From an optimization exercise on the open Yosys and OpenROAD flow, aimed at small area; shortcuts taken in it are not production practice. RTL that was checked went through simulation tests only; none was proved equivalent to the original. Some runs may be left out. An edit can pass the tests and still lose a function that they never use. No functional check of the RTL was part of runs 3 to 5. No driver is modelled on the clock port, so clocking that relies on it looks cheaper here than on a real chip. Power is estimated from default activity; no workload was simulated.

==> design.v <==
module fifo (
	input [31:0] DI,
	input	RE,
	input	WE,
	input   clk,
	input	rst,
	output	[31:0] res,
	output	read_valid,
	output	r_err,
	output	w_err
);
	reg  [3:0]  rp, wp;
	reg  [31:0] mem [0:7];
	reg  [31:0] res_r;
	reg         rv_r;
	wire empty = (rp == wp);
	wire full  = (rp[2:0] == wp[2:0]) & (rp[3] ^ wp[3]);
	wire re_ok = RE & ~empty & ~rst;
	wire we_ok = WE & (~full | RE) & ~rst;
	assign r_err = RE & empty;
	assign w_err = WE & full;
	assign read_valid = rv_r;
	assign res = res_r;
	always @(posedge clk) begin
		if (rst) begin
			rp <= 4'd0;
			wp <= 4'd0;
		end else begin
			if (re_ok) rp <= rp + 4'd1;
			if (we_ok) wp <= wp + 4'd1;
		end
		rv_r <= re_ok;
	end
	always @(posedge clk)
		if (we_ok) mem[wp[2:0]] <= DI;
	wire [7:0] sel = 8'd1 << rp[2:0];
	wire [31:0] n0, n1, n2;
	ao222n g0 (.a(mem[0]), .b(mem[1]), .c(mem[2]), .sa(sel[0]), .sb(sel[1]), .sc(sel[2]), .y(n0));
	ao222n g1 (.a(mem[3]), .b(mem[4]), .c(mem[5]), .sa(sel[3]), .sb(sel[4]), .sc(sel[5]), .y(n1));
	ao22n  g2 (.a(mem[6]), .b(mem[7]), .sa(sel[6]), .sb(sel[7]), .y(n2));
	always @(posedge clk)
		res_r <= ~(n0 & n1 & n2);
endmodule
module ao222n (
	input  [31:0] a, b, c,
	input         sa, sb, sc,
	output [31:0] y
);
	assign y = ~((a & {32{sa}}) | (b & {32{sb}}) | (c & {32{sc}}));
endmodule
module ao22n (
	input  [31:0] a, b,
	input         sa, sb,
	output [31:0] y
);
	assign y = ~((a & {32{sa}}) | (b & {32{sb}}));
endmodule
==> flow/run.sh <==
#!/bin/bash
# Standard ORFS layout, with the smallest buffer on the ports and a
# clock tree of small buffers without dummy loads.
export BUFFER_PORTS_ARGS="-buffer_cell sky130_fd_sc_hd__buf_1"
export CTS_ARGS="-sink_clustering_enable -repair_clock_nets -dont_use_dummy_load -buf_list {sky130_fd_sc_hd__clkbuf_4} -sink_clustering_size 10 -sink_clustering_max_diameter 100"
bash standard.sh > standard.log 2>&1
==> standard.sh <==
#!/bin/bash
# synth_recipe.tcl (not shown) runs the flow's synth.tcl, then flattens the netlist and writes it again
# the make line also repeats each setting of config.mk as NAME=value (left out here)
make -C /OpenROAD-flow-scripts/flow DESIGN_CONFIG=/design/flow/config.mk WORK_HOME=/design/flow/orfs CLKGATE_MAP_FILE= SYNTH_SCRIPT=/design/flow/synth_recipe.tcl "${@:-finish}"
==> config.mk <==
export PLATFORM = sky130hd
export DESIGN_NAME = fifo
export DESIGN_NICKNAME = fifo
export VERILOG_FILES = /design/flow/design.v
export SDC_FILE = /design/flow/constraint.sdc
export NUM_CORES = 4
export LEC_CHECK = 0
export ABC_AREA = 0
export CAP_MARGIN = 20
export CORE_MARGIN = 2
export CORE_UTILIZATION = 70
export SLEW_MARGIN = 20
export SYNTH_HIERARCHICAL = 1
export SYNTH_MINIMUM_KEEP_SIZE = 0
==> constraint.sdc <==
create_clock -name core_clock -period 5.0 [get_ports {clk}]
set_input_delay 1.0000 -clock core_clock [delete_from_list [all_inputs] [get_ports {clk}]]
set_output_delay 1.0000 -clock core_clock [all_outputs]
set_load 0.01 [all_outputs]
==> qor.yml, run 1 <==
hp-class: "reg -> reg"
dp_hpwl_um: 10300
cp_max_fo: 11
slew_viol_final: 0
synth_cell_type_count: 39
coreArea_sq_um: 14500
cpPeakStageDelay_ns: 0.58
root_buffer: "clkbuf_4"
antenna-diode-count: 0
netSwitchingFraction_pct: 25.5
numCtsBuffers: 35
final_antenna_net_count: 0
syn_inst: 539
drcViolationCount: 0
crit_buf_inv: 1
ys_ff_latch: 297
via_per_inst: 6.62
crit_arrival_ns: 1.96
drt_wl_total_um: 18900
syn-cell-area_sq_um: 10400
synth_ff_type: "edfxtp_1"
grt_pass1_wl_um: 29700
yosysTopAreaCell: "edfxtp_1"
synth_commonest_cells: "edfxtp_1 (256), a222oi_1 (64), dfxtp_1 (41)"
worst_pin_slew_ns: 1.08
final_hold_viol_count: 0
n_fill_cell: 845
cts_buffer_depth: 3
pwr-share-seq_pct: 63.7
io_pins: 71
crit_type: "reg -> out"
initial_core_util_pct: 71.6
dieArea_sq_um: 15800
setup.worst_path.start_class: "flop"
p_switching_uw: 1180
drt-initial-drc-count: 708
grt_max_degree: 33
cts_sinks: 297
path_cells: "xnor2_1, nand3_1, nor3_1, buf_1"
leakage_uw: 0.00343
finalNetCount: 671
antenna_found_initial: 0
yosysSeqAreaShare_pct: 82.1
synth_edf_count: 256
htreeDepth: 2
rsz0062_at_grt: "false"
max_cap_viol_count: 0
fmax_ghz: 0.338
cts_hold_buf: 0
p_int_uw: 3450
maxSlewHeadroom_pct: 28.0
ys_top_cells_by_area: "edfxtp_1 (74%), dfxtp_1 (7.9%), a222oi_1 (6.2%)"
area_growth_pct: 6.86
fp-row-count: 44
drt_pass1_iterations: 6
ys_async_sr_fraction_pct: 0
status: "no timing/DRC/antenna violations"
fin_crit_ns: 2.96
critPathSlowestCell: "dfxtp_1"
finalSetupViolCount: 0
synth_top_area_share_pct: 74.2
layout-drive-gt1-share_pct: 10.1
grt_pass1_vias: 5450
yosysMostFrequentCell: "edfxtp_1"
end_kind: "output pin"
fin_util_pct: 76.5
vias: 5366
post_cts_buffers: 0
period_share_pct: 59.2
portBuffers: 70
chipWidth_um: 126
cp.required_ns: 4.00
whs_ns: 0.483
grt_overflow: 0
cts_tree: "built"
place_congestion: 0.767
avgSynthCellArea_sq_um: 19.2
die_y_um: 126
finalSetupTns_ns: 0
power.density_nw_per_um2: 419
syn-num-nets: 582
clk_pin_slew_ns: 0.09
pwr-share-comb_pct: 14.8
ir_drop_mv: 0.301
crit_family: "flip-flops"
cts_resized: 0
yosysWarnings: 7
[run 1: kinds of logic (layout without fill, tap and decap cells)]
family          after synthesis  in the layout  synth area share [%]
buf+inv                      38            125                  2.67
simple gates                 82             82                  4.28
compound gates              107            107                  9.24
flops                       297            297                  82.1
mux                           2              2                 0.193
xor+xnor                      6              6                 0.652
fa+ha+maj                     7              7                 0.845
[run 1: routing by layer]
layer | routed length [um] | vias to the layer above | GRT usage (%) | share of wire (%)
li1 | - | 2445 | - | -
met2 | 9290 | 256 | 38.7 | 49
met5 | 0 | - | 0 | 0
met3 | 1570 | 23 | 5.52 | 8.3
met1 | 7820 | 2642 | 36.1 | 41
met4 | 257 | 0 | 5.95 | 1.4
[run 1: metrics by stage]
step | instances | power [uW] | worst slack (ns) | area (sq um)
after floorplan | 539 | 3460 | 0.625 | 10400
after global placement | 773 | 3680 | 1.73 | 10800
after detailed placement | 773 | 3690 | 1.60 | 10800
after CTS | 808 | 4660 | 1.99 | 11000
after global routing | 810 | 4840 | 1.85 | 11100
final | 810 | 4640 | 2.04 | 11100
[run 1: final cells by class]
type                       instances  area [sq um]  area share (%)
multi-input combinational        204          1640            14.8
clock buffer                      35           263            2.37
inverter                           7          26.3           0.237
timing repair buffer              83           405            3.66
sequential                       297          8510            76.9
tap                              184           230            2.08
[run 1: cell usage in the layout (no fill, tap or decap), drive strengths merged, types with 2 or more instances in the layout]
| cell type | n |
|---|---|
| a21oi | 3 |
| a222oi | 64 |
| a22oi | 32 |
| and2 | 3 |
| buf | 83 |
| clkbuf | 35 |
| dfxtp | 41 |
| edfxtp | 256 |
| ha | 7 |
| inv | 7 |
| mux2i | 2 |
| nand2 | 5 |
| nand3 | 38 |
| nand4 | 2 |
| nor2 | 13 |
| nor2b | 4 |
| nor3 | 5 |
| nor3b | 2 |
| nor4 | 2 |
| o211ai | 2 |
| o311ai | 2 |
| xnor2 | 5 |
[run 1: modules after synthesis, one instance, submodules excluded]
| module | flip-flops and latches | area, sq um | cells | copies in the design |
|---|---|---|---|---|
| ao222n | 0 | 403 | 41 | 2 |
| ao22n | 0 | 289 | 38 | 1 |
| fifo | 297 | 9270 | 419 | 1 |
[run 1: worst paths after layout]
check	from	endpoint	slack (ns)	depth (start not counted)
worst min-delay path	mem[5][19]$_DFFE_PP_	res_r[19]$_DFF_P_	0.48	2
worst max-delay path	rp[2]$_SDFFE_PP0P_	r_err	2.04	4
worst min register to register	mem[5][19]$_DFFE_PP_	res_r[19]$_DFF_P_	0.48	2
worst max register to register	rp[2]$_SDFFE_PP0P_	mem[0][19]$_DFFE_PP_	2.32	5
[run 1: power groups by stage]
stage	logic (uW)	registers, uW	clock network (uW)
2_1_floorplan	393	3060	0
3_3_place_gp	678	3000	0
3_5_place_dp	685	3010	0
4_1_cts	689	2950	1020
5_1_grt	746	2970	1120
6_report	686	2950	999
[run 1: registers in the layout, summed over array words and instances, names as in the netlist]
| signal | count |
|---|---|
| mem | 256 |
| wp | 4 |
| res_r | 32 |
| rp | 4 |
| rv_r | 1 |
[run 1: worst reg2reg max path, cell delays in order (launching register included)]
cell	delay [ns]
dfxtp_1	0.58
xnor2_1	0.22
nand4_4	0.20
o211ai_1	0.30
nor3_2	0.78
buf_12	0.30
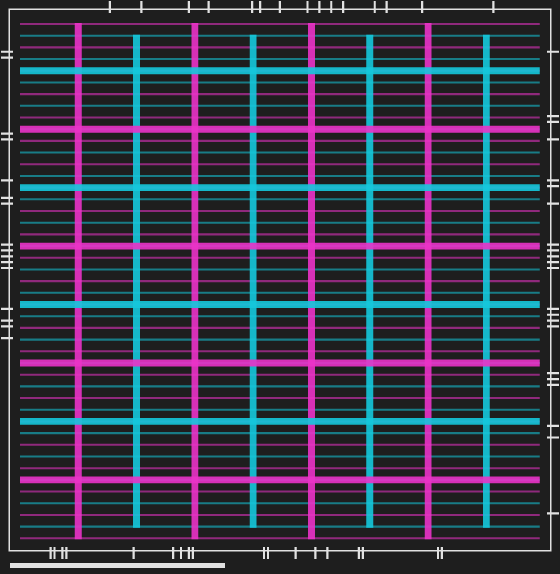
**Above:** run 1 (floorplan with the power grid).
Scale bar: 50 um. Pins as bars on the die edge.
Key: cyan = VDD; magenta = VSS
The core has 44 rows. 8 straps on met4. 71 signal pins sit on the boundary. 45 met1 rails follow the rows.

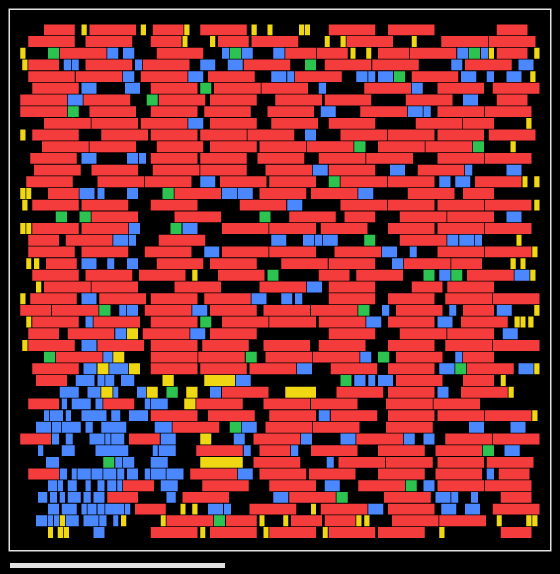
**Above:** run 1 (cell classes on the final placement).
Scale bar: 50 um.
Key: green = cells driving clock nets [cells 35, share of their area 2.4%]; red = flops [cells 297, share of their area 78%]; blue = all other logic [cells 211, share of their area 15%]; yellow = other buffers and delay cells [cells 83, share of their area 3.7%]

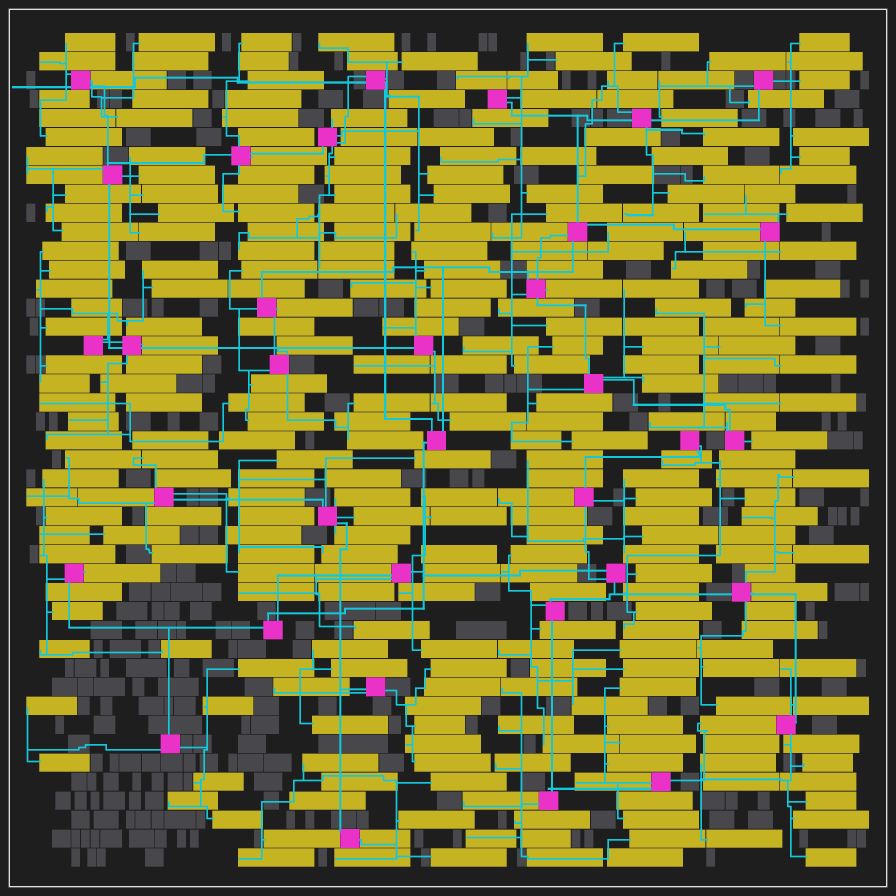
**Above:** run 1 (clock network drawn from the DEF).
Key: magenta = cells driving clock nets [count 35]; yellow = flip-flops [count 297]; cyan = clock wires [length 2760 um]
There are 36 routed clock nets. Position of the flops: all over the die.
Worst Skew: 0.0181 ns
Clock Latency Late Sink: 0.61 ns
Clk network pwr share: 21.5%

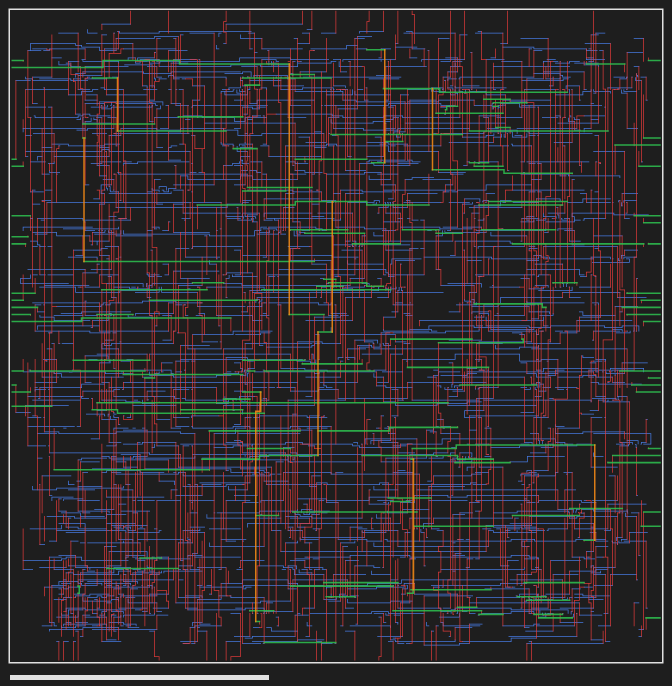
**Above:** run 1 (routed metal, one color a layer).
Scale bar: 50 um.
Key: orange = met4 [wire length 257 um]; green = met3 [wire length 1570 um]; red = met2 [wire length 9290 um]; blue = met1 [wire length 7820 um]
global-route usage over all layers: 24.5%
wire per inst: 23.4 um

**Run 1: clock tree branches**

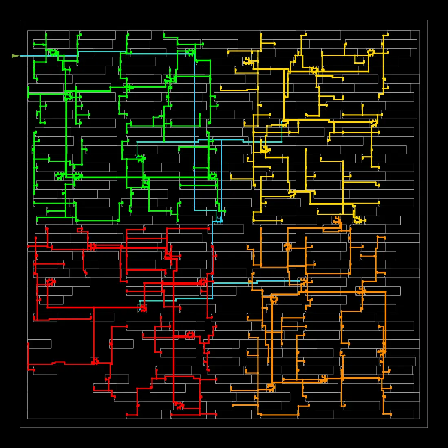

--- run 2 (diff from run 1) ---
==> flow/run.sh (replaced) <==
#!/bin/bash
# Standard ORFS layout, with the smallest buffer on the ports and a
# clock tree of small buffers without dummy loads.
export BUFFER_PORTS_ARGS="-buffer_cell sky130_fd_sc_hd__buf_1"
export CTS_ARGS="-sink_clustering_enable -repair_clock_nets -dont_use_dummy_load -buf_list {sky130_fd_sc_hd__clkbuf_8} -sink_clustering_size 20 -sink_clustering_max_diameter 100"
bash standard.sh > standard.log 2>&1
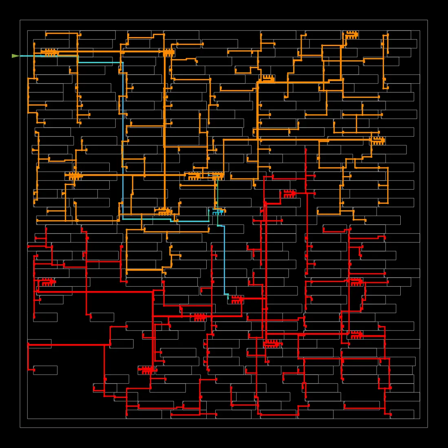
**Above:** run 2 (clock tree branches).
H-tree Lvls: 1
clock root buffer: clkbuf_8
Clock Sink Count: 297
CTS buffer count: 18

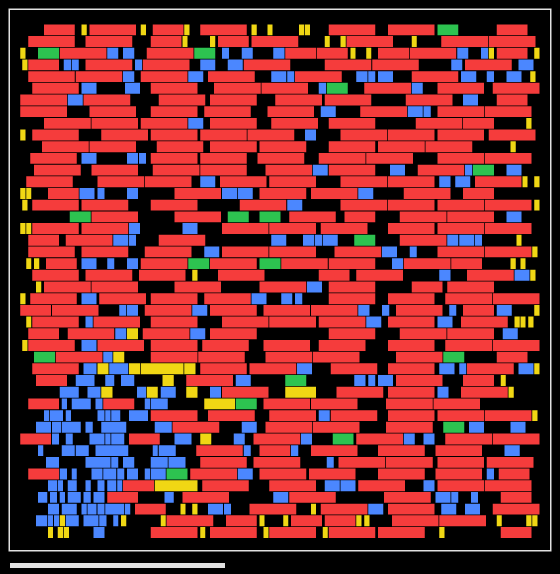
**Above:** run 2 (cell classes on the final placement).
Scale bar: 50 um.
Key: green = cells driving clock nets [cells 18, share of their area 2.3%]; blue = all other logic [cells 211, share of their area 15%]; red = flops [cells 297, share of their area 78%]; yellow = other buffers and delay cells [cells 84, share of their area 4.0%]

==> run 2 against run 1 <==
Via count shrank 1.6%. Sequential cell count is the same. First-iteration DRC count grew 5.5%. Sequential power is essentially flat. Power shrank 0.57%. Still clean. Combinational power is essentially flat. Wire length shrank 1.3%. Cell count shrank 2.0%. Critical path depth is the same. Register-to-register slack gained 0.03 ns. Die area is the same. Core utilization grew 0.086 points.
==> qor.yml, run 2 <==
cts_tree: "built"
status: "no timing/DRC/antenna violations"
via_per_inst: 6.65
final_antenna_net_count: 0
grt_pass1_wl_um: 29400
met2_usage_pct: 39.2
crit_type: "in -> out"
antenna_found_initial: 0
grtUsageMet1_pct: 36.2
busiest_layer: "met2"
cp.required_ns: 4.00
dieArea_sq_um: 15800
grt_overflow: 0
finalSetupViolCount: 0
vias: 5280
rsz0062_at_grt: "false"
syn-cell-area_sq_um: 10400
synth_ff_type: "edfxtp_1"
grt_max_degree: 33
grt_util_all_layers_pct: 24.1
slew_viol_final: 0
hp-class: "reg -> reg"
period_share_pct: 57.8
fin_crit_ns: 2.89
whs_ns: 0.470
final_hold_viol_count: 0
cpPeakStageDelay_ns: 0.31
wl_per_cell_um: 23.5
portBuffers: 70
yosysSeqAreaShare_pct: 82.1
largest_reg_flops: 256
fp-row-count: 44
final_common_cell: "edfxtp_1"
drcViolationCount: 0
leakage_uw: 0.00341
drt_wl_total_um: 18700
initial_core_util_pct: 71.6
io_pins: 71
finalNetCount: 655
die_y_um: 126
yosysWarnings: 7
cts_hold_buf: 0
antenna-diode-count: 0
crit_family: "buffers and inverters"
critPathSlowestCell: "buf_1"
ir_drop_mv: 0.398
post_cts_buffers: 0
crit_buf_inv: 3
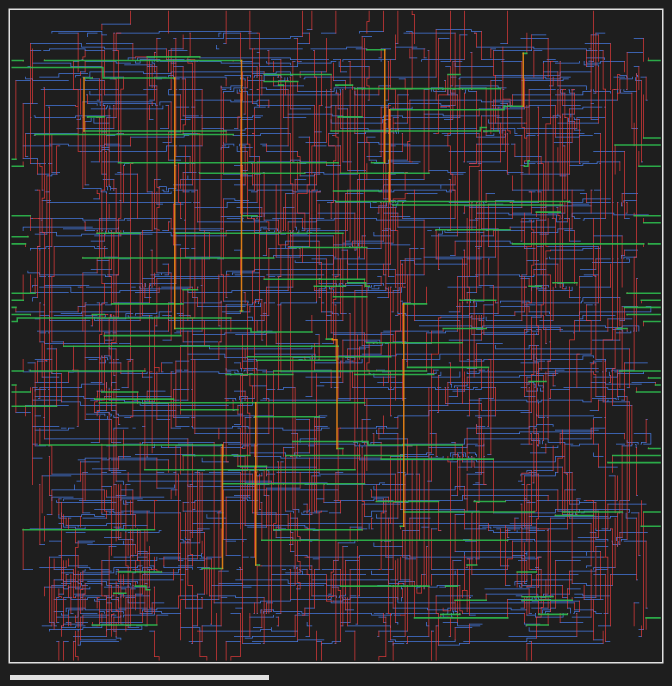
**Above:** run 2 (routed metal, one color a layer).
Scale bar: 50 um.
Key: green = met3 [wire length 1660 um]; blue = met1 [wire length 7660 um]; red = met2 [wire length 9100 um]; orange = met4 [wire length 276 um]

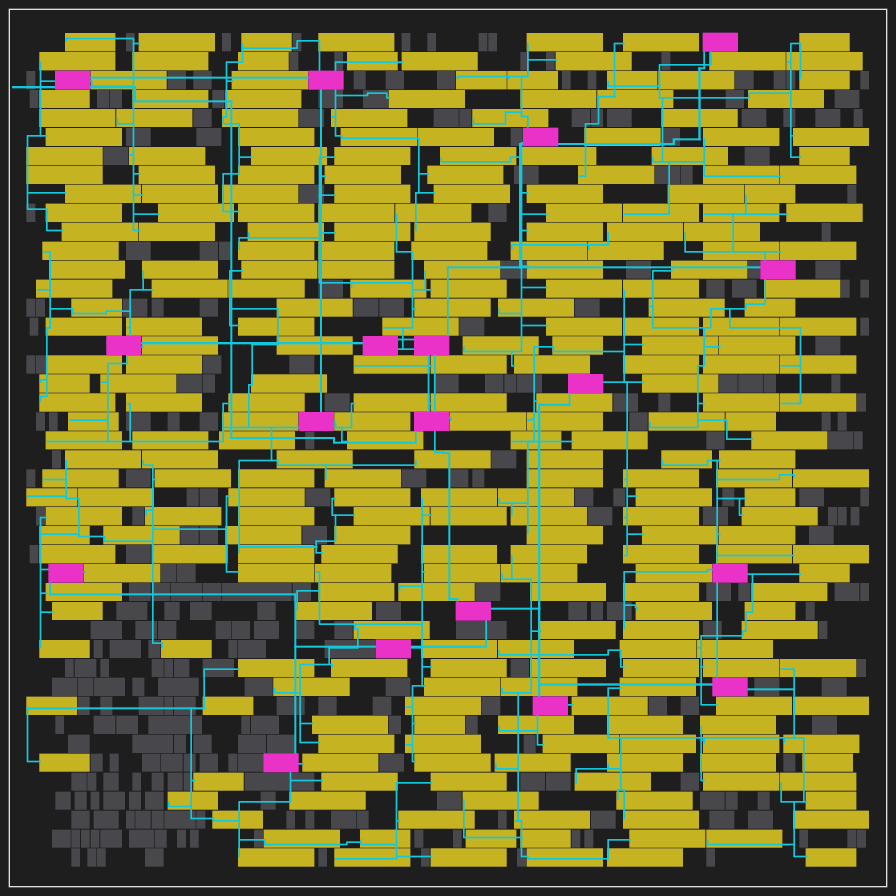
**Above:** run 2 (clock network drawn from the DEF).
Key: cyan = clock wires [length 2510 um]; magenta = cells driving clock nets [count 18]; yellow = flip-flops [count 297]
There are 19 routed clock nets. Position of the flops: all over the die.
power in the clock group: 973 uW
Clk network pwr share: 21.1%
Clock Latency Late Sink: 0.53 ns

[run 2: power by group]
group	internal, uW	switching, uW	leakage (uW)
combinational	248	438	0.000628
sequential	2880	70.4	0.00266
clock	327	645	0.000129
[run 2: tightest hold or removal path, stage by stage, from the launching register on]
cell and delay (ns):
edfxtp_1 0.34, a22oi_1 0.06, nand3_1 0.08
[run 2: path summary, 6_finish.rpt]
kind                        start             endpoint  cells past startpoint
max                            RE                r_err                      4
max reg2reg    rp[2]$_SDFFE_PP0P_  mem[0][1]$_DFFE_PP_                      5
min reg2reg  mem[7][16]$_DFFE_PP_    res_r[16]$_DFF_P_                      2
min          mem[7][16]$_DFFE_PP_    res_r[16]$_DFF_P_                      2
[run 2: metal layers]
metal  vias up  wire [um]
met3        24       1660
li1       2399          -
met5         -          0
met1      2602       7660
met4         0        276
met2       255       9100
[run 2: cell families (layout without fill, tap and decap cells)]
kind of cell             Yosys count  after routing  synth area share (%)
XOR/XNOR                           6              6                 0.652
flip-flops                       297            297                  82.1
AO/OA/AOI/OAI                    107            107                  9.24
AND/OR/NAND/NOR                   82             82                  4.28
multiplexers                       2              2                 0.193
adder cells (fa/ha/maj)            7              7                 0.845
buffers and inverters             38            109                  2.67
[run 2: area by class of cell]
class	instances	area [sq um]
well taps	184	230
repair buffers	84	433
clock buffers	18	248
inverters	7	26.3
multi-input cells	204	1640
flip-flops and latches	297	8510
fillers	841	3400
[run 2: through the flow]
stage / setup slack (ns) / utilization, % / std cells / total power [uW] / instance area [sq um]
after global placement: 1.73 / 74.3 / 773 / 3680 / 10800
after floorplan: 0.625 / - / 539 / 3460 / 10400
final: 2.11 / 76.5 / 794 / 4610 / 11100
after global routing: 1.96 / 76.5 / 794 / 4800 / 11100
after detailed placement: 1.60 / 74.3 / 773 / 3690 / 10800
after CTS: 2.11 / 76.0 / 791 / 4630 / 11000
[run 2: per-module statistics from Yosys (local to each module, per instance)]
module | copies in the design | cells | cell area [sq um]
ao222n | 2 | 41 | 403
ao22n | 1 | 38 | 289
fifo | 1 | 419 | 9270
--- run 3 (diff from run 2) ---
==> design.v (replaced) <==
module fifo (
	input [31:0] DI,
	input	RE,
	input	WE,
	input   clk,
	input	rst,
	output	[31:0] res,
	output	read_valid,
	output	r_err,
	output	w_err
);
	reg  [3:0]  rp, wp;
	reg  [31:0] mem [0:7];
	reg  [31:0] res_r;
	reg         rv_r;
	wire empty = (rp == wp);
	wire full  = (rp[2:0] == wp[2:0]) & (rp[3] ^ wp[3]);
	wire re_ok = RE & ~empty & ~rst;
	wire we_ok = WE & (~full | RE) & ~rst;
	assign r_err = RE & empty;
	assign w_err = WE & full;
	assign read_valid = rv_r;
	assign res = res_r;
	always @(posedge clk) begin
		if (rst) begin
			rp <= 4'd0;
			wp <= 4'd0;
		end else begin
			if (re_ok) rp <= rp + 4'd1;
			if (we_ok) wp <= wp + 4'd1;
		end
		rv_r <= re_ok;
	end
	always @(posedge clk)
		res_r <= mem[rp[2:0]];
	always @(posedge clk)
		if (we_ok) mem[wp[2:0]] <= DI;
endmodule
==> run.sh (new file) <==
#!/bin/bash
# synth_recipe.tcl (not shown) runs the flow's synth.tcl, then flattens the netlist and writes it again
# the make line also repeats each setting of config.mk as NAME=value (left out here)
make -C /OpenROAD-flow-scripts/flow DESIGN_CONFIG=/design/flow/config.mk WORK_HOME=/design/flow/orfs CLKGATE_MAP_FILE= SYNTH_SCRIPT=/design/flow/synth_recipe.tcl finish
==> config.mk (replaced) <==
export PLATFORM = sky130hd
export DESIGN_NAME = fifo
export DESIGN_NICKNAME = fifo
export VERILOG_FILES = /design/flow/design.v
export SDC_FILE = /design/flow/constraint.sdc
export NUM_CORES = 4
export LEC_CHECK = 0
export CAP_MARGIN = 20
export CORE_MARGIN = 2
export CORE_UTILIZATION = 40
export SLEW_MARGIN = 20
removed: flow/run.sh
removed: standard.sh
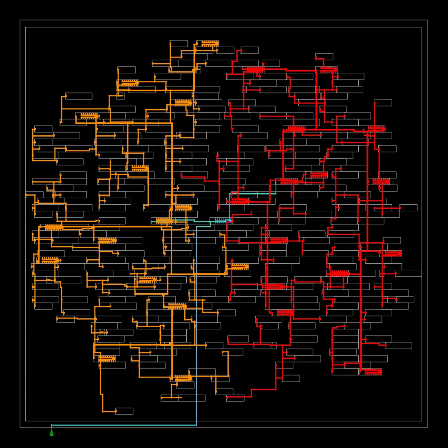
**Above:** run 3 (clock tree branches).
Seq cells: 297
CTS buffer count: 30
clock root buffer: clkbuf_16

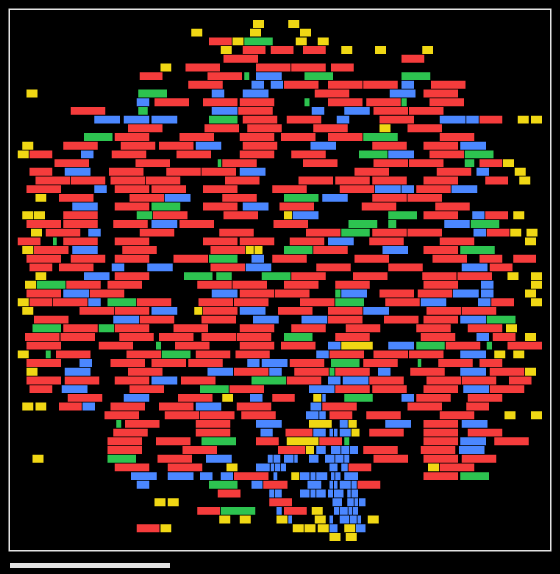
**Above:** run 3 (cell classes on the final placement).
Scale bar: 50 um.
Key: yellow = other buffers and delay cells [cells 82, share of their area 6.6%]; red = flops [cells 297, share of their area 67%]; blue = all other logic [cells 165, share of their area 18%]; green = clock drivers and dummy loads [cells 56, share of their area 8.5%]

==> run 3 against run 2 <==
Still clean. Sequential power about the same. Worst hold slack better by 0.069 ns. Fmax down 20%. Sequential share of layout area down 12 points. Clock power up 150%. Sequential cell count unchanged. Global-route usage down 9.6 points. Power up 37%. Area after synthesis up 5.0%. Critical path depth unchanged. Synthesized cell count down 9.8%. Non-clock buffer count down 2.
==> qor.yml, run 3 <==
status: "no timing/DRC/antenna violations"
final_common_cell: "edfxtp_1"
layout-drive-gt1-share_pct: 28.8
grt_overflow: 0
cp.required_ns: 4.00
synth_cell_type_count: 38
multi_input_area_sq_um: 2270
avgSynthCellArea_sq_um: 22.4
portBuffers: 70
coreArea_sq_um: 26800
crit_family: "flip-flops"
area_growth_pct: 20.9
syn_inst: 486
worst_pin_slew_ns: 0.970
register_area_sq_um: 8520
fmax_ghz: 0.278
clk_latency_ns: 0.55
hp-class: "reg -> reg"
htreeDepth: 1
io_pins: 71
yosysTopAreaCell: "edfxtp_1"
drcViolationCount: 0
wl_per_cell_um: 21.5
rsz0062_at_grt: "false"
grt_max_degree: 68
place_congestion: 0.726
whs_ns: 0.539
ys_async_sr_fraction_pct: 0
end_kind: "output pin"
dieArea_sq_um: 28500
crit_type: "reg -> out"
slew_viol_final: 0
drt-initial-drc-count: 362
cts_tree: "built"
path_cells: "xnor2_1, nand4_2, nor2_1, clkdlybuf4s50_1"
max_cap_viol_count: 0
final_cell_mix: "edfxtp_1 (256), clkdlybuf4s50_1 (70), mux4_2 (64)"
skew_ns: 0.0183
initial_core_util_pct: 40.6
ys_top_cells_by_area: "edfxtp_1 (71%), mux4_2 (13%), dfxtp_1 (7.5%)"
cpPeakStageDelay_ns: 0.76
synth_commonest_cells: "edfxtp_1 (256), mux4_2 (64), dfxtp_1 (41)"
finalSetupTns_ns: 0
chipWidth_um: 169
period_share_pct: 71.9
die_y_um: 169
final_antenna_net_count: 0
ys_ff_latch: 297
synth_ff_type: "edfxtp_1"
cts_resized: 0
cp_max_fo: 32
leakage_uw: 0.00415
antenna_found_initial: 1
fin_crit_ns: 3.59
largest_reg_flops: 256
ir_drop_mv: 0.297
n_fill_cell: 2130
fin_util_pct: 49.1
worst_slack_ns: 1.41
final_hold_viol_count: 0
cts_sinks: 297
drt_pass1_iterations: 4
finalSetupViolCount: 0
post-place-ws_ns: 1.19
syn-num-nets: 524
grt_pass1_wl_um: 31100
maxSlewHeadroom_pct: 35.4
post_cts_buffers: 0
cts_hold_buf: 0
syn-cell-area_sq_um: 10900
crit_arrival_ns: 2.59
grt_pass1_vias: 5350
clk_pin_slew_ns: 0.06
finalNetCount: 614
power.density_nw_per_um2: 481
vias: 4947
yosysWarnings: 1
critPathSlowestCell: "dfxtp_4"
cts_buffer_depth: 3
setup.worst_path.start_class: "flop"
crit_buf_inv: 1
synth_top_area_share_pct: 70.7
via_per_inst: 5.25
yosysSeqAreaShare_pct: 78.2
synth_edf_count: 256
yosysMostFrequentCell: "edfxtp_1"
fp-row-count: 60
dp_hpwl_um: 11800
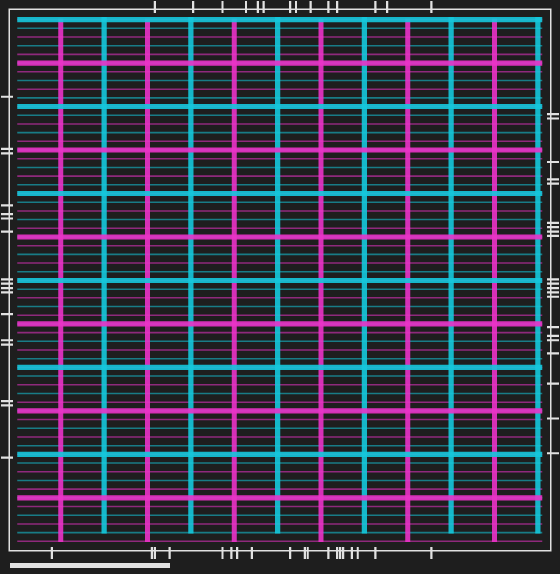
**Above:** run 3 (floorplan with the power grid).
Scale bar: 50 um. Pins as bars on the die edge.
Key: magenta = VSS; cyan = VDD
71 signal pins sit on the boundary. 12 straps on met4. 12 straps on met5. The core has 60 rows. 61 met1 rails follow the rows.

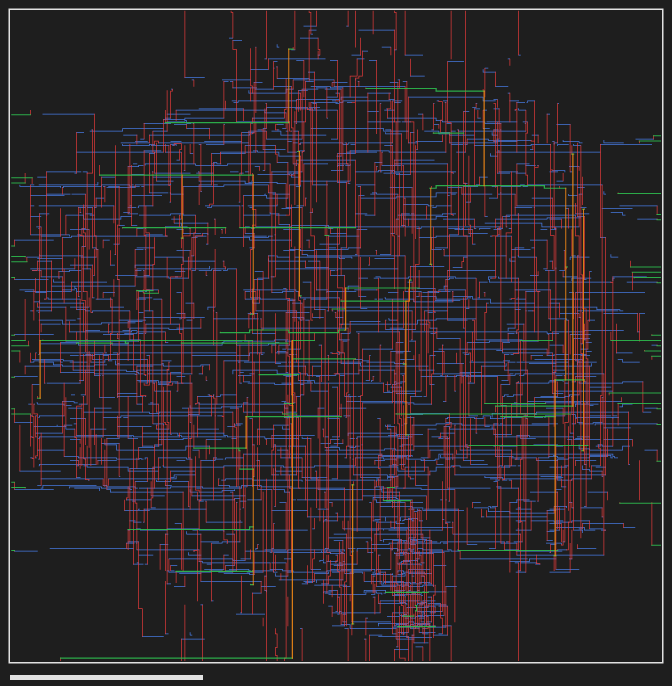
**Above:** run 3 (routed metal, one color a layer).
Scale bar: 50 um.
Key: green = met3 [wire length 930 um]; red = met2 [wire length 10500 um]; orange = met4 [wire length 599 um]; blue = met1 [wire length 8250 um]
final WL: 20300 um
global-route usage over all layers: 14.5%

## run 3: cell families after synthesis
group                      count (synthesis)  synth area share [%]
AOI/OAI and AO/OA                         13                 0.839
and+or+nand+nor                           41                  2.04
DFF                                      297                  78.2
buffers and inverters                     29                  1.47
adders and majority gates                  2                 0.230
xor gates and xnor gates                   6                 0.483
muxes                                     98                  16.7
## run 3: layer usage
metal / GRT usage [%] / wire [um]
met3: 2.69 / 929
met2: 25.5 / 10500
met5: 0 / 0
met4: 5.36 / 599
met1: 17.8 / 8250
## run 3: worst reg2reg max path, cell delays in order, from the launching register on
cell      delay (ns)
dfxtp_4         0.76
xnor2_1         0.26
nand4_2         0.31
o211ai_1        0.81
nor2_4          0.26
buf_4           0.33
## run 3: path summary, 6_finish.rpt
path / startpoint / end / slack [ns] / cells past startpoint
max: rp[0]$_SDFFE_PP0P_ / w_err / 1.41 / 4
min: rp[3]$_SDFFE_PP0P_ / rp[3]$_SDFFE_PP0P_ / 0.54 / 2
max reg2reg: rp[0]$_SDFFE_PP0P_ / mem[1][9]$_DFFE_PP_ / 1.99 / 5
min reg2reg: rp[3]$_SDFFE_PP0P_ / rp[3]$_SDFFE_PP0P_ / 0.54 / 2
## run 3: area by class of cell
class | instances | share of cell area [%]
clock inverters | 20 | 1.97
multi-input cells | 160 | 17.2
repair buffers | 82 | 6.41
well taps | 341 | 3.24
flip-flops and latches | 297 | 64.7
clock buffers | 36 | 6.27
diodes | 1 | 0.0190
inverters | 5 | 0.143
## run 3: where the power goes
part / internal, uW / switching (uW) / total, uW
Sequential: 2850 / 106 / 2960
Clock: 1480 / 903 / 2390
Combinational: 583 / 404 / 988
Total: 4920 / 1410 / 6330
## run 3: per-stage QoR
| stage | total power (uW) | area (sq um) | instances |
|---|---|---|---|
| 5_1_grt | 6580 | 13200 | 941 |
| 3_5_place_dp | 4030 | 12000 | 882 |
| 2_1_floorplan | 3640 | 10900 | 486 |
| 4_1_cts | 6420 | 13100 | 938 |
| 6_report | 6330 | 13200 | 942 |
| 3_3_place_gp | 4020 | 12000 | 882 |
**Run 3: clock network drawn from the DEF**

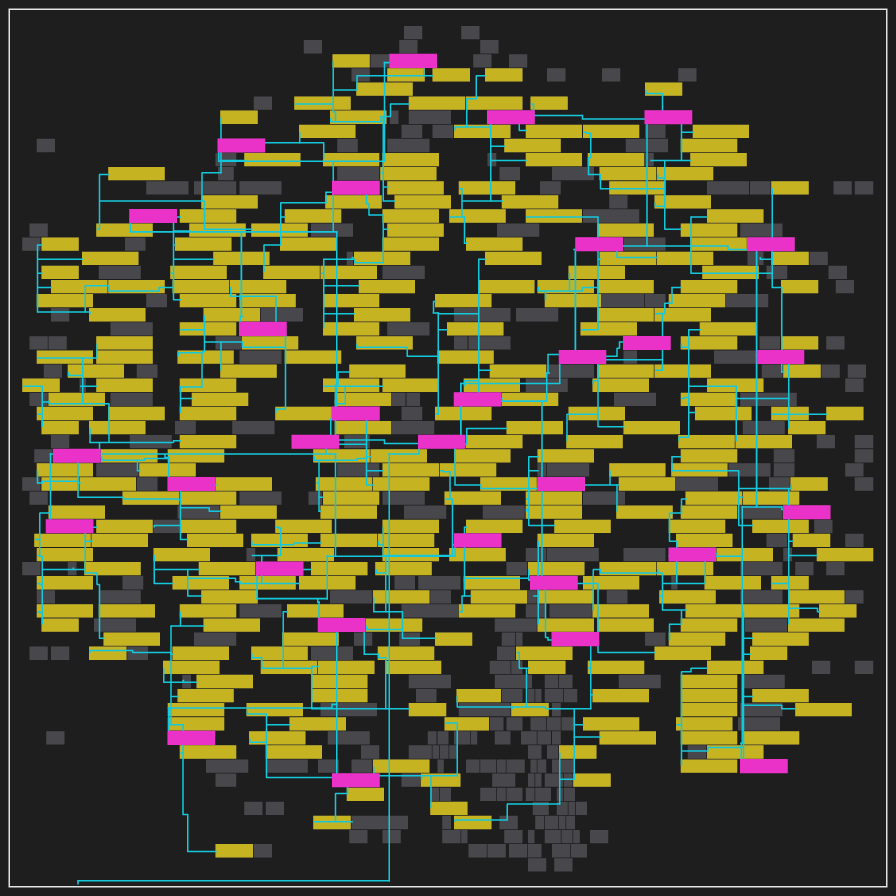

--- run 4 (diff from run 3) ---
--- a/config.mk
+++ b/config.mk
@@ -5,7 +5,9 @@
 export SDC_FILE = /design/flow/constraint.sdc
 export NUM_CORES = 4
 export LEC_CHECK = 0
+export ABC_AREA = 1
 export CAP_MARGIN = 20
 export CORE_MARGIN = 2
-export CORE_UTILIZATION = 40
+export CORE_UTILIZATION = 60
+export CTS_BUF_LIST = sky130_fd_sc_hd__clkbuf_4 sky130_fd_sc_hd__clkbuf_2
 export SLEW_MARGIN = 20
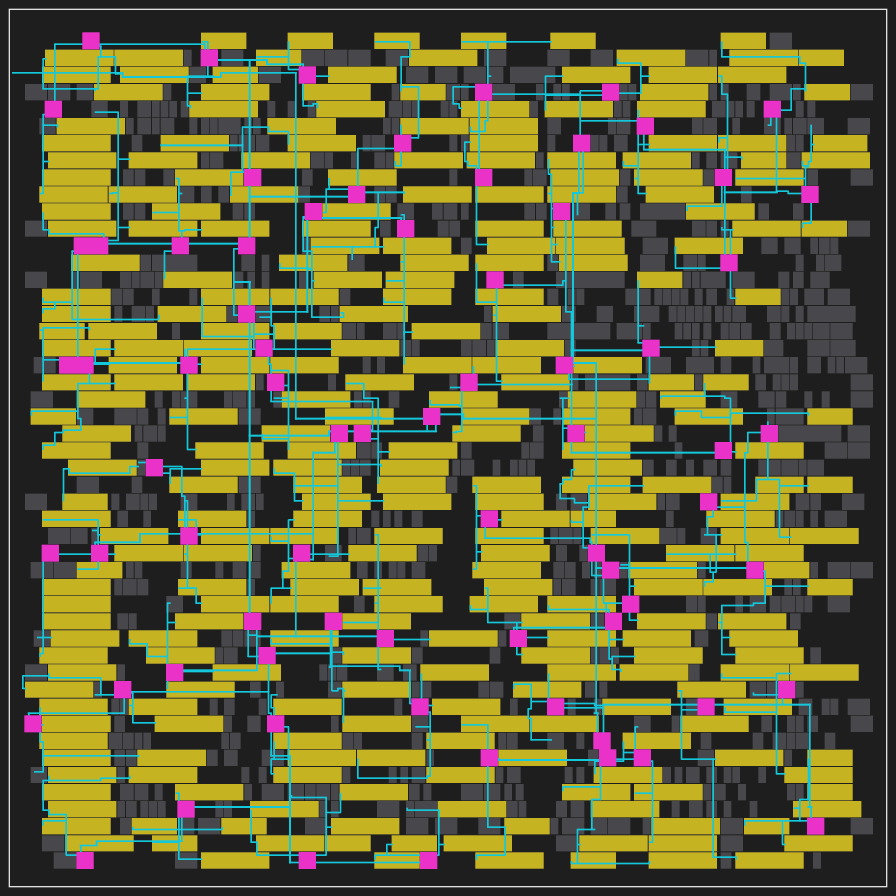
**Above:** run 4 (clock network drawn from the DEF).
Key: cyan = clock wires [length 3400 um]; magenta = cells driving clock nets [count 73]; yellow = flip-flops [count 297]
There are 74 routed clock nets.

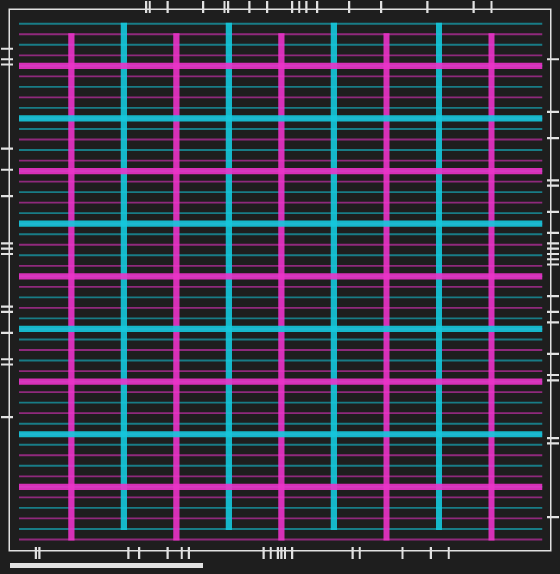
**Above:** run 4 (floorplan with the power grid).
Scale bar: 50 um. Pins as bars on the die edge.
Key: magenta = VSS; cyan = VDD
9 straps on met4. 71 signal pins sit on the boundary. The core has 49 rows. 50 met1 rails follow the rows. 9 straps on met5.
Die X: 140 um
die height: 140 um

==> run 4 against run 3 <==
Die area down 32%. Non-clock buffer count rose by 2. Largest cell class unchanged. Core utilization up 23 points. Clock skew up 0.022 ns. Still clean.
==> qor.yml, run 4 <==
critPathSlowestCell: "dfxtp_4"
setup.worst_path.start_class: "flop"
finalNetCount: 992
slew_viol_final: 0
yosysSeqAreaShare_pct: 77.2
syn-cell-area_sq_um: 11000
grt_overflow: 0
fmax_ghz: 0.274
final_hold_viol_count: 0
grt_max_degree: 95
skew_ns: 0.0401
vias: 6969
ir_drop_mv: 0.295
crit_family: "buffers and inverters"
ys_async_sr_fraction_pct: 0
end_kind: "output pin"
drcViolationCount: 0
crit_arrival_ns: 2.65
cp_max_fo: 39
period_share_pct: 73.0
ff2ff_path_depth: 11
avgSynthCellArea_sq_um: 13.0
cts_tree: "built"
syn_inst: 845
yosysWarnings: 1
via_per_inst: 5.62
cp.depth: 7
power.density_nw_per_um2: 405
cts_hold_buf: 0
finalSetupTns_ns: 0
path_cells: "inv_4, nand2_2, nand2_2, nor2_4, nand2_1, nor3b_1, clkdlybuf4s50_1"
rsz0062_at_grt: "false"
io_pins: 71
synth_ff_type: "edfxtp_1"
crit_type: "reg -> out"
cts_resized: 0
fp-row-count: 49
yosysTopAreaCell: "edfxtp_1"
cp.required_ns: 4.00
n_fill_cell: 1247
final_cell_mix: "edfxtp_1 (256), nor2_1 (136), o21ai_0 (129)"
largest_reg_flops: 256
maxSlewHeadroom_pct: 27.8
synth_cell_type_count: 28
initial_core_util_pct: 61.2
ys_top_cells_by_area: "edfxtp_1 (70%), dfxtp_1 (7.4%), o21ai_0 (5.9%)"
synth_top_area_share_pct: 69.7
dp_hpwl_um: 11800
final_common_cell: "edfxtp_1"
worst_pin_slew_ns: 1.08
whs_path_depth: 2
leakage_uw: 0.00459
yosysMostFrequentCell: "edfxtp_1"
post_cts_buffers: 0
cpPeakStageDelay_ns: 0.60
synth_edf_count: 256
clk_latency_ns: 0.66
max_cap_viol_count: 0
crit_buf_inv: 2
whs_ns: 0.552
syn-num-nets: 883
cpMostUsedCell: "nand2_2"
portBuffers: 70
cts_sinks: 297
dieArea_sq_um: 19500
grt_util_all_layers_pct: 23.2
grt_pass1_vias: 6905
antenna_found_initial: 1
fin_util_pct: 72.1
cts_buffer_depth: 3
finalSetupViolCount: 0
final_antenna_net_count: 0
status: "no timing/DRC/antenna violations"
fin_crit_ns: 3.65
layout-drive-gt1-share_pct: 14.8
synth_commonest_cells: "edfxtp_1 (256), nor2_1 (144), o21ai_0 (129)"
coreArea_sq_um: 18000
drt_pass1_iterations: 5
ys_ff_latch: 297
grt_pass1_wl_um: 35000
clk_pin_slew_ns: 0.07
place_congestion: 0.806
hp-class: "reg -> reg"
area_growth_pct: 17.9
drt-initial-drc-count: 531
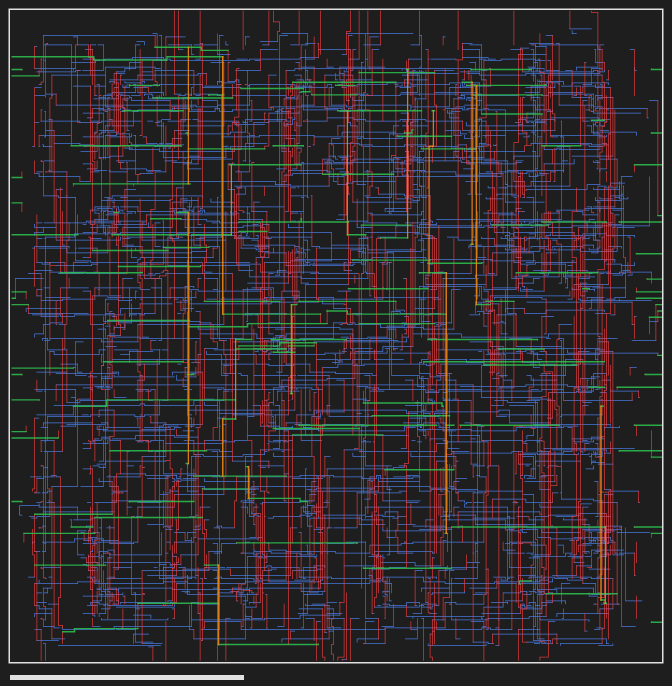
**Above:** run 4 (routed metal, one color a layer).
Scale bar: 50 um.
Key: blue = met1 [wire length 9330 um]; green = met3 [wire length 1590 um]; red = met2 [wire length 10900 um]; orange = met4 [wire length 518 um]
wire per inst: 18.0 um
final WL: 22400 um

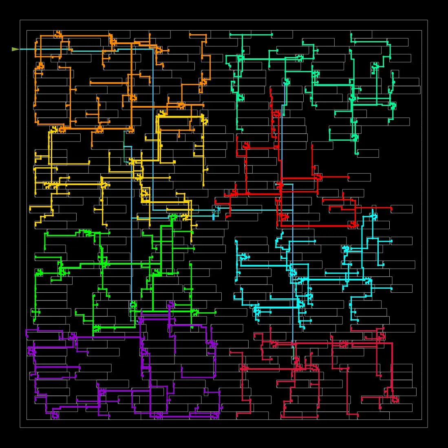
**Above:** run 4 (clock tree branches).
CTS buffer count: 73
clock root buffer: clkbuf_4
H-tree Lvls: 3

run 4: cell types whose count changed in the layout (fill, tap and decap cells not counted), sizes merged, moves of 5 or more:
cell	change
mux4	-64
clkbuf	+76
nand2	+119
o22ai	+64
o21ai	+128
mux2	-32
inv	+11
nor2	+133
nor3	-6
bufinv	-5
run 4: final timing paths:
path	slack, ns	start	end
setup / recovery	1.35	rp[0]$_SDFFE_PP0P_	w_err
hold / removal	0.55	wp[1]$_SDFFE_PP0P_	wp[1]$_SDFFE_PP0P_
setup reg to reg	1.94	rp[1]$_SDFFE_PP0P_	mem[0][2]$_DFFE_PP_
hold reg to reg	0.55	wp[1]$_SDFFE_PP0P_	wp[1]$_SDFFE_PP0P_
run 4: logic make-up after synthesis:
group	Yosys count	synth area share [%]
and+or+nand+nor	279	10.1
buffers and inverters	65	2.47
adders and majority gates	2	0.227
DFF	297	77.2
AOI/OAI and AO/OA	199	9.78
xor gates and xnor gates	3	0.238
run 4: worst reg2reg max path, stage by stage, from the launching register on:
cell	delay [ns]
dfxtp_2	0.32
inv_2	0.04
buf_4	0.53
nand2_1	0.12
nand2_1	0.14
nor2_4	0.06
nand4_4	0.09
nand3_2	0.10
inv_2	0.07
nand2_1	0.21
nor2_4	0.72
buf_4	0.36
run 4: power by group:
group          switching, uW  internal (uW)  leakage (uW)  total (uW)
Clock                    889           1070      0.000560        1960
Sequential              32.8           2770       0.00266        2800
Combinational            299            202       0.00137         501
Total                   1220           4040       0.00459        5260
run 4: per-layer routing:
layer | up-vias | global-route usage, % | part of all wire, % | routed length [um]
li1 | 3322 | - | - | -
met4 | 0 | 9.89 | 2.3 | 518
met3 | 43 | 5.20 | 7.1 | 1590
met2 | 246 | 37.4 | 49 | 10900
met1 | 3358 | 31.1 | 42 | 9330
met5 | - | 0 | 0 | 0
run 4: per-stage QoR:
step / power (uW) / instance area (sq um) / std cells / setup slack (ns)
after floorplan: 3130 / 11000 / 845 / 1.74
after global placement: 3340 / 11900 / 1102 / 1.51
after detailed placement: 3350 / 12000 / 1104 / 1.44
after CTS: 5310 / 12900 / 1235 / 1.30
after global routing: 5510 / 13000 / 1240 / 1.14
final: 5260 / 13000 / 1240 / 1.35
run 4: area by class of cell:
type / instances / area [sq um] / area share, %
Clock buffer: 112 / 841 / 6.47
Antenna cell: 1 / 2.50 / 0.0192
Timing Repair Buffer: 84 / 896 / 6.89
Tap cell: 229 / 287 / 2.20
Multi-Input combinational cell: 483 / 2300 / 17.7
Clock inverter: 19 / 97.6 / 0.751
Inverter: 15 / 58.8 / 0.452
Sequential cell: 297 / 8510 / 65.5
**Run 4: cell classes on the final placement**

Scale bar: 50 um.
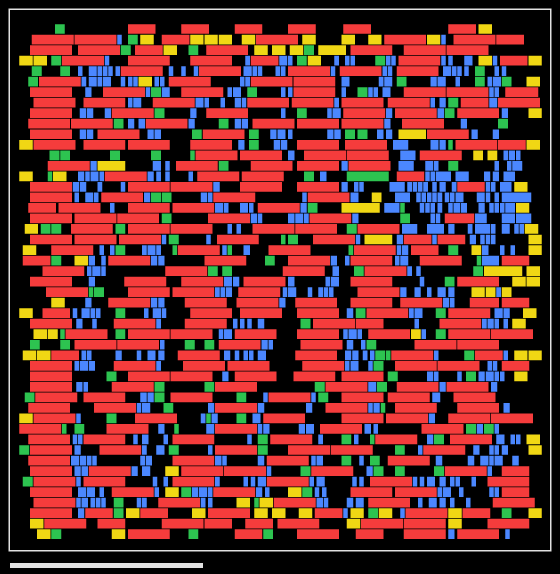

--- run 5 (diff from run 4) ---
--- a/design.v
+++ b/design.v
@@ -31,8 +31,15 @@
 		end
 		rv_r <= re_ok;
 	end
+	reg [31:0] head;
+	integer k;
+	always @* begin
+		head = 32'd0;
+		for (k = 0; k < 8; k = k + 1)
+			head = head | (mem[k] & {32{rp[2:0] == k}});
+	end
 	always @(posedge clk)
-		res_r <= mem[rp[2:0]];
+		res_r <= head;
 	always @(posedge clk)
 		if (we_ok) mem[wp[2:0]] <= DI;
 endmodule
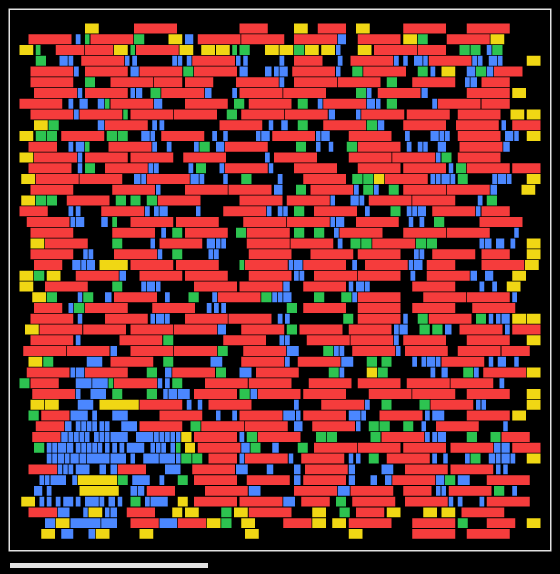
**Above:** run 5 (cell classes on the final placement).
Scale bar: 50 um.
Key: red = flops [cells 297, share of their area 69%]; yellow = other buffers and delay cells [cells 80, share of their area 6.9%]; blue = all other logic [cells 404, share of their area 16%]; green = clock drivers and dummy loads [cells 134, share of their area 7.8%]
post-layout util: 73.2%
Core ar.: 17200 sq um

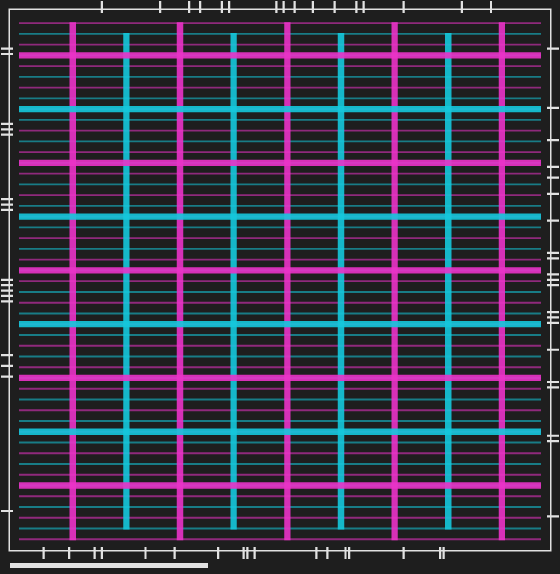
**Above:** run 5 (floorplan with the power grid).
Scale bar: 50 um. Pins as bars on the die edge.
Key: magenta = VSS; cyan = VDD
9 straps on met5. 9 straps on met4.

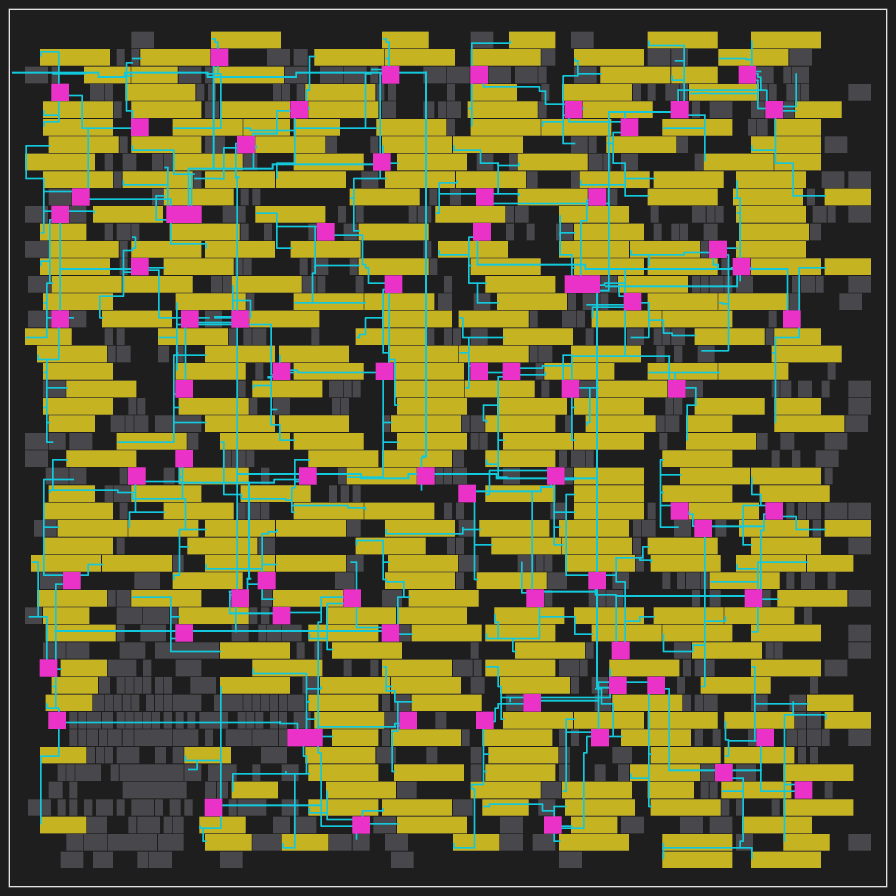
**Above:** run 5 (clock network drawn from the DEF).
Key: magenta = cells driving clock nets [count 75]; yellow = flip-flops [count 297]; cyan = clock wires [length 3380 um]
There are 76 routed clock nets.

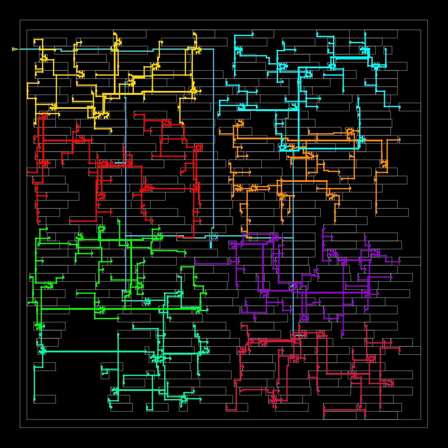
**Above:** run 5 (clock tree branches).
CTS buffer count: 75

==> run 5 against run 4 <==
Clock-buffer cell count grew 11. Power increased by 4.0%. Via count shrank 11%. Worst hold slack got worse by 0.10 ns. Sequential cell count unchanged. Non-clock buffer count fell by 4. Combinational power is 26% higher. Die area down 4.2%. Highest routed layer unchanged.
==> qor.yml, run 5 <==
cp_max_fo: 8
maxSlewHeadroom_pct: 28.6
yosysMostFrequentCell: "edfxtp_1"
root_buffer: "clkbuf_4"
final_hold_viol_count: 0
syn_inst: 727
dp_hpwl_um: 11100
ir_drop_mv: 0.272
setup.worst_path.start_class: "input port"
largest_reg_flops: 256
status: "no timing/DRC/antenna violations"
post_cts_buffers: 0
drt_wl_total_um: 20500
htreeDepth: 3
hp-class: "reg -> reg"
clk_pin_slew_ns: 0.06
via_per_inst: 5.44
skew_ns: 0.0242
worst_pin_slew_ns: 1.07
synth_top_area_share_pct: 72.9
leakage_uw: 0.00437
drt_pass1_iterations: 5
slew_viol_final: 0
ys_top_cells_by_area: "edfxtp_1 (73%), nand2_1 (8.1%), dfxtp_1 (7.8%)"
cts_tree: "built"
cp.required_ns: 4.00
layout-drive-gt1-share_pct: 17.0
dieArea_sq_um: 18700
final_antenna_net_count: 0
cts_sinks: 297
crit_arrival_ns: 2.42
grt_pass1_wl_um: 31600
synth_edf_count: 256
crit_type: "in -> out"
wl_per_cell_um: 17.9
max_cap_viol_count: 0
syn-num-nets: 770
finalSetupTns_ns: 0
cts_resized: 0
grt_pass1_vias: 6229
grt_overflow: 0
power.density_nw_per_um2: 434
die_y_um: 137
drt-initial-drc-count: 353
synth_cell_type_count: 27
grt_util_all_layers_pct: 22.7
chipWidth_um: 137
initial_core_util_pct: 61.2
synth_ff_type: "edfxtp_1"
yosysSeqAreaShare_pct: 80.7
avgSynthCellArea_sq_um: 14.5
fin_crit_ns: 3.42
finalNetCount: 901
final_cell_mix: "edfxtp_1 (256), nand2_1 (227), clkbuf_4 (123)"
antenna_found_initial: 1
yosysWarnings: 1
ys_ff_latch: 297
area_growth_pct: 19.5
syn-cell-area_sq_um: 10500
synth_commonest_cells: "edfxtp_1 (256), nand2_1 (227), nand4_1 (55)"
grt_max_degree: 33
whs_ns: 0.451
vias: 6206
finalSetupViolCount: 0
place_congestion: 0.818
run 5: cell types whose count changed after synthesis, moves of 7 or more:
cell,change
a22o_1,+7
a21oi_1,+32
nor2_1,-124
o21ai_0,-128
clkbuf_1,-18
a221oi_1,+7
o22ai_1,-64
nand2_1,+107
nand4_1,+52
run 5: final cells by class:
type	instances	area, sq um
clock inverters	11	41.3
clock buffers	123	923
repair buffers	80	848
inverters	23	86.3
fillers	1121	4630
flip-flops and latches	297	8510
multi-input cells	381	1920
diodes	1	2.50
well taps	225	282
run 5: path summary, 6_finish.rpt:
| kind | startpoint | end | slack (ns) | cells past startpoint |
|---|---|---|---|---|
| setup / recovery | WE | w_err | 1.58 | 3 |
| hold reg to reg | mem[4][14]$_DFFE_PP_ | res_r[14]$_DFF_P_ | 0.45 | 2 |
| hold / removal | mem[4][14]$_DFFE_PP_ | res_r[14]$_DFF_P_ | 0.45 | 2 |
| setup reg to reg | rp[2]$_SDFFE_PP0P_ | mem[0][3]$_DFFE_PP_ | 2.25 | 6 |
run 5: metrics by stage:
stage          utilization, %  instances  setup WS, ns  power (uW)  instance area [sq um]
3_3_place_gp             66.9       1002          1.58        3520                  11500
5_1_grt                  73.2       1141          1.44        5710                  12600
2_1_floorplan               -        727          1.74        3200                  10500
6_report                 73.2       1141          1.58        5470                  12600
4_1_cts                  72.5       1136          1.55        5530                  12500
3_5_place_dp             66.9       1002          1.49        3540                  11500
run 5: cells by family after synthesis:
| logic type | share of synthesized area [%] |
|---|---|
| simple gates | 13.2 |
| flops | 80.7 |
| compound gates | 3.08 |
| buf+inv | 1.95 |
| fa+ha+maj | 0.830 |
| xor+xnor | 0.320 |
run 5: layer usage:
layer	track usage, %	part of all wire [%]	up-vias
met1	30.0	44	3042
met4	9.49	1.8	0
met2	37.0	49	183
li1	-	-	2949
met3	5.04	5.3	32
met5	0	0	-
run 5: power by group:
part | total (uW) | switching [uW] | internal [uW]
logic | 629 | 350 | 278
clock network | 1990 | 887 | 1100
registers | 2850 | 39.7 | 2810
total | 5470 | 1280 | 4190
run 5: worst max-delay path, stage by stage:
cell             delay (ns)
clkdlybuf4s50_1        0.63
nor3b_1                0.23
clkdlybuf4s50_1        0.56
**Run 5: routed metal, one color a layer**

Scale bar: 50 um.
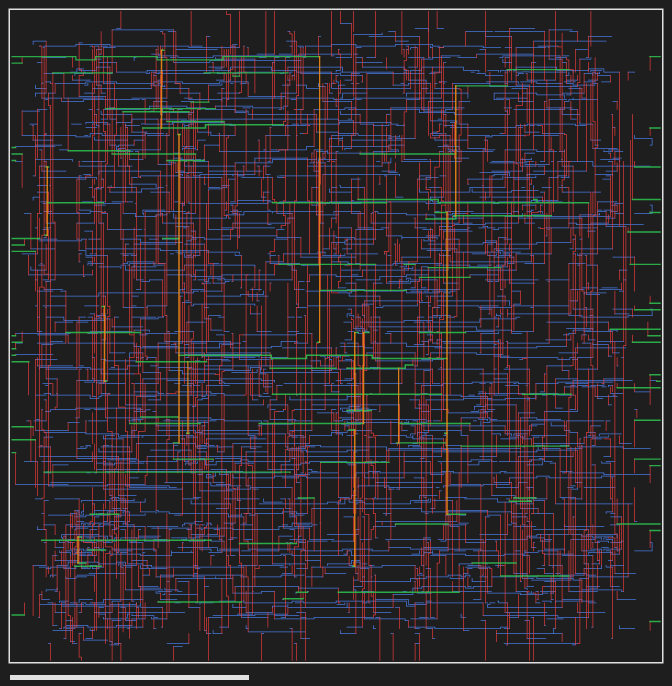

--- run 6 (diff from run 5) ---
==> design.v (replaced) <==
module fifo (
	input [31:0] DI,
	input	RE,
	input	WE,
	input   clk,
	input	rst,
	output	[31:0] res,
	output	read_valid,
	output	r_err,
	output	w_err
);
	reg  [2:0]  rp, wp;
	reg         lastw;
	reg  [31:0] mem [0:7];
	reg  [31:0] res_r;
	reg         rv_r;
	wire eq    = (rp == wp);
	wire empty = eq & ~lastw;
	wire full  = eq & lastw;
	wire re_ok = RE & ~empty;
	wire we_ok = WE & (~full | RE);
	assign r_err = RE & empty;
	assign w_err = WE & full;
	assign read_valid = rv_r;
	assign res = res_r;
	always @(posedge clk) begin
		if (rst) begin
			rp <= 3'd0;
			wp <= 3'd0;
			lastw <= 1'b0;
			rv_r <= 1'b0;
		end else begin
			if (re_ok) rp <= rp + 3'd1;
			if (we_ok) wp <= wp + 3'd1;
			if (re_ok != we_ok) lastw <= we_ok;
			rv_r <= re_ok;
		end
	end
	always @(posedge clk)
		if (we_ok) mem[wp] <= DI;
	wire [7:0] sel = 8'd1 << rp;
	wire [31:0] n0, n1, n2;
	ao222n g0 (.a(mem[0]), .b(mem[1]), .c(mem[2]), .sa(sel[0]), .sb(sel[1]), .sc(sel[2]), .y(n0));
	ao222n g1 (.a(mem[3]), .b(mem[4]), .c(mem[5]), .sa(sel[3]), .sb(sel[4]), .sc(sel[5]), .y(n1));
	ao22n  g2 (.a(mem[6]), .b(mem[7]), .sa(sel[6]), .sb(sel[7]), .y(n2));
	always @(posedge clk)
		res_r <= ~(n0 & n1 & n2);
endmodule
module ao222n (
	input  [31:0] a, b, c,
	input         sa, sb, sc,
	output [31:0] y
);
	assign y = ~((a & {32{sa}}) | (b & {32{sb}}) | (c & {32{sc}}));
endmodule
module ao22n (
	input  [31:0] a, b,
	input         sa, sb,
	output [31:0] y
);
	assign y = ~((a & {32{sa}}) | (b & {32{sb}}));
endmodule
==> flow/run.sh (new file) <==
#!/bin/bash
# Standard ORFS layout, with the smallest buffer on the ports and a
# clock tree of small buffers without dummy loads.
export BUFFER_PORTS_ARGS="-buffer_cell sky130_fd_sc_hd__buf_1"
export CTS_ARGS="-sink_clustering_enable -repair_clock_nets -dont_use_dummy_load -buf_list {sky130_fd_sc_hd__clkbuf_4} -sink_clustering_size 10 -sink_clustering_max_diameter 100"
bash standard.sh > standard.log 2>&1
==> standard.sh (new file) <==
#!/bin/bash
# synth_recipe.tcl (not shown) runs the flow's synth.tcl, then flattens the netlist and writes it again
# the make line also repeats each setting of config.mk as NAME=value (left out here)
make -C /OpenROAD-flow-scripts/flow DESIGN_CONFIG=/design/flow/config.mk WORK_HOME=/design/flow/orfs CLKGATE_MAP_FILE= SYNTH_SCRIPT=/design/flow/synth_recipe.tcl "${@:-finish}"
==> config.mk (replaced) <==
export PLATFORM = sky130hd
export DESIGN_NAME = fifo
export DESIGN_NICKNAME = fifo
export VERILOG_FILES = /design/flow/design.v
export SDC_FILE = /design/flow/constraint.sdc
export NUM_CORES = 4
export LEC_CHECK = 0
export ABC_AREA = 0
export CAP_MARGIN = 20
export CORE_MARGIN = 2
export CORE_UTILIZATION = 70
export SLEW_MARGIN = 20
export SYNTH_HIERARCHICAL = 1
export SYNTH_MINIMUM_KEEP_SIZE = 0
removed: run.sh
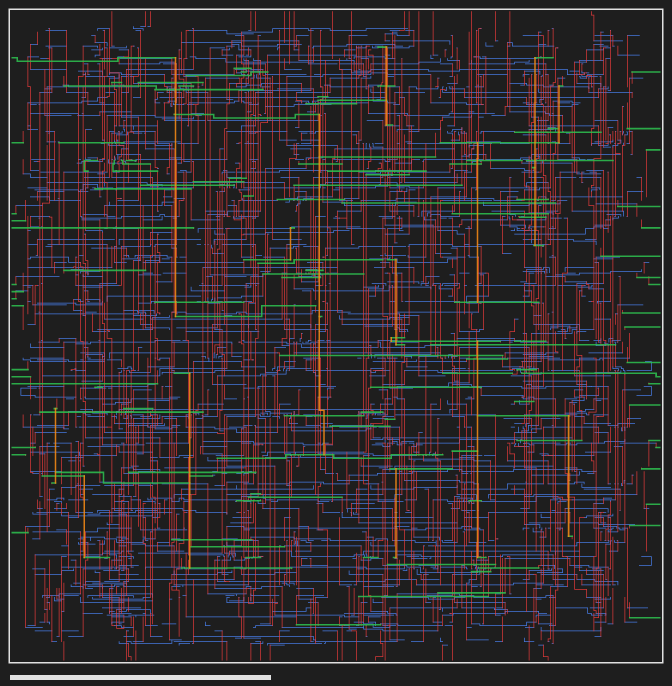
**Above:** run 6 (routed metal, one color a layer).
Scale bar: 50 um.
Key: orange = met4 [wire length 380 um]; red = met2 [wire length 9590 um]; blue = met1 [wire length 7570 um]; green = met3 [wire length 1440 um]
Vias: 5255
wire per inst: 24.1 um

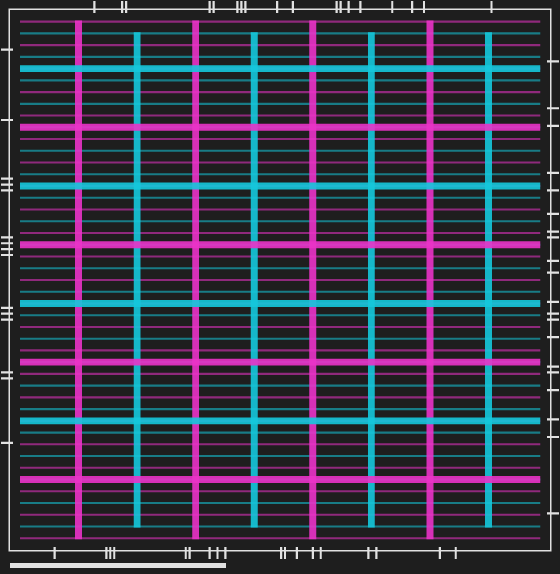
**Above:** run 6 (floorplan with the power grid).
Scale bar: 50 um. Pins as bars on the die edge.
Key: magenta = VSS; cyan = VDD
8 straps on met5. 45 met1 rails follow the rows. The core has 44 rows. 8 straps on met4. 71 signal pins sit on the boundary.

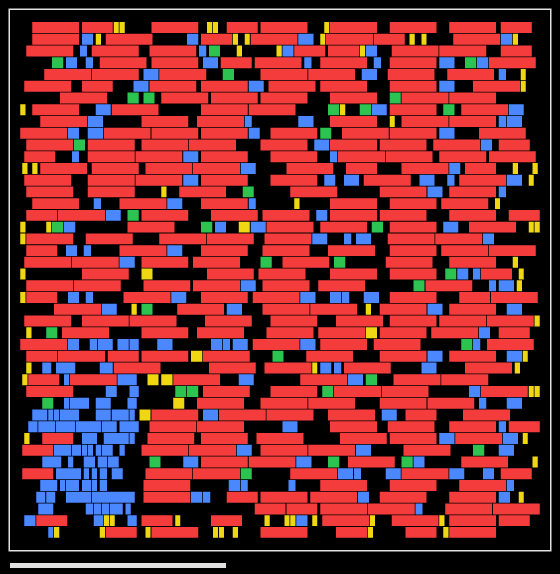
**Above:** run 6 (cell classes on the final placement).
Scale bar: 50 um.
Key: blue = all other logic [cells 194, share of their area 15%]; green = cells driving clock nets [cells 35, share of their area 2.5%]; yellow = other buffers and delay cells [cells 78, share of their area 3.0%]; red = flops [cells 296, share of their area 80%]

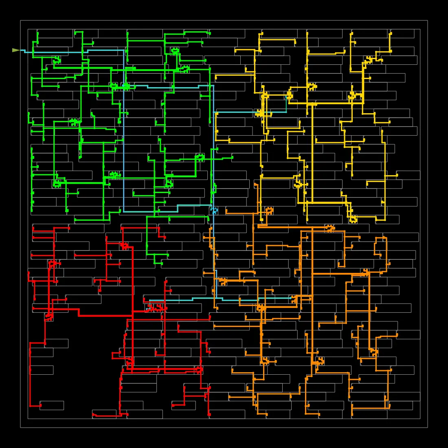
**Above:** run 6 (clock tree branches).
Clock Sink Count: 296
Seq cells: 296

==> run 6 against run 5 <==
Global-route usage grew 2.0 points. Non-clock buffer count shrank 2. Register-to-register slack gained 0.50 ns. Sequential cell count shrank 1. Critical path type is now reg -> out. Largest power group unchanged. Highest routed layer unchanged.
==> qor.yml, run 6 <==
setup.worst_path.start_class: "flop"
io_pins: 71
ir_drop_mv: 0.261
dieArea_sq_um: 15700
coreArea_sq_um: 14400
worst_slack_ns: 2.13
chipWidth_um: 125
cts_tree: "built"
portBuffers: 70
post_cts_buffers: 0
fin_crit_ns: 2.87
ys_async_sr_fraction_pct: 0
cts_buffer_depth: 3
fmax_ghz: 0.348
whs_ns: 0.438
path_cells: "xnor2_2, nand3_1, nor3_1, buf_1"
post-place-ws_ns: 2.21
r2r_slack_ns: 2.75
clk_latency_ns: 0.63
maxSlewHeadroom_pct: 33.7
initial_core_util_pct: 71.2
synth_commonest_cells: "edfxtp_1 (256), a222oi_1 (64), dfxtp_1 (40)"
finalSetupTns_ns: 0
rsz0062_at_grt: "false"
grt_overflow: 0
root_buffer: "clkbuf_4"
die_y_um: 125
p_int_uw: 3360
pwr-share-seq_pct: 65.6
ys_top_cells_by_area: "edfxtp_1 (75%), dfxtp_1 (7.8%), a222oi_1 (6.2%)"
cts_resized: 0
pwr-share-comb_pct: 11.6
numCtsBuffers: 35
cpPeakStageDelay_ns: 0.42
status: "no timing/DRC/antenna violations"
crit_family: "flip-flops"
syn-cell-area_sq_um: 10300
p_switching_uw: 1070
leakage_uw: 0.00342
grt_max_degree: 33
crit_buf_inv: 1
drt_pass1_iterations: 7
cp_max_fo: 9
dp_hpwl_um: 10100
period_share_pct: 57.4
grt_util_all_layers_pct: 24.7
drcViolationCount: 0
finalSetupViolCount: 0
yosysSeqAreaShare_pct: 82.7
slew_viol_final: 0
syn-num-nets: 559
place_congestion: 0.750
synth_edf_count: 256
final_hold_viol_count: 0
final_antenna_net_count: 0
clk_pin_slew_ns: 0.10
crit_type: "reg -> out"
max_cap_viol_count: 0
antenna-diode-count: 0
yosysTopAreaCell: "edfxtp_1"
fp-row-count: 44
avgSynthCellArea_sq_um: 19.9
final_common_cell: "edfxtp_1"
drt-initial-drc-count: 645
[run 6: metal layers]
layer  share of wire, %  GRT usage [%]
met1                 40           34.0
met2                 51           41.0
met3                7.6           5.01
met4                2.0           7.65
met5                  0              0
[run 6: through the flow]
step	area, sq um	instances	util [%]	power, uW
finish	10900	787	75.4	4430
global route	10900	787	75.4	4600
CTS	10900	787	75.4	4460
detailed placement	10600	752	73.6	3490
global placement	10600	752	73.6	3470
floorplan	10300	516	-	3300
[run 6: power groups by stage]
stage / Sequential, uW / Clock [uW] / Combinational, uW
after floorplan: 3010 / 0 / 289
after global placement: 2960 / 0 / 508
after detailed placement: 2970 / 0 / 520
after CTS: 2910 / 1030 / 522
after global routing: 2920 / 1110 / 563
final: 2910 / 1010 / 516
[run 6: cell type report]
type,count,area [sq um],area share (%)
Sequential cell,296,8490,78.1
Multi-Input combinational cell,188,1550,14.2
Timing Repair Buffer,78,323,2.97
Clock buffer,35,263,2.42
Tap cell,184,230,2.12
Inverter,6,22.5,0.207
[run 6: modules after synthesis (local to each module, per instance)]
module | cells | times used | cell area [sq um]
ao222n | 41 | 2 | 403
ao22n | 38 | 1 | 289
fifo | 396 | 1 | 9170
[run 6: worst register-to-register path: cells and delay by family (launching register included)]
kind                      cells  cell delay, ns
xor gates and xnor gates      1            0.19
and+or+nand+nor               2            1.15
DFF                           1            0.52
[run 6: path summary, 6_finish.rpt]
check	startpoint	endpoint	depth (start not counted)
worst min-delay path	mem[5][2]$_DFFE_PP_	res_r[2]$_DFF_P_	2
worst min register to register	mem[5][2]$_DFFE_PP_	res_r[2]$_DFF_P_	2
worst max register to register	rp[2]$_SDFFE_PP0P_	mem[6][30]$_DFFE_PP_	3
worst max-delay path	rp[2]$_SDFFE_PP0P_	r_err	4
[run 6: kinds of logic after synthesis]
| group | share of synthesized area [%] |
|---|---|
| xor gates and xnor gates | 0.475 |
| AOI/OAI and AO/OA | 9.23 |
| DFF | 82.7 |
| and+or+nand+nor | 3.75 |
| muxes | 0.634 |
| buffers and inverters | 2.38 |
| adders and majority gates | 0.853 |
**Run 6: clock network drawn from the DEF**

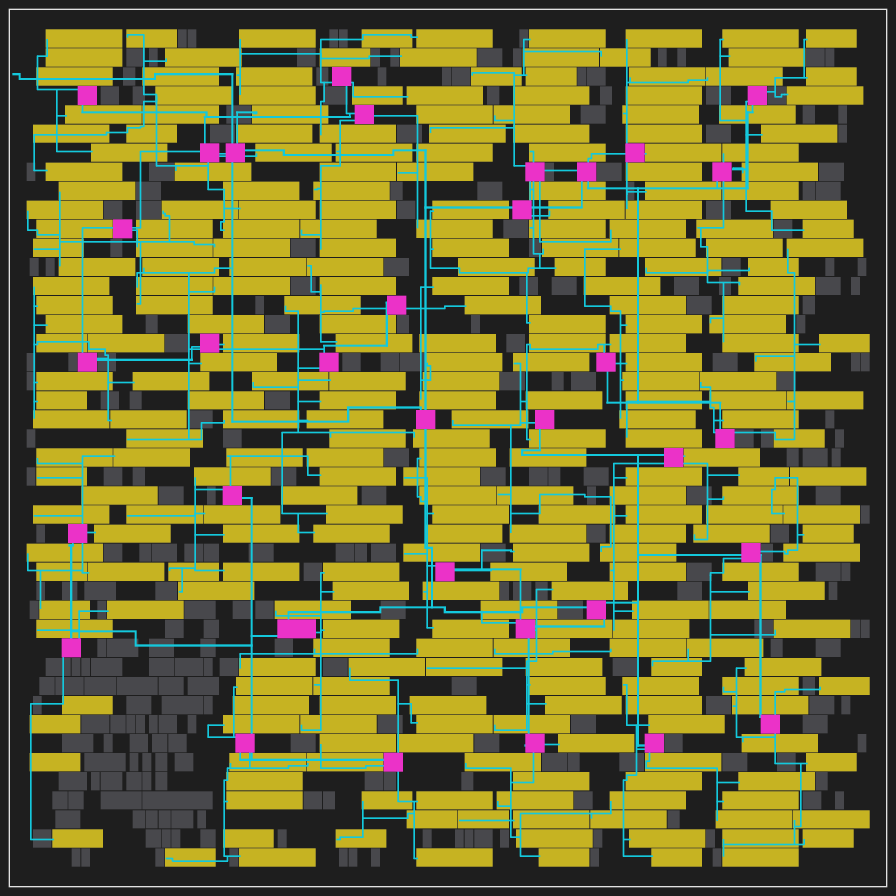

--- run 7 (diff from run 6) ---
==> flow/run.sh (replaced) <==
#!/bin/bash
# Standard ORFS layout, with the smallest buffer on the ports, a clock
# tree of small buffers without dummy loads, and a pass after CTS that
# swaps cells for lower-drive ones of the same function where slew,
# capacitance and timing stay within margins.
set -euo pipefail
export BUFFER_PORTS_ARGS="-buffer_cell sky130_fd_sc_hd__buf_1"
export CTS_ARGS="-sink_clustering_enable -repair_clock_nets -dont_use_dummy_load -buf_list {sky130_fd_sc_hd__clkbuf_4} -sink_clustering_size 10 -sink_clustering_max_diameter 100"
bash standard.sh cts > standard_cts.log 2>&1
R=orfs/results/sky130hd/fifo/base
DS_ODB=$R/4_cts.odb DS_SDC=$R/4_cts.sdc openroad -no_init -exit flow/downsize.tcl > downsize.log 2>&1
bash standard.sh > standard.log 2>&1
==> flow/downsize.tcl (new file) <==
# Swap each logic and clock-tree cell for the smallest cell of its family
# (same function, lower drive) that keeps slew, capacitance and timing
# within margins. Reads and writes the odb named by DS_ODB.
set plat $::env(FLOW_HOME)/platforms/sky130hd
read_liberty $plat/lib/sky130_fd_sc_hd__tt_025C_1v80.lib
read_db $::env(DS_ODB)
read_sdc $::env(DS_SDC)
source $plat/setRC.tcl
set_propagated_clock [all_clocks]
estimate_parasitics -placement

set clk_slew_max 0.110
set slew_frac 0.2
set setup_min 0.3
set hold_min 0.05

proc max_clk_slew {} {
  set mx 0
  foreach p [get_pins -hierarchical */CLK] {
    set s [get_property $p slew_max]
    if {$s > $mx} { set mx $s }
  }
  return $mx
}

proc design_ok {} {
  global clk_slew_max slew_frac setup_min hold_min
  estimate_parasitics -placement
  if {[sta::max_slew_violation_count] > 0} { return 0 }
  if {[sta::max_capacitance_violation_count] > 0} { return 0 }
  if {[sta::max_slew_check_slack_limit] < $slew_frac} { return 0 }
  if {[sta::worst_slack_cmd max] < $setup_min * 1e-9} { return 0 }
  if {[sta::worst_slack_cmd min] < $hold_min * 1e-9} { return 0 }
  if {[max_clk_slew] > $clk_slew_max} { return 0 }
  return 1
}

puts "start: ok=[design_ok] clk slew [max_clk_slew] setup [sta::worst_slack_cmd max] hold [sta::worst_slack_cmd min]"
set saved 0.0
foreach inst [get_cells *] {
  set m [get_property $inst ref_name]
  if {![regexp {^(sky130_fd_sc_hd__[a-z0-9]+)_([0-9]+)$} $m -> base drv]} { continue }
  if {[string match "*df*" $base] || [string match "*tap*" $base] || [string match "*fill*" $base] || [string match "*decap*" $base] || [string match "*conb*" $base]} { continue }
  set a0 [get_property [get_lib_cells $m] area]
  set cands {}
  foreach lc [get_lib_cells ${base}_*] {
    set n [get_name $lc]
    if {![regexp "^${base}_\[0-9\]+\$" $n]} { continue }
    if {[get_property $lc dont_use]} { continue }
    set a [get_property $lc area]
    if {$a < $a0} { lappend cands [list $a $n] }
  }
  foreach c [lsort -real -index 0 $cands] {
    lassign $c a n
    replace_cell $inst $n
    if {[design_ok]} {
      set saved [expr {$saved + $a0 - $a}]
      puts "downsized [get_full_name $inst] $m -> $n"
      break
    }
    replace_cell $inst $m
  }
}
estimate_parasitics -placement
puts "end: saved $saved um2, clk slew [max_clk_slew] setup [sta::worst_slack_cmd max] hold [sta::worst_slack_cmd min]"
write_db $::env(DS_ODB)
--- a/config.mk
+++ b/config.mk
@@ -8,7 +8,8 @@
 export ABC_AREA = 0
 export CAP_MARGIN = 20
 export CORE_MARGIN = 2
-export CORE_UTILIZATION = 70
+export CORE_UTILIZATION = 80
+export PLACE_DENSITY = 0.9
 export SLEW_MARGIN = 20
 export SYNTH_HIERARCHICAL = 1
 export SYNTH_MINIMUM_KEEP_SIZE = 0
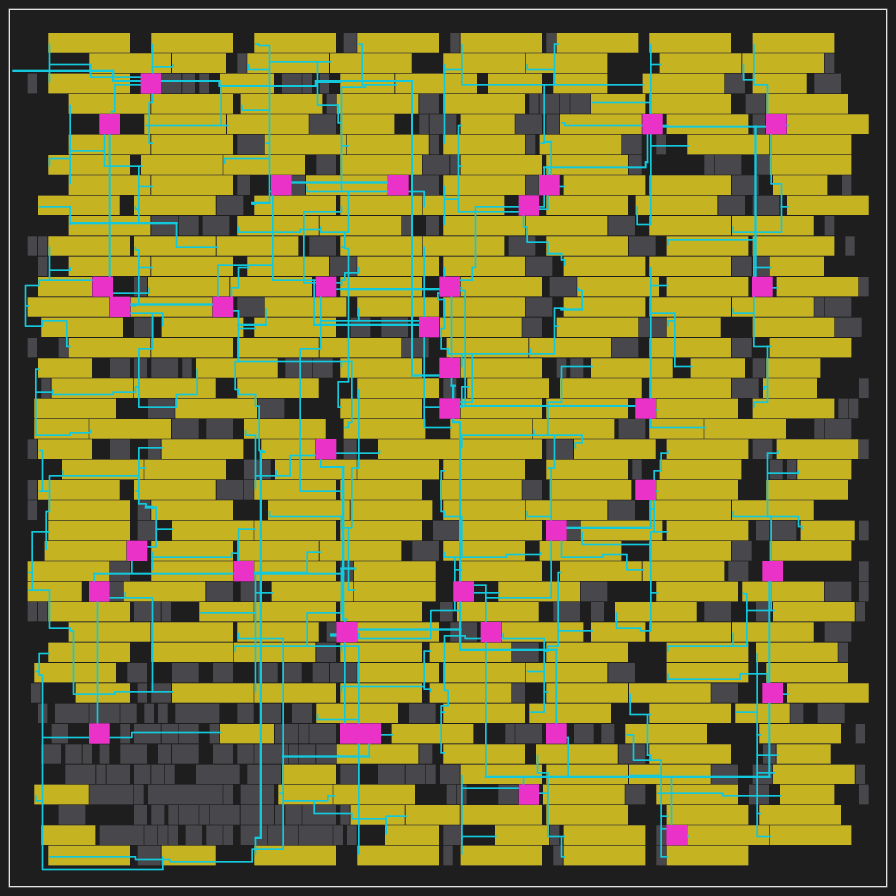
**Above:** run 7 (clock network drawn from the DEF).
Key: magenta = cells driving clock nets [count 35]; yellow = flip-flops [count 296]; cyan = clock wires [length 2710 um]
Position of the flops: all over the die. There are 36 routed clock nets.
Worst Skew: 0.0594 ns
power in the clock group: 1010 uW
Clk network pwr share: 22.7%

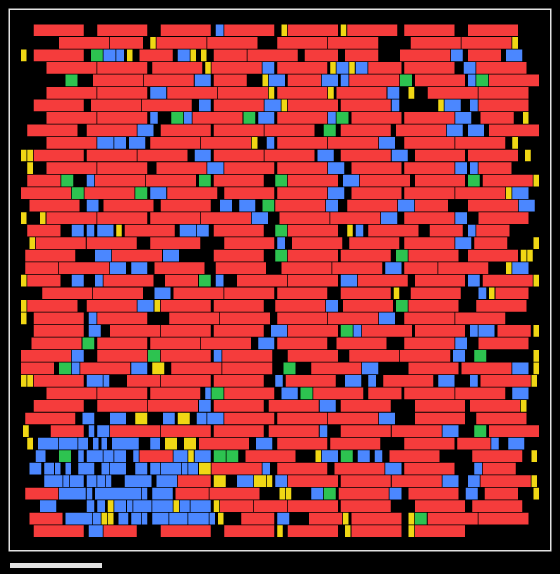
**Above:** run 7 (cell classes on the final placement).
Scale bar: 20 um.
Key: green = cells driving clock nets [cells 35, share of their area 2.5%]; red = flops [cells 296, share of their area 80%]; blue = all other logic [cells 194, share of their area 15%]; yellow = other buffers and delay cells [cells 78, share of their area 3.0%]
Site Rows: 41
post-route cell area: 10900 sq um
Core ar.: 12600 sq um
post-layout util: 86.4%
register share of the cell area: 78.2%

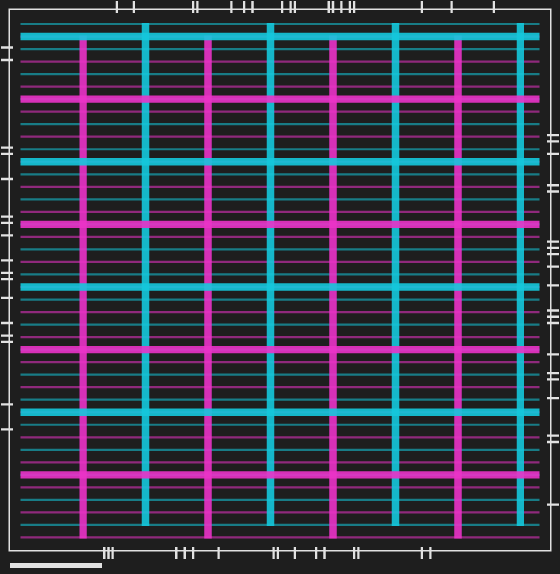
**Above:** run 7 (floorplan with the power grid).
Scale bar: 20 um. Pins as bars on the die edge.
Key: cyan = VDD; magenta = VSS
8 straps on met4. 8 straps on met5. 71 signal pins sit on the boundary. The core has 41 rows. 42 met1 rails follow the rows.
Peak VDD IR: 0.301 mV
Die X: 117 um
die height: 117 um

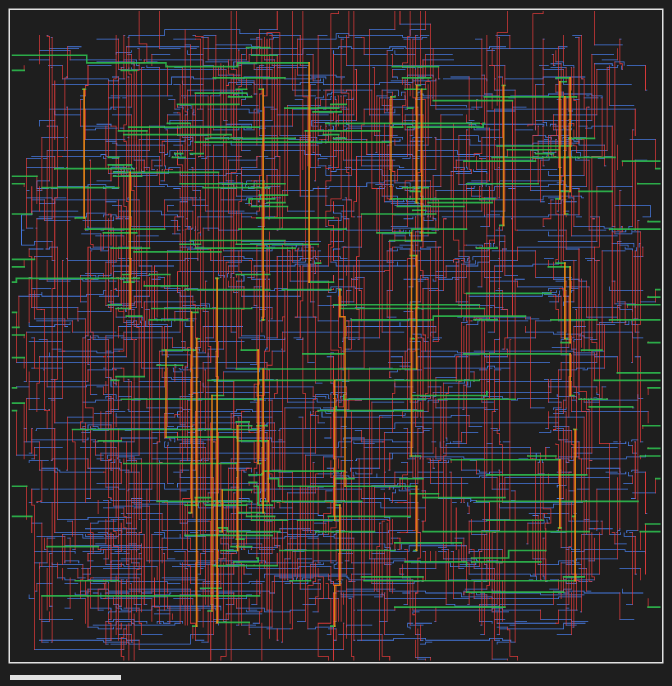
**Above:** run 7 (routed metal, one color a layer).
Scale bar: 20 um.
Key: green = met3 [wire length 2010 um]; orange = met4 [wire length 804 um]; red = met2 [wire length 10500 um]; blue = met1 [wire length 7140 um]
final WL: 20400 um
Vias: 5572
wire per inst: 26.3 um

==> run 7 against run 6 <==
Combinational power rose by 4.3%. Largest cell class unchanged. Core utilization rose by 11 points. Clock skew shrank 0.017 ns. Critical endpoint unchanged. First-iteration DRC count is 18% higher. Via count increased by 6.0%. Clock power is essentially flat. Sequential power about the same. Non-clock buffer count is the same.
==> qor.yml, run 7 <==
root_buffer: "clkbuf_4"
syn-cell-area_sq_um: 10300
r2r_slack_ns: 2.71
leakage_uw: 0.00342
placed_cells: 740
antenna-diode-count: 0
netSwitchingFraction_pct: 24.7
finalNetCount: 648
finalSetupViolCount: 0
synth_ff_type: "edfxtp_1"
place_congestion: 0.770
portBuffers: 70
final_hold_viol_count: 0
layout-drive-gt1-share_pct: 9.62
ys_ff_latch: 296
ys_async_sr_fraction_pct: 0
syn_inst: 516
via_per_inst: 7.19
antenna_found_initial: 0
drcViolationCount: 0
slew_viol_final: 0
yosysWarnings: 7
largest_reg_flops: 256
setup.worst_path.start_class: "flop"
final_antenna_net_count: 0
drt_pass1_iterations: 7
fmax_ghz: 0.349
synth_top_area_share_pct: 74.9
synth_commonest_cells: "edfxtp_1 (256), a222oi_1 (64), dfxtp_1 (40)"
cp_max_fo: 9
clk_latency_ns: 0.60
yosysTopAreaCell: "edfxtp_1"
post_cts_buffers: 0
worst_pin_slew_ns: 0.969
power.density_nw_per_um2: 411
drt-initial-drc-count: 760
ys_top_cells_by_area: "edfxtp_1 (75%), dfxtp_1 (7.8%), a222oi_1 (6.2%)"
p_switching_uw: 1100
layoutNonFillerInstCount: 775
synth_cell_type_count: 30
status: "no timing/DRC/antenna violations"
run 7: cell counts after synthesis:
No cell type changed its count.
run 7: worst max-delay path, stage by stage (launching register included):
cell and delay (ns):
dfxtp_1 0.44, xnor2_2 0.35, nand3_1 0.18, nor3_1 0.16, buf_1 0.17
run 7: Yosys stat by module, one instance, submodules excluded:
module,area (sq um),copies in the design
ao222n,403,2
ao22n,289,1
fifo,9170,1
run 7: area by class of cell:
| type | instances | area [sq um] |
|---|---|---|
| inverter | 6 | 22.5 |
| fill | 538 | 1710 |
| sequential | 296 | 8490 |
| multi-input combinational | 188 | 1550 |
| tap | 172 | 215 |
| timing repair buffer | 78 | 323 |
| clock buffer | 35 | 263 |
run 7: path summary, 6_finish.rpt:
kind | end | cells past startpoint | start
max | r_err | 4 | rp[2]$_SDFFE_PP0P_
min | res_r[27]$_DFF_P_ | 2 | mem[5][27]$_DFFE_PP_
max reg2reg | mem[7][27]$_DFFE_PP_ | 3 | rp[2]$_SDFFE_PP0P_
min reg2reg | res_r[27]$_DFF_P_ | 2 | mem[5][27]$_DFFE_PP_
run 7: logic make-up after synthesis:
group / after synthesis / synth area share [%]
XOR/XNOR: 3 / 0.475
AND/OR/NAND/NOR: 71 / 3.75
multiplexers: 6 / 0.634
buffers and inverters: 32 / 2.38
flip-flops: 296 / 82.7
AO/OA/AOI/OAI: 101 / 9.23
adder cells (fa/ha/maj): 7 / 0.853
run 7: power by group through the flow:
stage / sequential, uW / combinational [uW] / clock [uW]
after CTS: 2920 / 534 / 1020
after detailed placement: 2970 / 529 / 0
after floorplan: 3010 / 289 / 0
after global placement: 2950 / 500 / 0
final: 2920 / 538 / 1010
after global routing: 2930 / 577 / 1100
run 7: routing by layer:
metal,routed length [um],share of wire (%),track usage [%]
met3,2010,9.9,5.82
met4,803,3.9,16.2
met2,10500,51,49.6
met1,7140,35,40.3
met5,0,0,0
run 7: metrics by stage:
stage,worst slack (ns),util (%),hold WS [ns],instance area (sq um)
detailed placement,2.25,84.3,0.463,10600
finish,2.13,86.4,0.480,10900
global placement,2.34,84.3,0.455,10600
floorplan,2.53,-,0.440,10300
CTS,2.12,86.4,0.485,10900
global route,1.96,86.4,0.508,10900
**Run 7: clock tree branches**

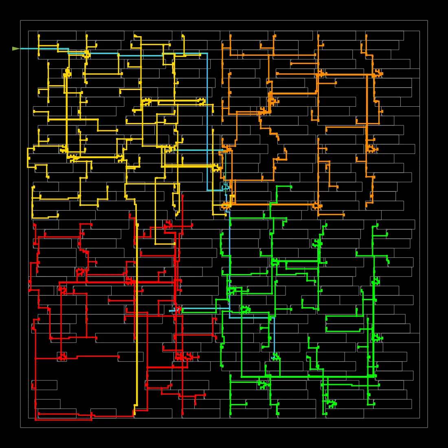

--- run 8 (diff from run 7) ---
--- a/config.mk
+++ b/config.mk
@@ -8,8 +8,7 @@
 export ABC_AREA = 0
 export CAP_MARGIN = 20
 export CORE_MARGIN = 2
-export CORE_UTILIZATION = 80
-export PLACE_DENSITY = 0.9
+export CORE_UTILIZATION = 70
 export SLEW_MARGIN = 20
 export SYNTH_HIERARCHICAL = 1
 export SYNTH_MINIMUM_KEEP_SIZE = 0
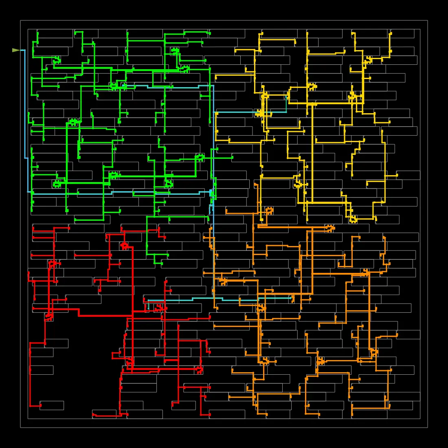
**Above:** run 8 (clock tree branches).
CTS buffer count: 35
H-tree Lvls: 2

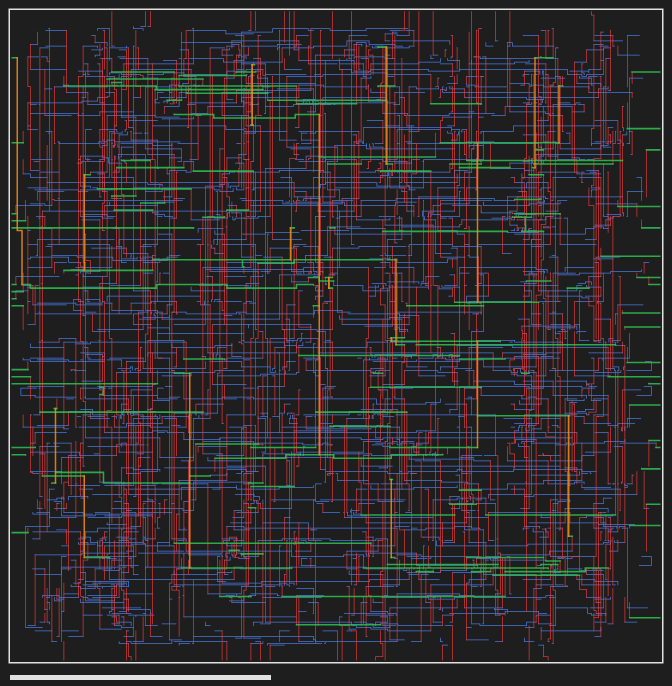
**Above:** run 8 (routed metal, one color a layer).
Scale bar: 50 um.
Key: orange = met4 [wire length 376 um]; green = met3 [wire length 1500 um]; blue = met1 [wire length 7500 um]; red = met2 [wire length 9550 um]

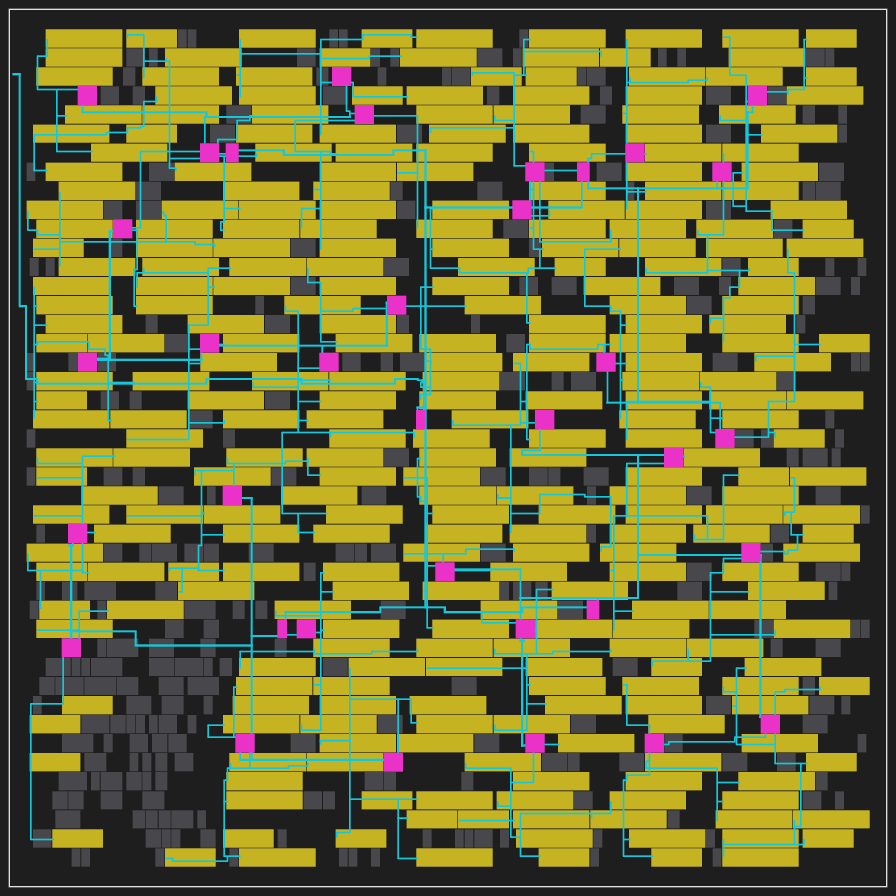
**Above:** run 8 (clock network drawn from the DEF).
Key: magenta = cells driving clock nets [count 35]; yellow = flip-flops [count 296]; cyan = clock wires [length 2800 um]
Position of the flops: all over the die.
Clock Latency Late Sink: 0.98 ns
Clk network pwr share: 22.3%

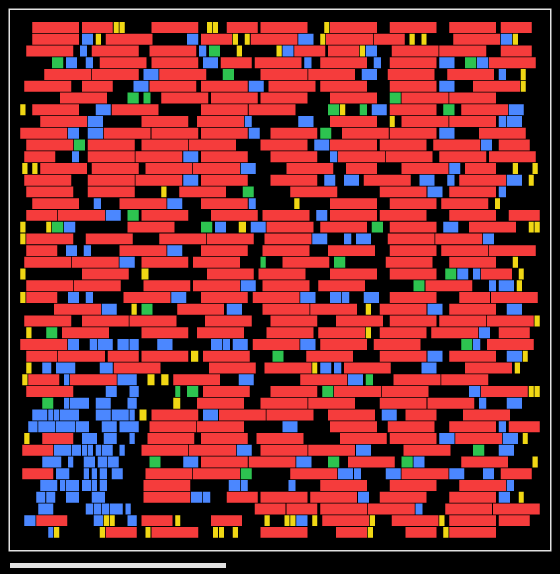
**Above:** run 8 (cell classes on the final placement).
Scale bar: 50 um.
Key: green = cells driving clock nets [cells 35, share of their area 2.3%]; blue = all other logic [cells 194, share of their area 14%]; yellow = other buffers and delay cells [cells 78, share of their area 2.9%]; red = flops [cells 296, share of their area 80%]
post-route cell area: 10800 sq um
Core ar.: 14400 sq um
post-layout util: 74.8%

==> run 8 against run 7 <==
Still clean on timing, DRC and antenna. Wire length decreased by 7.2%. Sequential power hardly changed. Cell count grew 1.7%. Sequential cell count is the same. Via count fell by 5.0%. Critical endpoint unchanged.
==> qor.yml, run 8 <==
syn_inst: 516
place_congestion: 0.750
r2r_slack_ns: 2.30
ff2ff_path_depth: 5
yosysMostFrequentCell: "edfxtp_1"
grt_max_degree: 33
total_power_uw: 4390
die_y_um: 125
syn-num-nets: 559
wl_per_cell_um: 24.0
worstReg2RegStart: "rp[0]$_SDFFE_PP0P_"
hp-class: "in -> reg"
end_kind: "output pin"
cts_tree: "built"
ir_drop_mv: 0.260
cp-startpoint: "rp[2]$_SDFFE_PP0P_"
final_hold_viol_count: 0
rsz0062_at_grt: "false"
pwr-share-comb_pct: 11.4
maxSlewHeadroom_pct: 28.4
fin_crit_ns: 3.30
max_cap_viol_count: 0
synth_top_area_share_pct: 74.9
final_cell_mix: "edfxtp_1 (256), buf_1 (71), a222oi_1 (64)"
netSwitchingFraction_pct: 24.2
leakage_uw: 0.00340
cp-endpoint: "r_err"
grt_pass1_vias: 5413
ys_top_cells_by_area: "edfxtp_1 (75%), dfxtp_1 (7.8%), a222oi_1 (6.2%)"
place_area_sq_um: 10600
drt_pass1_iterations: 6
p_switching_uw: 1060
pwr-share-seq_pct: 66.3
post_cts_buffers: 0
yosysSeqAreaShare_pct: 82.7
grt_util_all_layers_pct: 24.7
drt-initial-drc-count: 656
finalSetupViolCount: 0
clk_pin_slew_ns: 0.10
dp_hpwl_um: 10100
antenna_found_initial: 0
ys_ff_latch: 296
drcViolationCount: 0
cp.required_ns: 4.00
crit_type: "reg -> out"
worst_pin_slew_ns: 1.07
slew_viol_final: 0
synth_ff_type: "edfxtp_1"
fp-row-count: 44
period_share_pct: 66.0
crit_arrival_ns: 2.30
avgSynthCellArea_sq_um: 19.9
fmax_ghz: 0.303
cts_sinks: 296
placed_cells: 752
area_growth_pct: 5.11
drt_wl_total_um: 18900
r2r_end: "res_r[11]$_DFF_P_"
synth_cell_type_count: 30
layout-drive-gt1-share_pct: 8.29
largest_reg_flops: 256
synth_edf_count: 256
post-place-ws_ns: 2.21
grt_overflow: 0
root_buffer: "clkbuf_4"
via_per_inst: 6.72
layoutNonFillerInstCount: 788
status: "no timing/DRC/antenna violations"
grt_pass1_wl_um: 29300
run 8: cell counts after synthesis:
Identical to the previous run, type by type.
run 8: worst min-delay path by stage:
stage	startpoint	endpoint	slack (ns)	cells past startpoint
floorplan	mem[5][0]$_DFFE_PP_	res_r[0]$_DFF_P_	0.44	2
global placement	mem[5][29]$_DFFE_PP_	res_r[29]$_DFF_P_	0.45	2
detailed placement	mem[5][2]$_DFFE_PP_	res_r[2]$_DFF_P_	0.46	2
CTS	mem[5][2]$_DFFE_PP_	res_r[2]$_DFF_P_	0.45	2
global route	RE	lastw$_SDFFE_PP0P_	0.20	2
finish	RE	lastw$_SDFFE_PP0P_	0.29	2
run 8: critical path: stages (launching register included):
cell and delay (ns):
dfxtp_1 0.40, xnor2_1 0.38, nand3_1 0.18, nor3_1 0.17, buf_1 0.17
run 8: stage by stage:
stage	util (%)	hold slack [ns]
3_3_place_gp	73.6	0.454
5_1_grt	74.8	0.200
6_report	74.8	0.287
3_5_place_dp	73.6	0.462
2_1_floorplan	-	0.440
4_1_cts	75.4	0.447
run 8: routing by layer:
layer / global-route usage, % / vias to the layer above / share of wire (%)
met4: 7.65 / 0 / 2.0
met5: 0 / - / 0
met1: 33.9 / 2642 / 40
li1: - / 2359 / -
met3: 5.01 / 43 / 7.9
met2: 41.0 / 251 / 50
run 8: Yosys stat by module, one instance, submodules excluded:
| module | times used | flip-flops and latches |
|---|---|---|
| ao22n | 1 | 0 |
| ao222n | 2 | 0 |
| fifo | 1 | 296 |
run 8: logic make-up after synthesis:
| family | after synthesis | synth area share (%) |
|---|---|---|
| AND/OR/NAND/NOR | 71 | 3.75 |
| multiplexers | 6 | 0.634 |
| adder cells (fa/ha/maj) | 7 | 0.853 |
| AO/OA/AOI/OAI | 101 | 9.23 |
| flip-flops | 296 | 82.7 |
| XOR/XNOR | 3 | 0.475 |
| buffers and inverters | 32 | 2.38 |
run 8: area by class of cell:
type | count | area, sq um
well taps | 184 | 230
diodes | 1 | 2.50
fillers | 891 | 3630
clock buffers | 35 | 248
multi-input cells | 188 | 1500
inverters | 6 | 22.5
flip-flops and latches | 296 | 8490
repair buffers | 78 | 302
run 8: power groups by stage:
stage	Clock [uW]	Combinational, uW	Sequential, uW
6_report	979	500	2910
5_1_grt	1080	548	2920
4_1_cts	1030	522	2910
3_5_place_dp	0	520	2970
3_3_place_gp	0	508	2960
2_1_floorplan	0	289	3010
--- run 9 (diff from run 8) ---
--- a/flow/run.sh
+++ b/flow/run.sh
@@ -8,5 +8,5 @@
 export CTS_ARGS="-sink_clustering_enable -repair_clock_nets -dont_use_dummy_load -buf_list {sky130_fd_sc_hd__clkbuf_4} -sink_clustering_size 10 -sink_clustering_max_diameter 100"
 bash standard.sh cts > standard_cts.log 2>&1
 R=orfs/results/sky130hd/fifo/base
-DS_ODB=$R/4_cts.odb DS_SDC=$R/4_cts.sdc openroad -no_init -exit flow/downsize.tcl > downsize.log 2>&1
+DS_SLEW_FRAC=0.1 DS_ODB=$R/4_cts.odb DS_SDC=$R/4_cts.sdc openroad -no_init -exit flow/downsize.tcl > downsize.log 2>&1
 bash standard.sh > standard.log 2>&1
--- a/flow/downsize.tcl
+++ b/flow/downsize.tcl
@@ -9,10 +9,11 @@
 set_propagated_clock [all_clocks]
 estimate_parasitics -placement
 
-set clk_slew_max 0.110
-set slew_frac 0.2
-set setup_min 0.3
-set hold_min 0.05
+proc envor {name def} { if {[info exists ::env($name)]} { return $::env($name) } { return $def } }
+set clk_slew_max [envor DS_CLK_SLEW 0.110]
+set slew_frac [envor DS_SLEW_FRAC 0.2]
+set setup_min [envor DS_SETUP 0.3]
+set hold_min [envor DS_HOLD 0.1]
 
 proc max_clk_slew {} {
   set mx 0
@@ -24,17 +25,26 @@
 }
 
 proc design_ok {} {
-  global clk_slew_max slew_frac setup_min hold_min
+  global clk_slew_max slew_frac cap_frac setup_min hold_min
   estimate_parasitics -placement
   if {[sta::max_slew_violation_count] > 0} { return 0 }
   if {[sta::max_capacitance_violation_count] > 0} { return 0 }
   if {[sta::max_slew_check_slack_limit] < $slew_frac} { return 0 }
+  if {[sta::max_capacitance_check_slack_limit] < $cap_frac} { return 0 }
   if {[sta::worst_slack_cmd max] < $setup_min * 1e-9} { return 0 }
   if {[sta::worst_slack_cmd min] < $hold_min * 1e-9} { return 0 }
   if {[max_clk_slew] > $clk_slew_max} { return 0 }
   return 1
 }
 
+# never demand more than the layout already has
+estimate_parasitics -placement
+set clk_slew_max [expr {max($clk_slew_max, [max_clk_slew])}]
+set slew_frac [expr {min($slew_frac, [sta::max_slew_check_slack_limit])}]
+set cap_frac [expr {min($slew_frac, [sta::max_capacitance_check_slack_limit])}]
+set setup_min [expr {min($setup_min, [sta::worst_slack_cmd max] * 1e9)}]
+set hold_min [expr {min($hold_min, [sta::worst_slack_cmd min] * 1e9)}]
+puts "limits: clk slew $clk_slew_max slew frac $slew_frac setup $setup_min hold $hold_min"
 puts "start: ok=[design_ok] clk slew [max_clk_slew] setup [sta::worst_slack_cmd max] hold [sta::worst_slack_cmd min]"
 set saved 0.0
 foreach inst [get_cells *] {
--- a/config.mk
+++ b/config.mk
@@ -6,9 +6,9 @@
 export NUM_CORES = 4
 export LEC_CHECK = 0
 export ABC_AREA = 0
-export CAP_MARGIN = 20
+export CAP_MARGIN = 5
 export CORE_MARGIN = 2
 export CORE_UTILIZATION = 70
-export SLEW_MARGIN = 20
+export SLEW_MARGIN = 5
 export SYNTH_HIERARCHICAL = 1
 export SYNTH_MINIMUM_KEEP_SIZE = 0
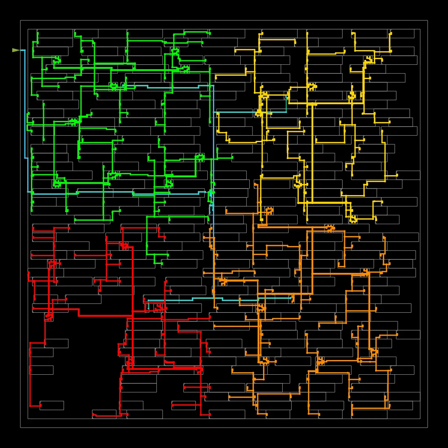
**Above:** run 9 (clock tree branches).

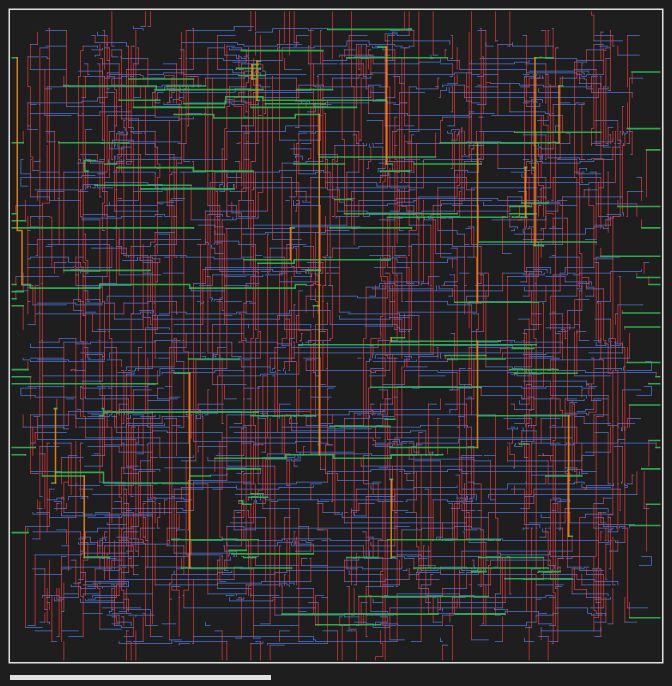
**Above:** run 9 (routed metal, one color a layer).
Scale bar: 50 um.
Key: red = met2 [wire length 9550 um]; orange = met4 [wire length 362 um]; blue = met1 [wire length 7650 um]; green = met3 [wire length 1430 um]
final WL: 19000 um
Vias: 5265
wire per inst: 24.1 um
global-route usage over all layers: 24.7%

==> run 9 against run 8 <==
Clock-buffer cell count is the same. Sequential power barely moved. Sequential share of layout area is 0.064 points lower. Die area unchanged. Worst hold slack improved by 0.0054 ns. Area after synthesis unchanged.
==> qor.yml, run 9 <==
cts_buffer_depth: 3
yosysWarnings: 7
numCtsBuffers: 35
final_hold_viol_count: 0
cp_max_fo: 9
leakage_uw: 0.00340
synth_commonest_cells: "edfxtp_1 (256), a222oi_1 (64), dfxtp_1 (40)"
skew_ns: 0.124
die_y_um: 125
ys_top_cells_by_area: "edfxtp_1 (75%), dfxtp_1 (7.8%), a222oi_1 (6.2%)"
busiest_layer: "met2"
grt_overflow: 0
final_cell_mix: "edfxtp_1 (256), buf_1 (73), a222oi_1 (64)"
grtUsageMet1_pct: 33.9
grt_pass1_vias: 5413
ys_async_sr_fraction_pct: 0
ir_drop_mv: 0.258
coreArea_sq_um: 14400
via_per_inst: 6.67
cts_tree: "built"
met2_usage_pct: 41.0
cts_resized: 0
synth_ff_type: "edfxtp_1"
fmax_ghz: 0.303
avgSynthCellArea_sq_um: 19.9
crit_type: "reg -> out"
clk_latency_ns: 0.98
post_cts_buffers: 0
holdPathEnd: "lastw$_SDFFE_PP0P_"
ys_ff_latch: 296
drt-initial-drc-count: 587
period_share_pct: 66.1
worst_pin_slew_ns: 1.22
placed_cells: 752
status: "no timing/DRC/antenna violations"
grt_pass1_wl_um: 29300
final_common_cell: "edfxtp_1"
ff2ff_path_depth: 5
layoutNonFillerInstCount: 789
end_kind: "output pin"
layout-drive-gt1-share_pct: 8.11
cts_sinks: 296
cts_hold_buf: 0
finalSetupTns_ns: 0
clk_pin_slew_ns: 0.10
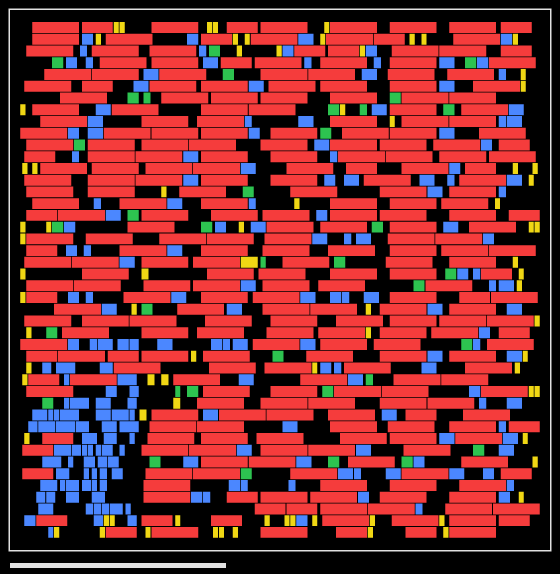
**Above:** run 9 (cell classes on the final placement).
Scale bar: 50 um.
Key: blue = all other logic [cells 194, share of their area 14%]; yellow = other buffers and delay cells [cells 79, share of their area 2.9%]; red = flops [cells 296, share of their area 80%]; green = cells driving clock nets [cells 35, share of their area 2.3%]
post-route cell area: 10800 sq um
Site Rows: 44

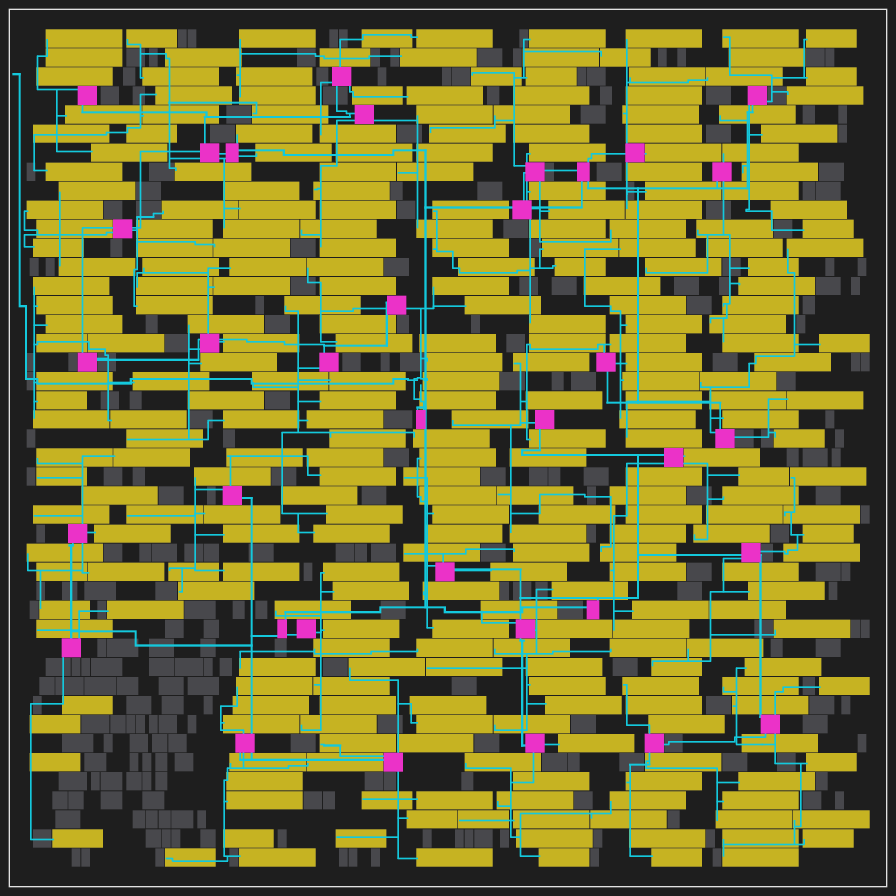
**Above:** run 9 (clock network drawn from the DEF).
Key: magenta = cells driving clock nets [count 35]; yellow = flip-flops [count 296]; cyan = clock wires [length 2780 um]
Position of the flops: all over the die.

## run 9: cell counts after synthesis
Identical to the previous run, type by type.
## run 9: layout make-up
cell class,count,area share (%)
sequential,296,78.6
multi-input combinational,188,13.9
tap,184,2.13
antenna,1,0.0232
timing repair buffer,79,2.87
inverter,6,0.209
clock buffer,35,2.29
## run 9: how the worst max path moves through the flow
stage | to | slack [ns] | cells past startpoint
2_1_floorplan | mem[0][0]$_DFFE_PP_ | 2.53 | 3
3_5_place_dp | mem[0][11]$_DFFE_PP_ | 2.21 | 4
5_1_grt | r_err | 1.40 | 4
3_3_place_gp | mem[0][16]$_DFFE_PP_ | 2.31 | 4
4_1_cts | r_err | 2.11 | 4
6_report | r_err | 1.70 | 4
## run 9: layer usage
layer,vias to the layer above,routed length [um]
li1,2363,-
met3,42,1430
met1,2629,7650
met4,0,362
met5,-,0
met2,231,9550
## run 9: modules after synthesis (local to each module, per instance)
module,times used,flops+latches
ao222n,2,0
ao22n,1,0
fifo,1,296
## run 9: per-stage QoR
stage	hold WS, ns	cell area [sq um]
after floorplan	0.440	10300
final	0.292	10800
after global routing	0.200	10800
after CTS	0.447	10900
after detailed placement	0.462	10600
after global placement	0.454	10600
## run 9: kinds of logic (layout without fill, tap and decap cells)
logic type | Yosys count | count (layout) | share of synthesized area [%]
xor gates and xnor gates | 3 | 3 | 0.475
buffers and inverters | 32 | 120 | 2.38
DFF | 296 | 296 | 82.7
other | 0 | 1 | 0
AOI/OAI and AO/OA | 101 | 101 | 9.23
adders and majority gates | 7 | 7 | 0.853
and+or+nand+nor | 71 | 71 | 3.75
muxes | 6 | 6 | 0.634
## run 9: worst max-delay path: stages (launching register included)
cell and delay, ns:
dfxtp_1 0.41, xnor2_1 0.38, nand3_1 0.18, nor3_1 0.17, buf_1 0.17
## run 9: report_power, final
| part | total [uW] | switching [uW] | internal, uW |
|---|---|---|---|
| sequential | 2910 | 50.2 | 2860 |
| combinational | 502 | 330 | 172 |
| clock | 973 | 678 | 296 |
--- run 10 (diff from run 9) ---
--- a/design.v
+++ b/design.v
@@ -38,7 +38,8 @@
 	end
 	always @(posedge clk)
 		if (we_ok) mem[wp] <= DI;
-	wire [7:0] sel = 8'd1 << rp;
+	wire [7:0] sel;
+	dec3 rdec (.a(rp), .y(sel));
 	wire [31:0] n0, n1, n2;
 	ao222n g0 (.a(mem[0]), .b(mem[1]), .c(mem[2]), .sa(sel[0]), .sb(sel[1]), .sc(sel[2]), .y(n0));
 	ao222n g1 (.a(mem[3]), .b(mem[4]), .c(mem[5]), .sa(sel[3]), .sb(sel[4]), .sc(sel[5]), .y(n1));
@@ -60,3 +61,9 @@
 );
 	assign y = ~((a & {32{sa}}) | (b & {32{sb}}));
 endmodule
+module dec3 (
+	input  [2:0] a,
+	output [7:0] y
+);
+	assign y = 8'd1 << a;
+endmodule
==> flow/run.sh (replaced) <==
#!/bin/bash
# Standard ORFS layout with these changes:
# - synthesis is the standard flow's, but ABC maps with an area-oriented script
#   (flow/area.abc) instead of ORFS's speed script;
# - the ports get the smallest buffer;
# - the clock tree uses small buffers and no dummy loads;
# - after CTS, cells are swapped for lower-drive ones of the same
#   function where slew, capacitance and timing stay within margins.
set -euo pipefail
export FLOW_SYNTH=$PWD/synth_recipe.tcl
export AREA_ABC_SCRIPT=$PWD/flow/area.abc
export BUFFER_PORTS_ARGS="-buffer_cell sky130_fd_sc_hd__buf_1"
export CTS_ARGS="-sink_clustering_enable -repair_clock_nets -dont_use_dummy_load -buf_list {sky130_fd_sc_hd__clkbuf_4} -sink_clustering_size 10 -sink_clustering_max_diameter 100"
SYN=SYNTH_SCRIPT=$PWD/flow/synth_abc.tcl
bash standard.sh $SYN cts > standard_cts.log 2>&1
R=orfs/results/sky130hd/fifo/base
DS_ODB=$R/4_cts.odb DS_SDC=$R/4_cts.sdc openroad -no_init -exit flow/downsize.tcl > downsize.log 2>&1
bash standard.sh $SYN finish > standard.log 2>&1
==> flow/area.abc (new file) <==
&get -n
&st
&dch
&nf -a
&put
==> flow/synth_abc.tcl (new file) <==
# The standard flow's synthesis script, with ABC run on an area-oriented script of our
# own (AREA_ABC_SCRIPT) in place of ORFS's: every other argument, the
# dont_use list included, is kept.
proc abc {args} {
  set i [lsearch -exact $args -script]
  if {$i >= 0} {
    set args [lreplace $args $i [expr {$i + 1}] -script $::env(AREA_ABC_SCRIPT)]
  }
  yosys abc {*}$args
}
source $::env(FLOW_SYNTH)
--- a/config.mk
+++ b/config.mk
@@ -6,9 +6,9 @@
 export NUM_CORES = 4
 export LEC_CHECK = 0
 export ABC_AREA = 0
-export CAP_MARGIN = 5
+export CAP_MARGIN = 20
 export CORE_MARGIN = 2
 export CORE_UTILIZATION = 70
-export SLEW_MARGIN = 5
+export SLEW_MARGIN = 20
 export SYNTH_HIERARCHICAL = 1
 export SYNTH_MINIMUM_KEEP_SIZE = 0
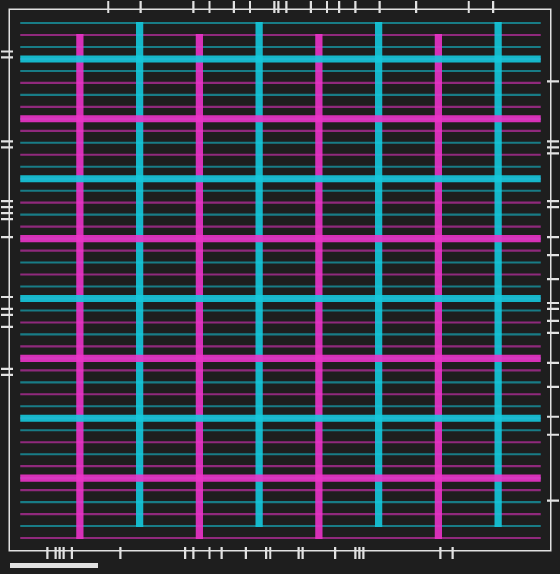
**Above:** run 10 (floorplan with the power grid).
Scale bar: 20 um. Pins as bars on the die edge.
Key: cyan = VDD; magenta = VSS
8 straps on met4. 44 met1 rails follow the rows. 71 signal pins sit on the boundary. 8 straps on met5. The core has 43 rows.

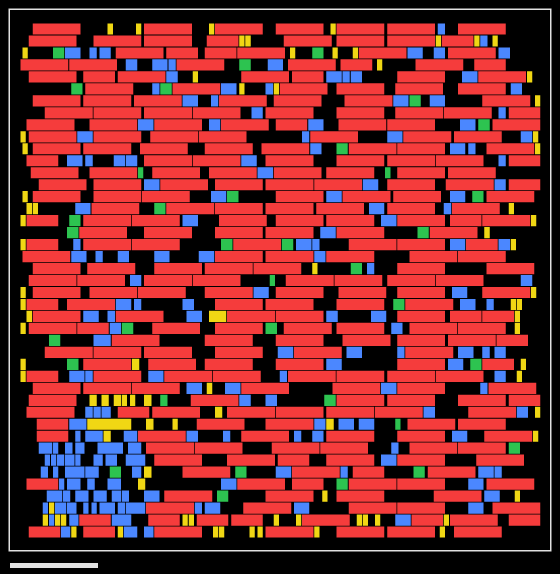
**Above:** run 10 (cell classes on the final placement).
Scale bar: 20 um.
Key: red = flops [cells 296, share of their area 81%]; blue = all other logic [cells 180, share of their area 13%]; green = cells driving clock nets [cells 35, share of their area 2.3%]; yellow = other buffers and delay cells [cells 87, share of their area 3.5%]
Site Rows: 43
register share of the cell area: 79.0%
post-route cell area: 10700 sq um

==> run 10 against run 9 <==
Clock power about the same. Area after synthesis fell by 4.0%. Largest power group unchanged. Sequential share of layout area increased by 0.38 points. Setup slack improved by 0.12 ns. Die area shrank 3.9%. Synthesized cell count is 7.8% lower. Fmax up 3.9%. Via count rose by 0.27%. Non-clock buffer count is 8 higher. First-iteration DRC count increased by 29%. Critical path type unchanged. Sequential cell count unchanged.
==> qor.yml, run 10 <==
cts_tree: "built"
root_buffer: "clkbuf_4"
ys_async_sr_fraction_pct: 0
syn_inst: 476
power.density_nw_per_um2: 426
total_power_uw: 4580
dieArea_sq_um: 15000
grt_max_degree: 33
cp_max_fo: 11
yosysSeqAreaShare_pct: 86.1
initial_core_util_pct: 71.3
synth_compound_area_share_pct: 9.17
synth_top_area_share_pct: 78.0
dp_hpwl_um: 10500
cp.required_ns: 4.00
syn-cell-area_sq_um: 9850
min_from: "DI[22]"
final_common_cell: "edfxtp_1"
place_congestion: 0.765
ys_top_cells_by_area: "edfxtp_1 (78%), dfxtp_1 (8.1%), a222oi_1 (6.5%)"
final_cell_mix: "edfxtp_1 (256), buf_1 (74), a222oi_1 (64)"
drt-initial-drc-count: 755
cts_resized: 0
grt_util_all_layers_pct: 26.0
largest_reg_flops: 256
post_cts_buffers: 0
final_antenna_net_count: 0
cts_buffer_depth: 3
synth_edf_count: 256
finalSetupTns_ns: 0
fin_crit_ns: 3.18
coreArea_sq_um: 13800
critPathSlowestCell: "dfxtp_1"
antenna_found_initial: 1
ys_ff_latch: 296
chipWidth_um: 123
crit_family: "flip-flops"
period_share_pct: 63.6
wl_per_cell_um: 24.4
maxSlewHeadroom_pct: 20.2
ir_drop_mv: 0.269
rsz0062_at_grt: "false"
cts_sinks: 296
yosysWarnings: 7
clk_latency_ns: 1.09
synth_top_family_by_area: "compound AO/OA/AOI/OAI gates"
leakage_uw: 0.00334
syn-num-nets: 514
die_y_um: 123
cts_hold_buf: 0
avgSynthCellArea_sq_um: 20.7
vias: 5279
worst_pin_slew_ns: 1.20
grt_pass1_wl_um: 28700
drcViolationCount: 0
cpPeakStageDelay_ns: 0.58
drt_wl_total_um: 19000
status: "no timing/DRC/antenna violations"
hp-class: "in -> reg"
crit_buf_inv: 1
setup.worst_path.start_class: "flop"
synth_cell_type_count: 25
end_kind: "output pin"
grt_overflow: 0
whs_ns: 0.252
synthAdderAreaFrac_pct: 0.356
crit_type: "reg -> out"
synth_ff_type: "edfxtp_1"
synth_commonest_cells: "edfxtp_1 (256), a222oi_1 (64), dfxtp_1 (40)"
yosysTopAreaCell: "edfxtp_1"
slew_viol_final: 0
drt_pass1_iterations: 9
crit_arrival_ns: 2.18
grt_pass1_vias: 5204
portBuffers: 70
synth-xor-area-share_pct: 0.444
finalSetupViolCount: 0
synth-simple-area-share_pct: 3.71
numCtsBuffers: 35
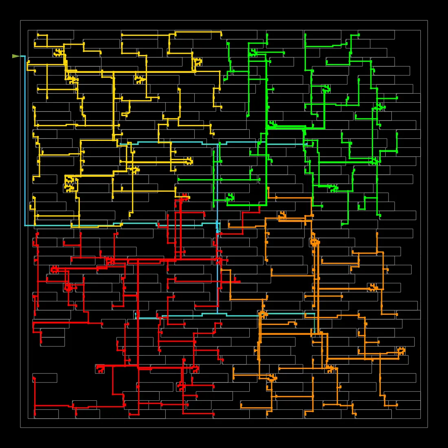
**Above:** run 10 (clock tree branches).

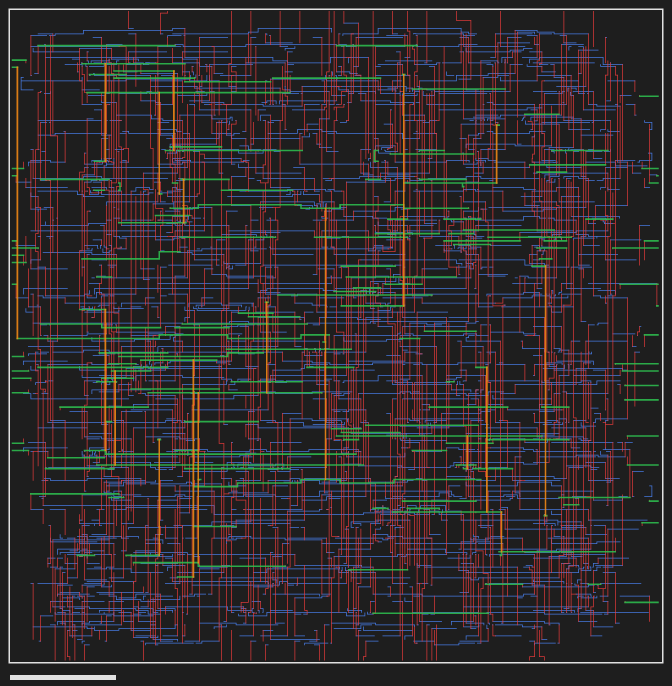
**Above:** run 10 (routed metal, one color a layer).
Scale bar: 20 um.
Key: green = met3 [wire length 1720 um]; blue = met1 [wire length 7530 um]; red = met2 [wire length 9260 um]; orange = met4 [wire length 460 um]

run 10: cell types whose count changed after synthesis, sizes merged, moves of 3 or more:
cell	before	now
mux2	4	0
nor2b	5	2
a41oi	3	0
inv	6	0
ha	7	2
nor3	3	8
buf	24	0
nor3b	0	3
run 10: stage by stage:
stage               instances  setup WS, ns  instance area (sq um)
global placement          741          1.75                  10500
CTS                       776          1.95                  10800
global route              779          1.59                  10700
detailed placement        741          1.70                  10500
floorplan                 476         0.202                   9850
finish                    779          1.82                  10700
run 10: cell families after synthesis:
logic type,after synthesis
AO/OA/AOI/OAI,100
XOR/XNOR,5
adder cells (fa/ha/maj),3
buffers and inverters,2
flip-flops,296
multiplexers,1
AND/OR/NAND/NOR,69
run 10: Yosys stat by module, one instance, submodules excluded:
module  cell area [sq um]  cells inside  copies in the design
fifo                 8910           372                     1
dec3                 60.1             8                     1
ao22n                 240            32                     1
ao222n                320            32                     2
run 10: path summary, 6_finish.rpt:
kind	slack, ns	depth (start not counted)	to
worst max register to register	2.09	5	mem[2][2]$_DFFE_PP_
worst min-delay path	0.25	1	mem[0][22]$_DFFE_PP_
worst max-delay path	1.82	4	r_err
worst min register to register	0.36	2	res_r[30]$_DFF_P_
run 10: layer usage:
| metal | global-route usage, % | part of all wire (%) |
|---|---|---|
| met3 | 5.58 | 9.0 |
| met2 | 41.4 | 49 |
| met5 | 0 | 0 |
| met4 | 8.69 | 2.4 |
| met1 | 36.8 | 40 |
run 10: area by class of cell:
cell class / instances / area, sq um
diodes: 1 / 2.50
clock buffers: 35 / 245
fillers: 766 / 3080
inverters: 2 / 7.51
multi-input cells: 178 / 1410
flip-flops and latches: 296 / 8490
well taps: 180 / 225
repair buffers: 87 / 372
run 10: power breakdown:
group | total, uW | internal (uW) | switching [uW]
clock | 973 | 291 | 682
sequential | 2970 | 2900 | 70.4
combinational | 639 | 221 | 418
total | 4580 | 3410 | 1170

[separate check: timing with driven ports]
Ports are ideal in the flow. The routed layouts listed here were re-timed in OpenROAD.
Step 1 assumes that a clkbuf_16 drives the clock port and a buf_2 every other input.
Step 2 adds t to the input delays and takes it off the output delays; t is the mean of the earliest and latest rising clock arrival at the registers after step 1. Input paths then give back, and output paths get back, about the clock's delay inside the block.
a / b / c = no drivers / after step 1 / after step 2; a / b = the first two.
| run | t, ns | setup slack, ns | worst register clock-pin slew, ns | worst slew at a driven data input, ns |
|---|---|---|---|---|
| run 1 | 0.637 | 2.039 / 2.002 / 1.602 | 0.10 / 0.10 | 0.06 |
| run 2 | 0.550 | 2.111 / 2.089 / 1.602 | 0.11 / 0.11 | 0.06 |
| run 3 | 0.583 | 1.405 / 1.360 / 1.218 | 0.06 / 0.06 | 0.05 |
| run 4 | 0.677 | 1.349 / 1.311 / 1.418 | 0.07 / 0.07 | 0.04 |
| run 5 | 0.678 | 1.576 / 1.541 / 1.496 | 0.07 / 0.07 | 0.03 |
| run 6 | 0.633 | 2.128 / 2.091 / 2.196 | 0.11 / 0.11 | 0.05 |
| run 7 | 0.607 | 2.132 / 2.097 / 2.234 | 0.13 / 0.13 | 0.06 |
| run 8 | 0.961 | 1.700 / 1.666 / 2.174 | 0.11 / 0.11 | 0.06 |
| run 9 | 0.953 | 1.696 / 1.662 / 2.171 | 0.11 / 0.11 | 0.05 |
| run 10 | 1.023 | 1.819 / 1.784 / 1.713 | 0.11 / 0.11 | 0.06 |
After both steps every run listed still meets setup and hold. The setup slack of run 2, which loses most, moves by -0.022 ns with the drivers and by -0.509 ns with both steps.
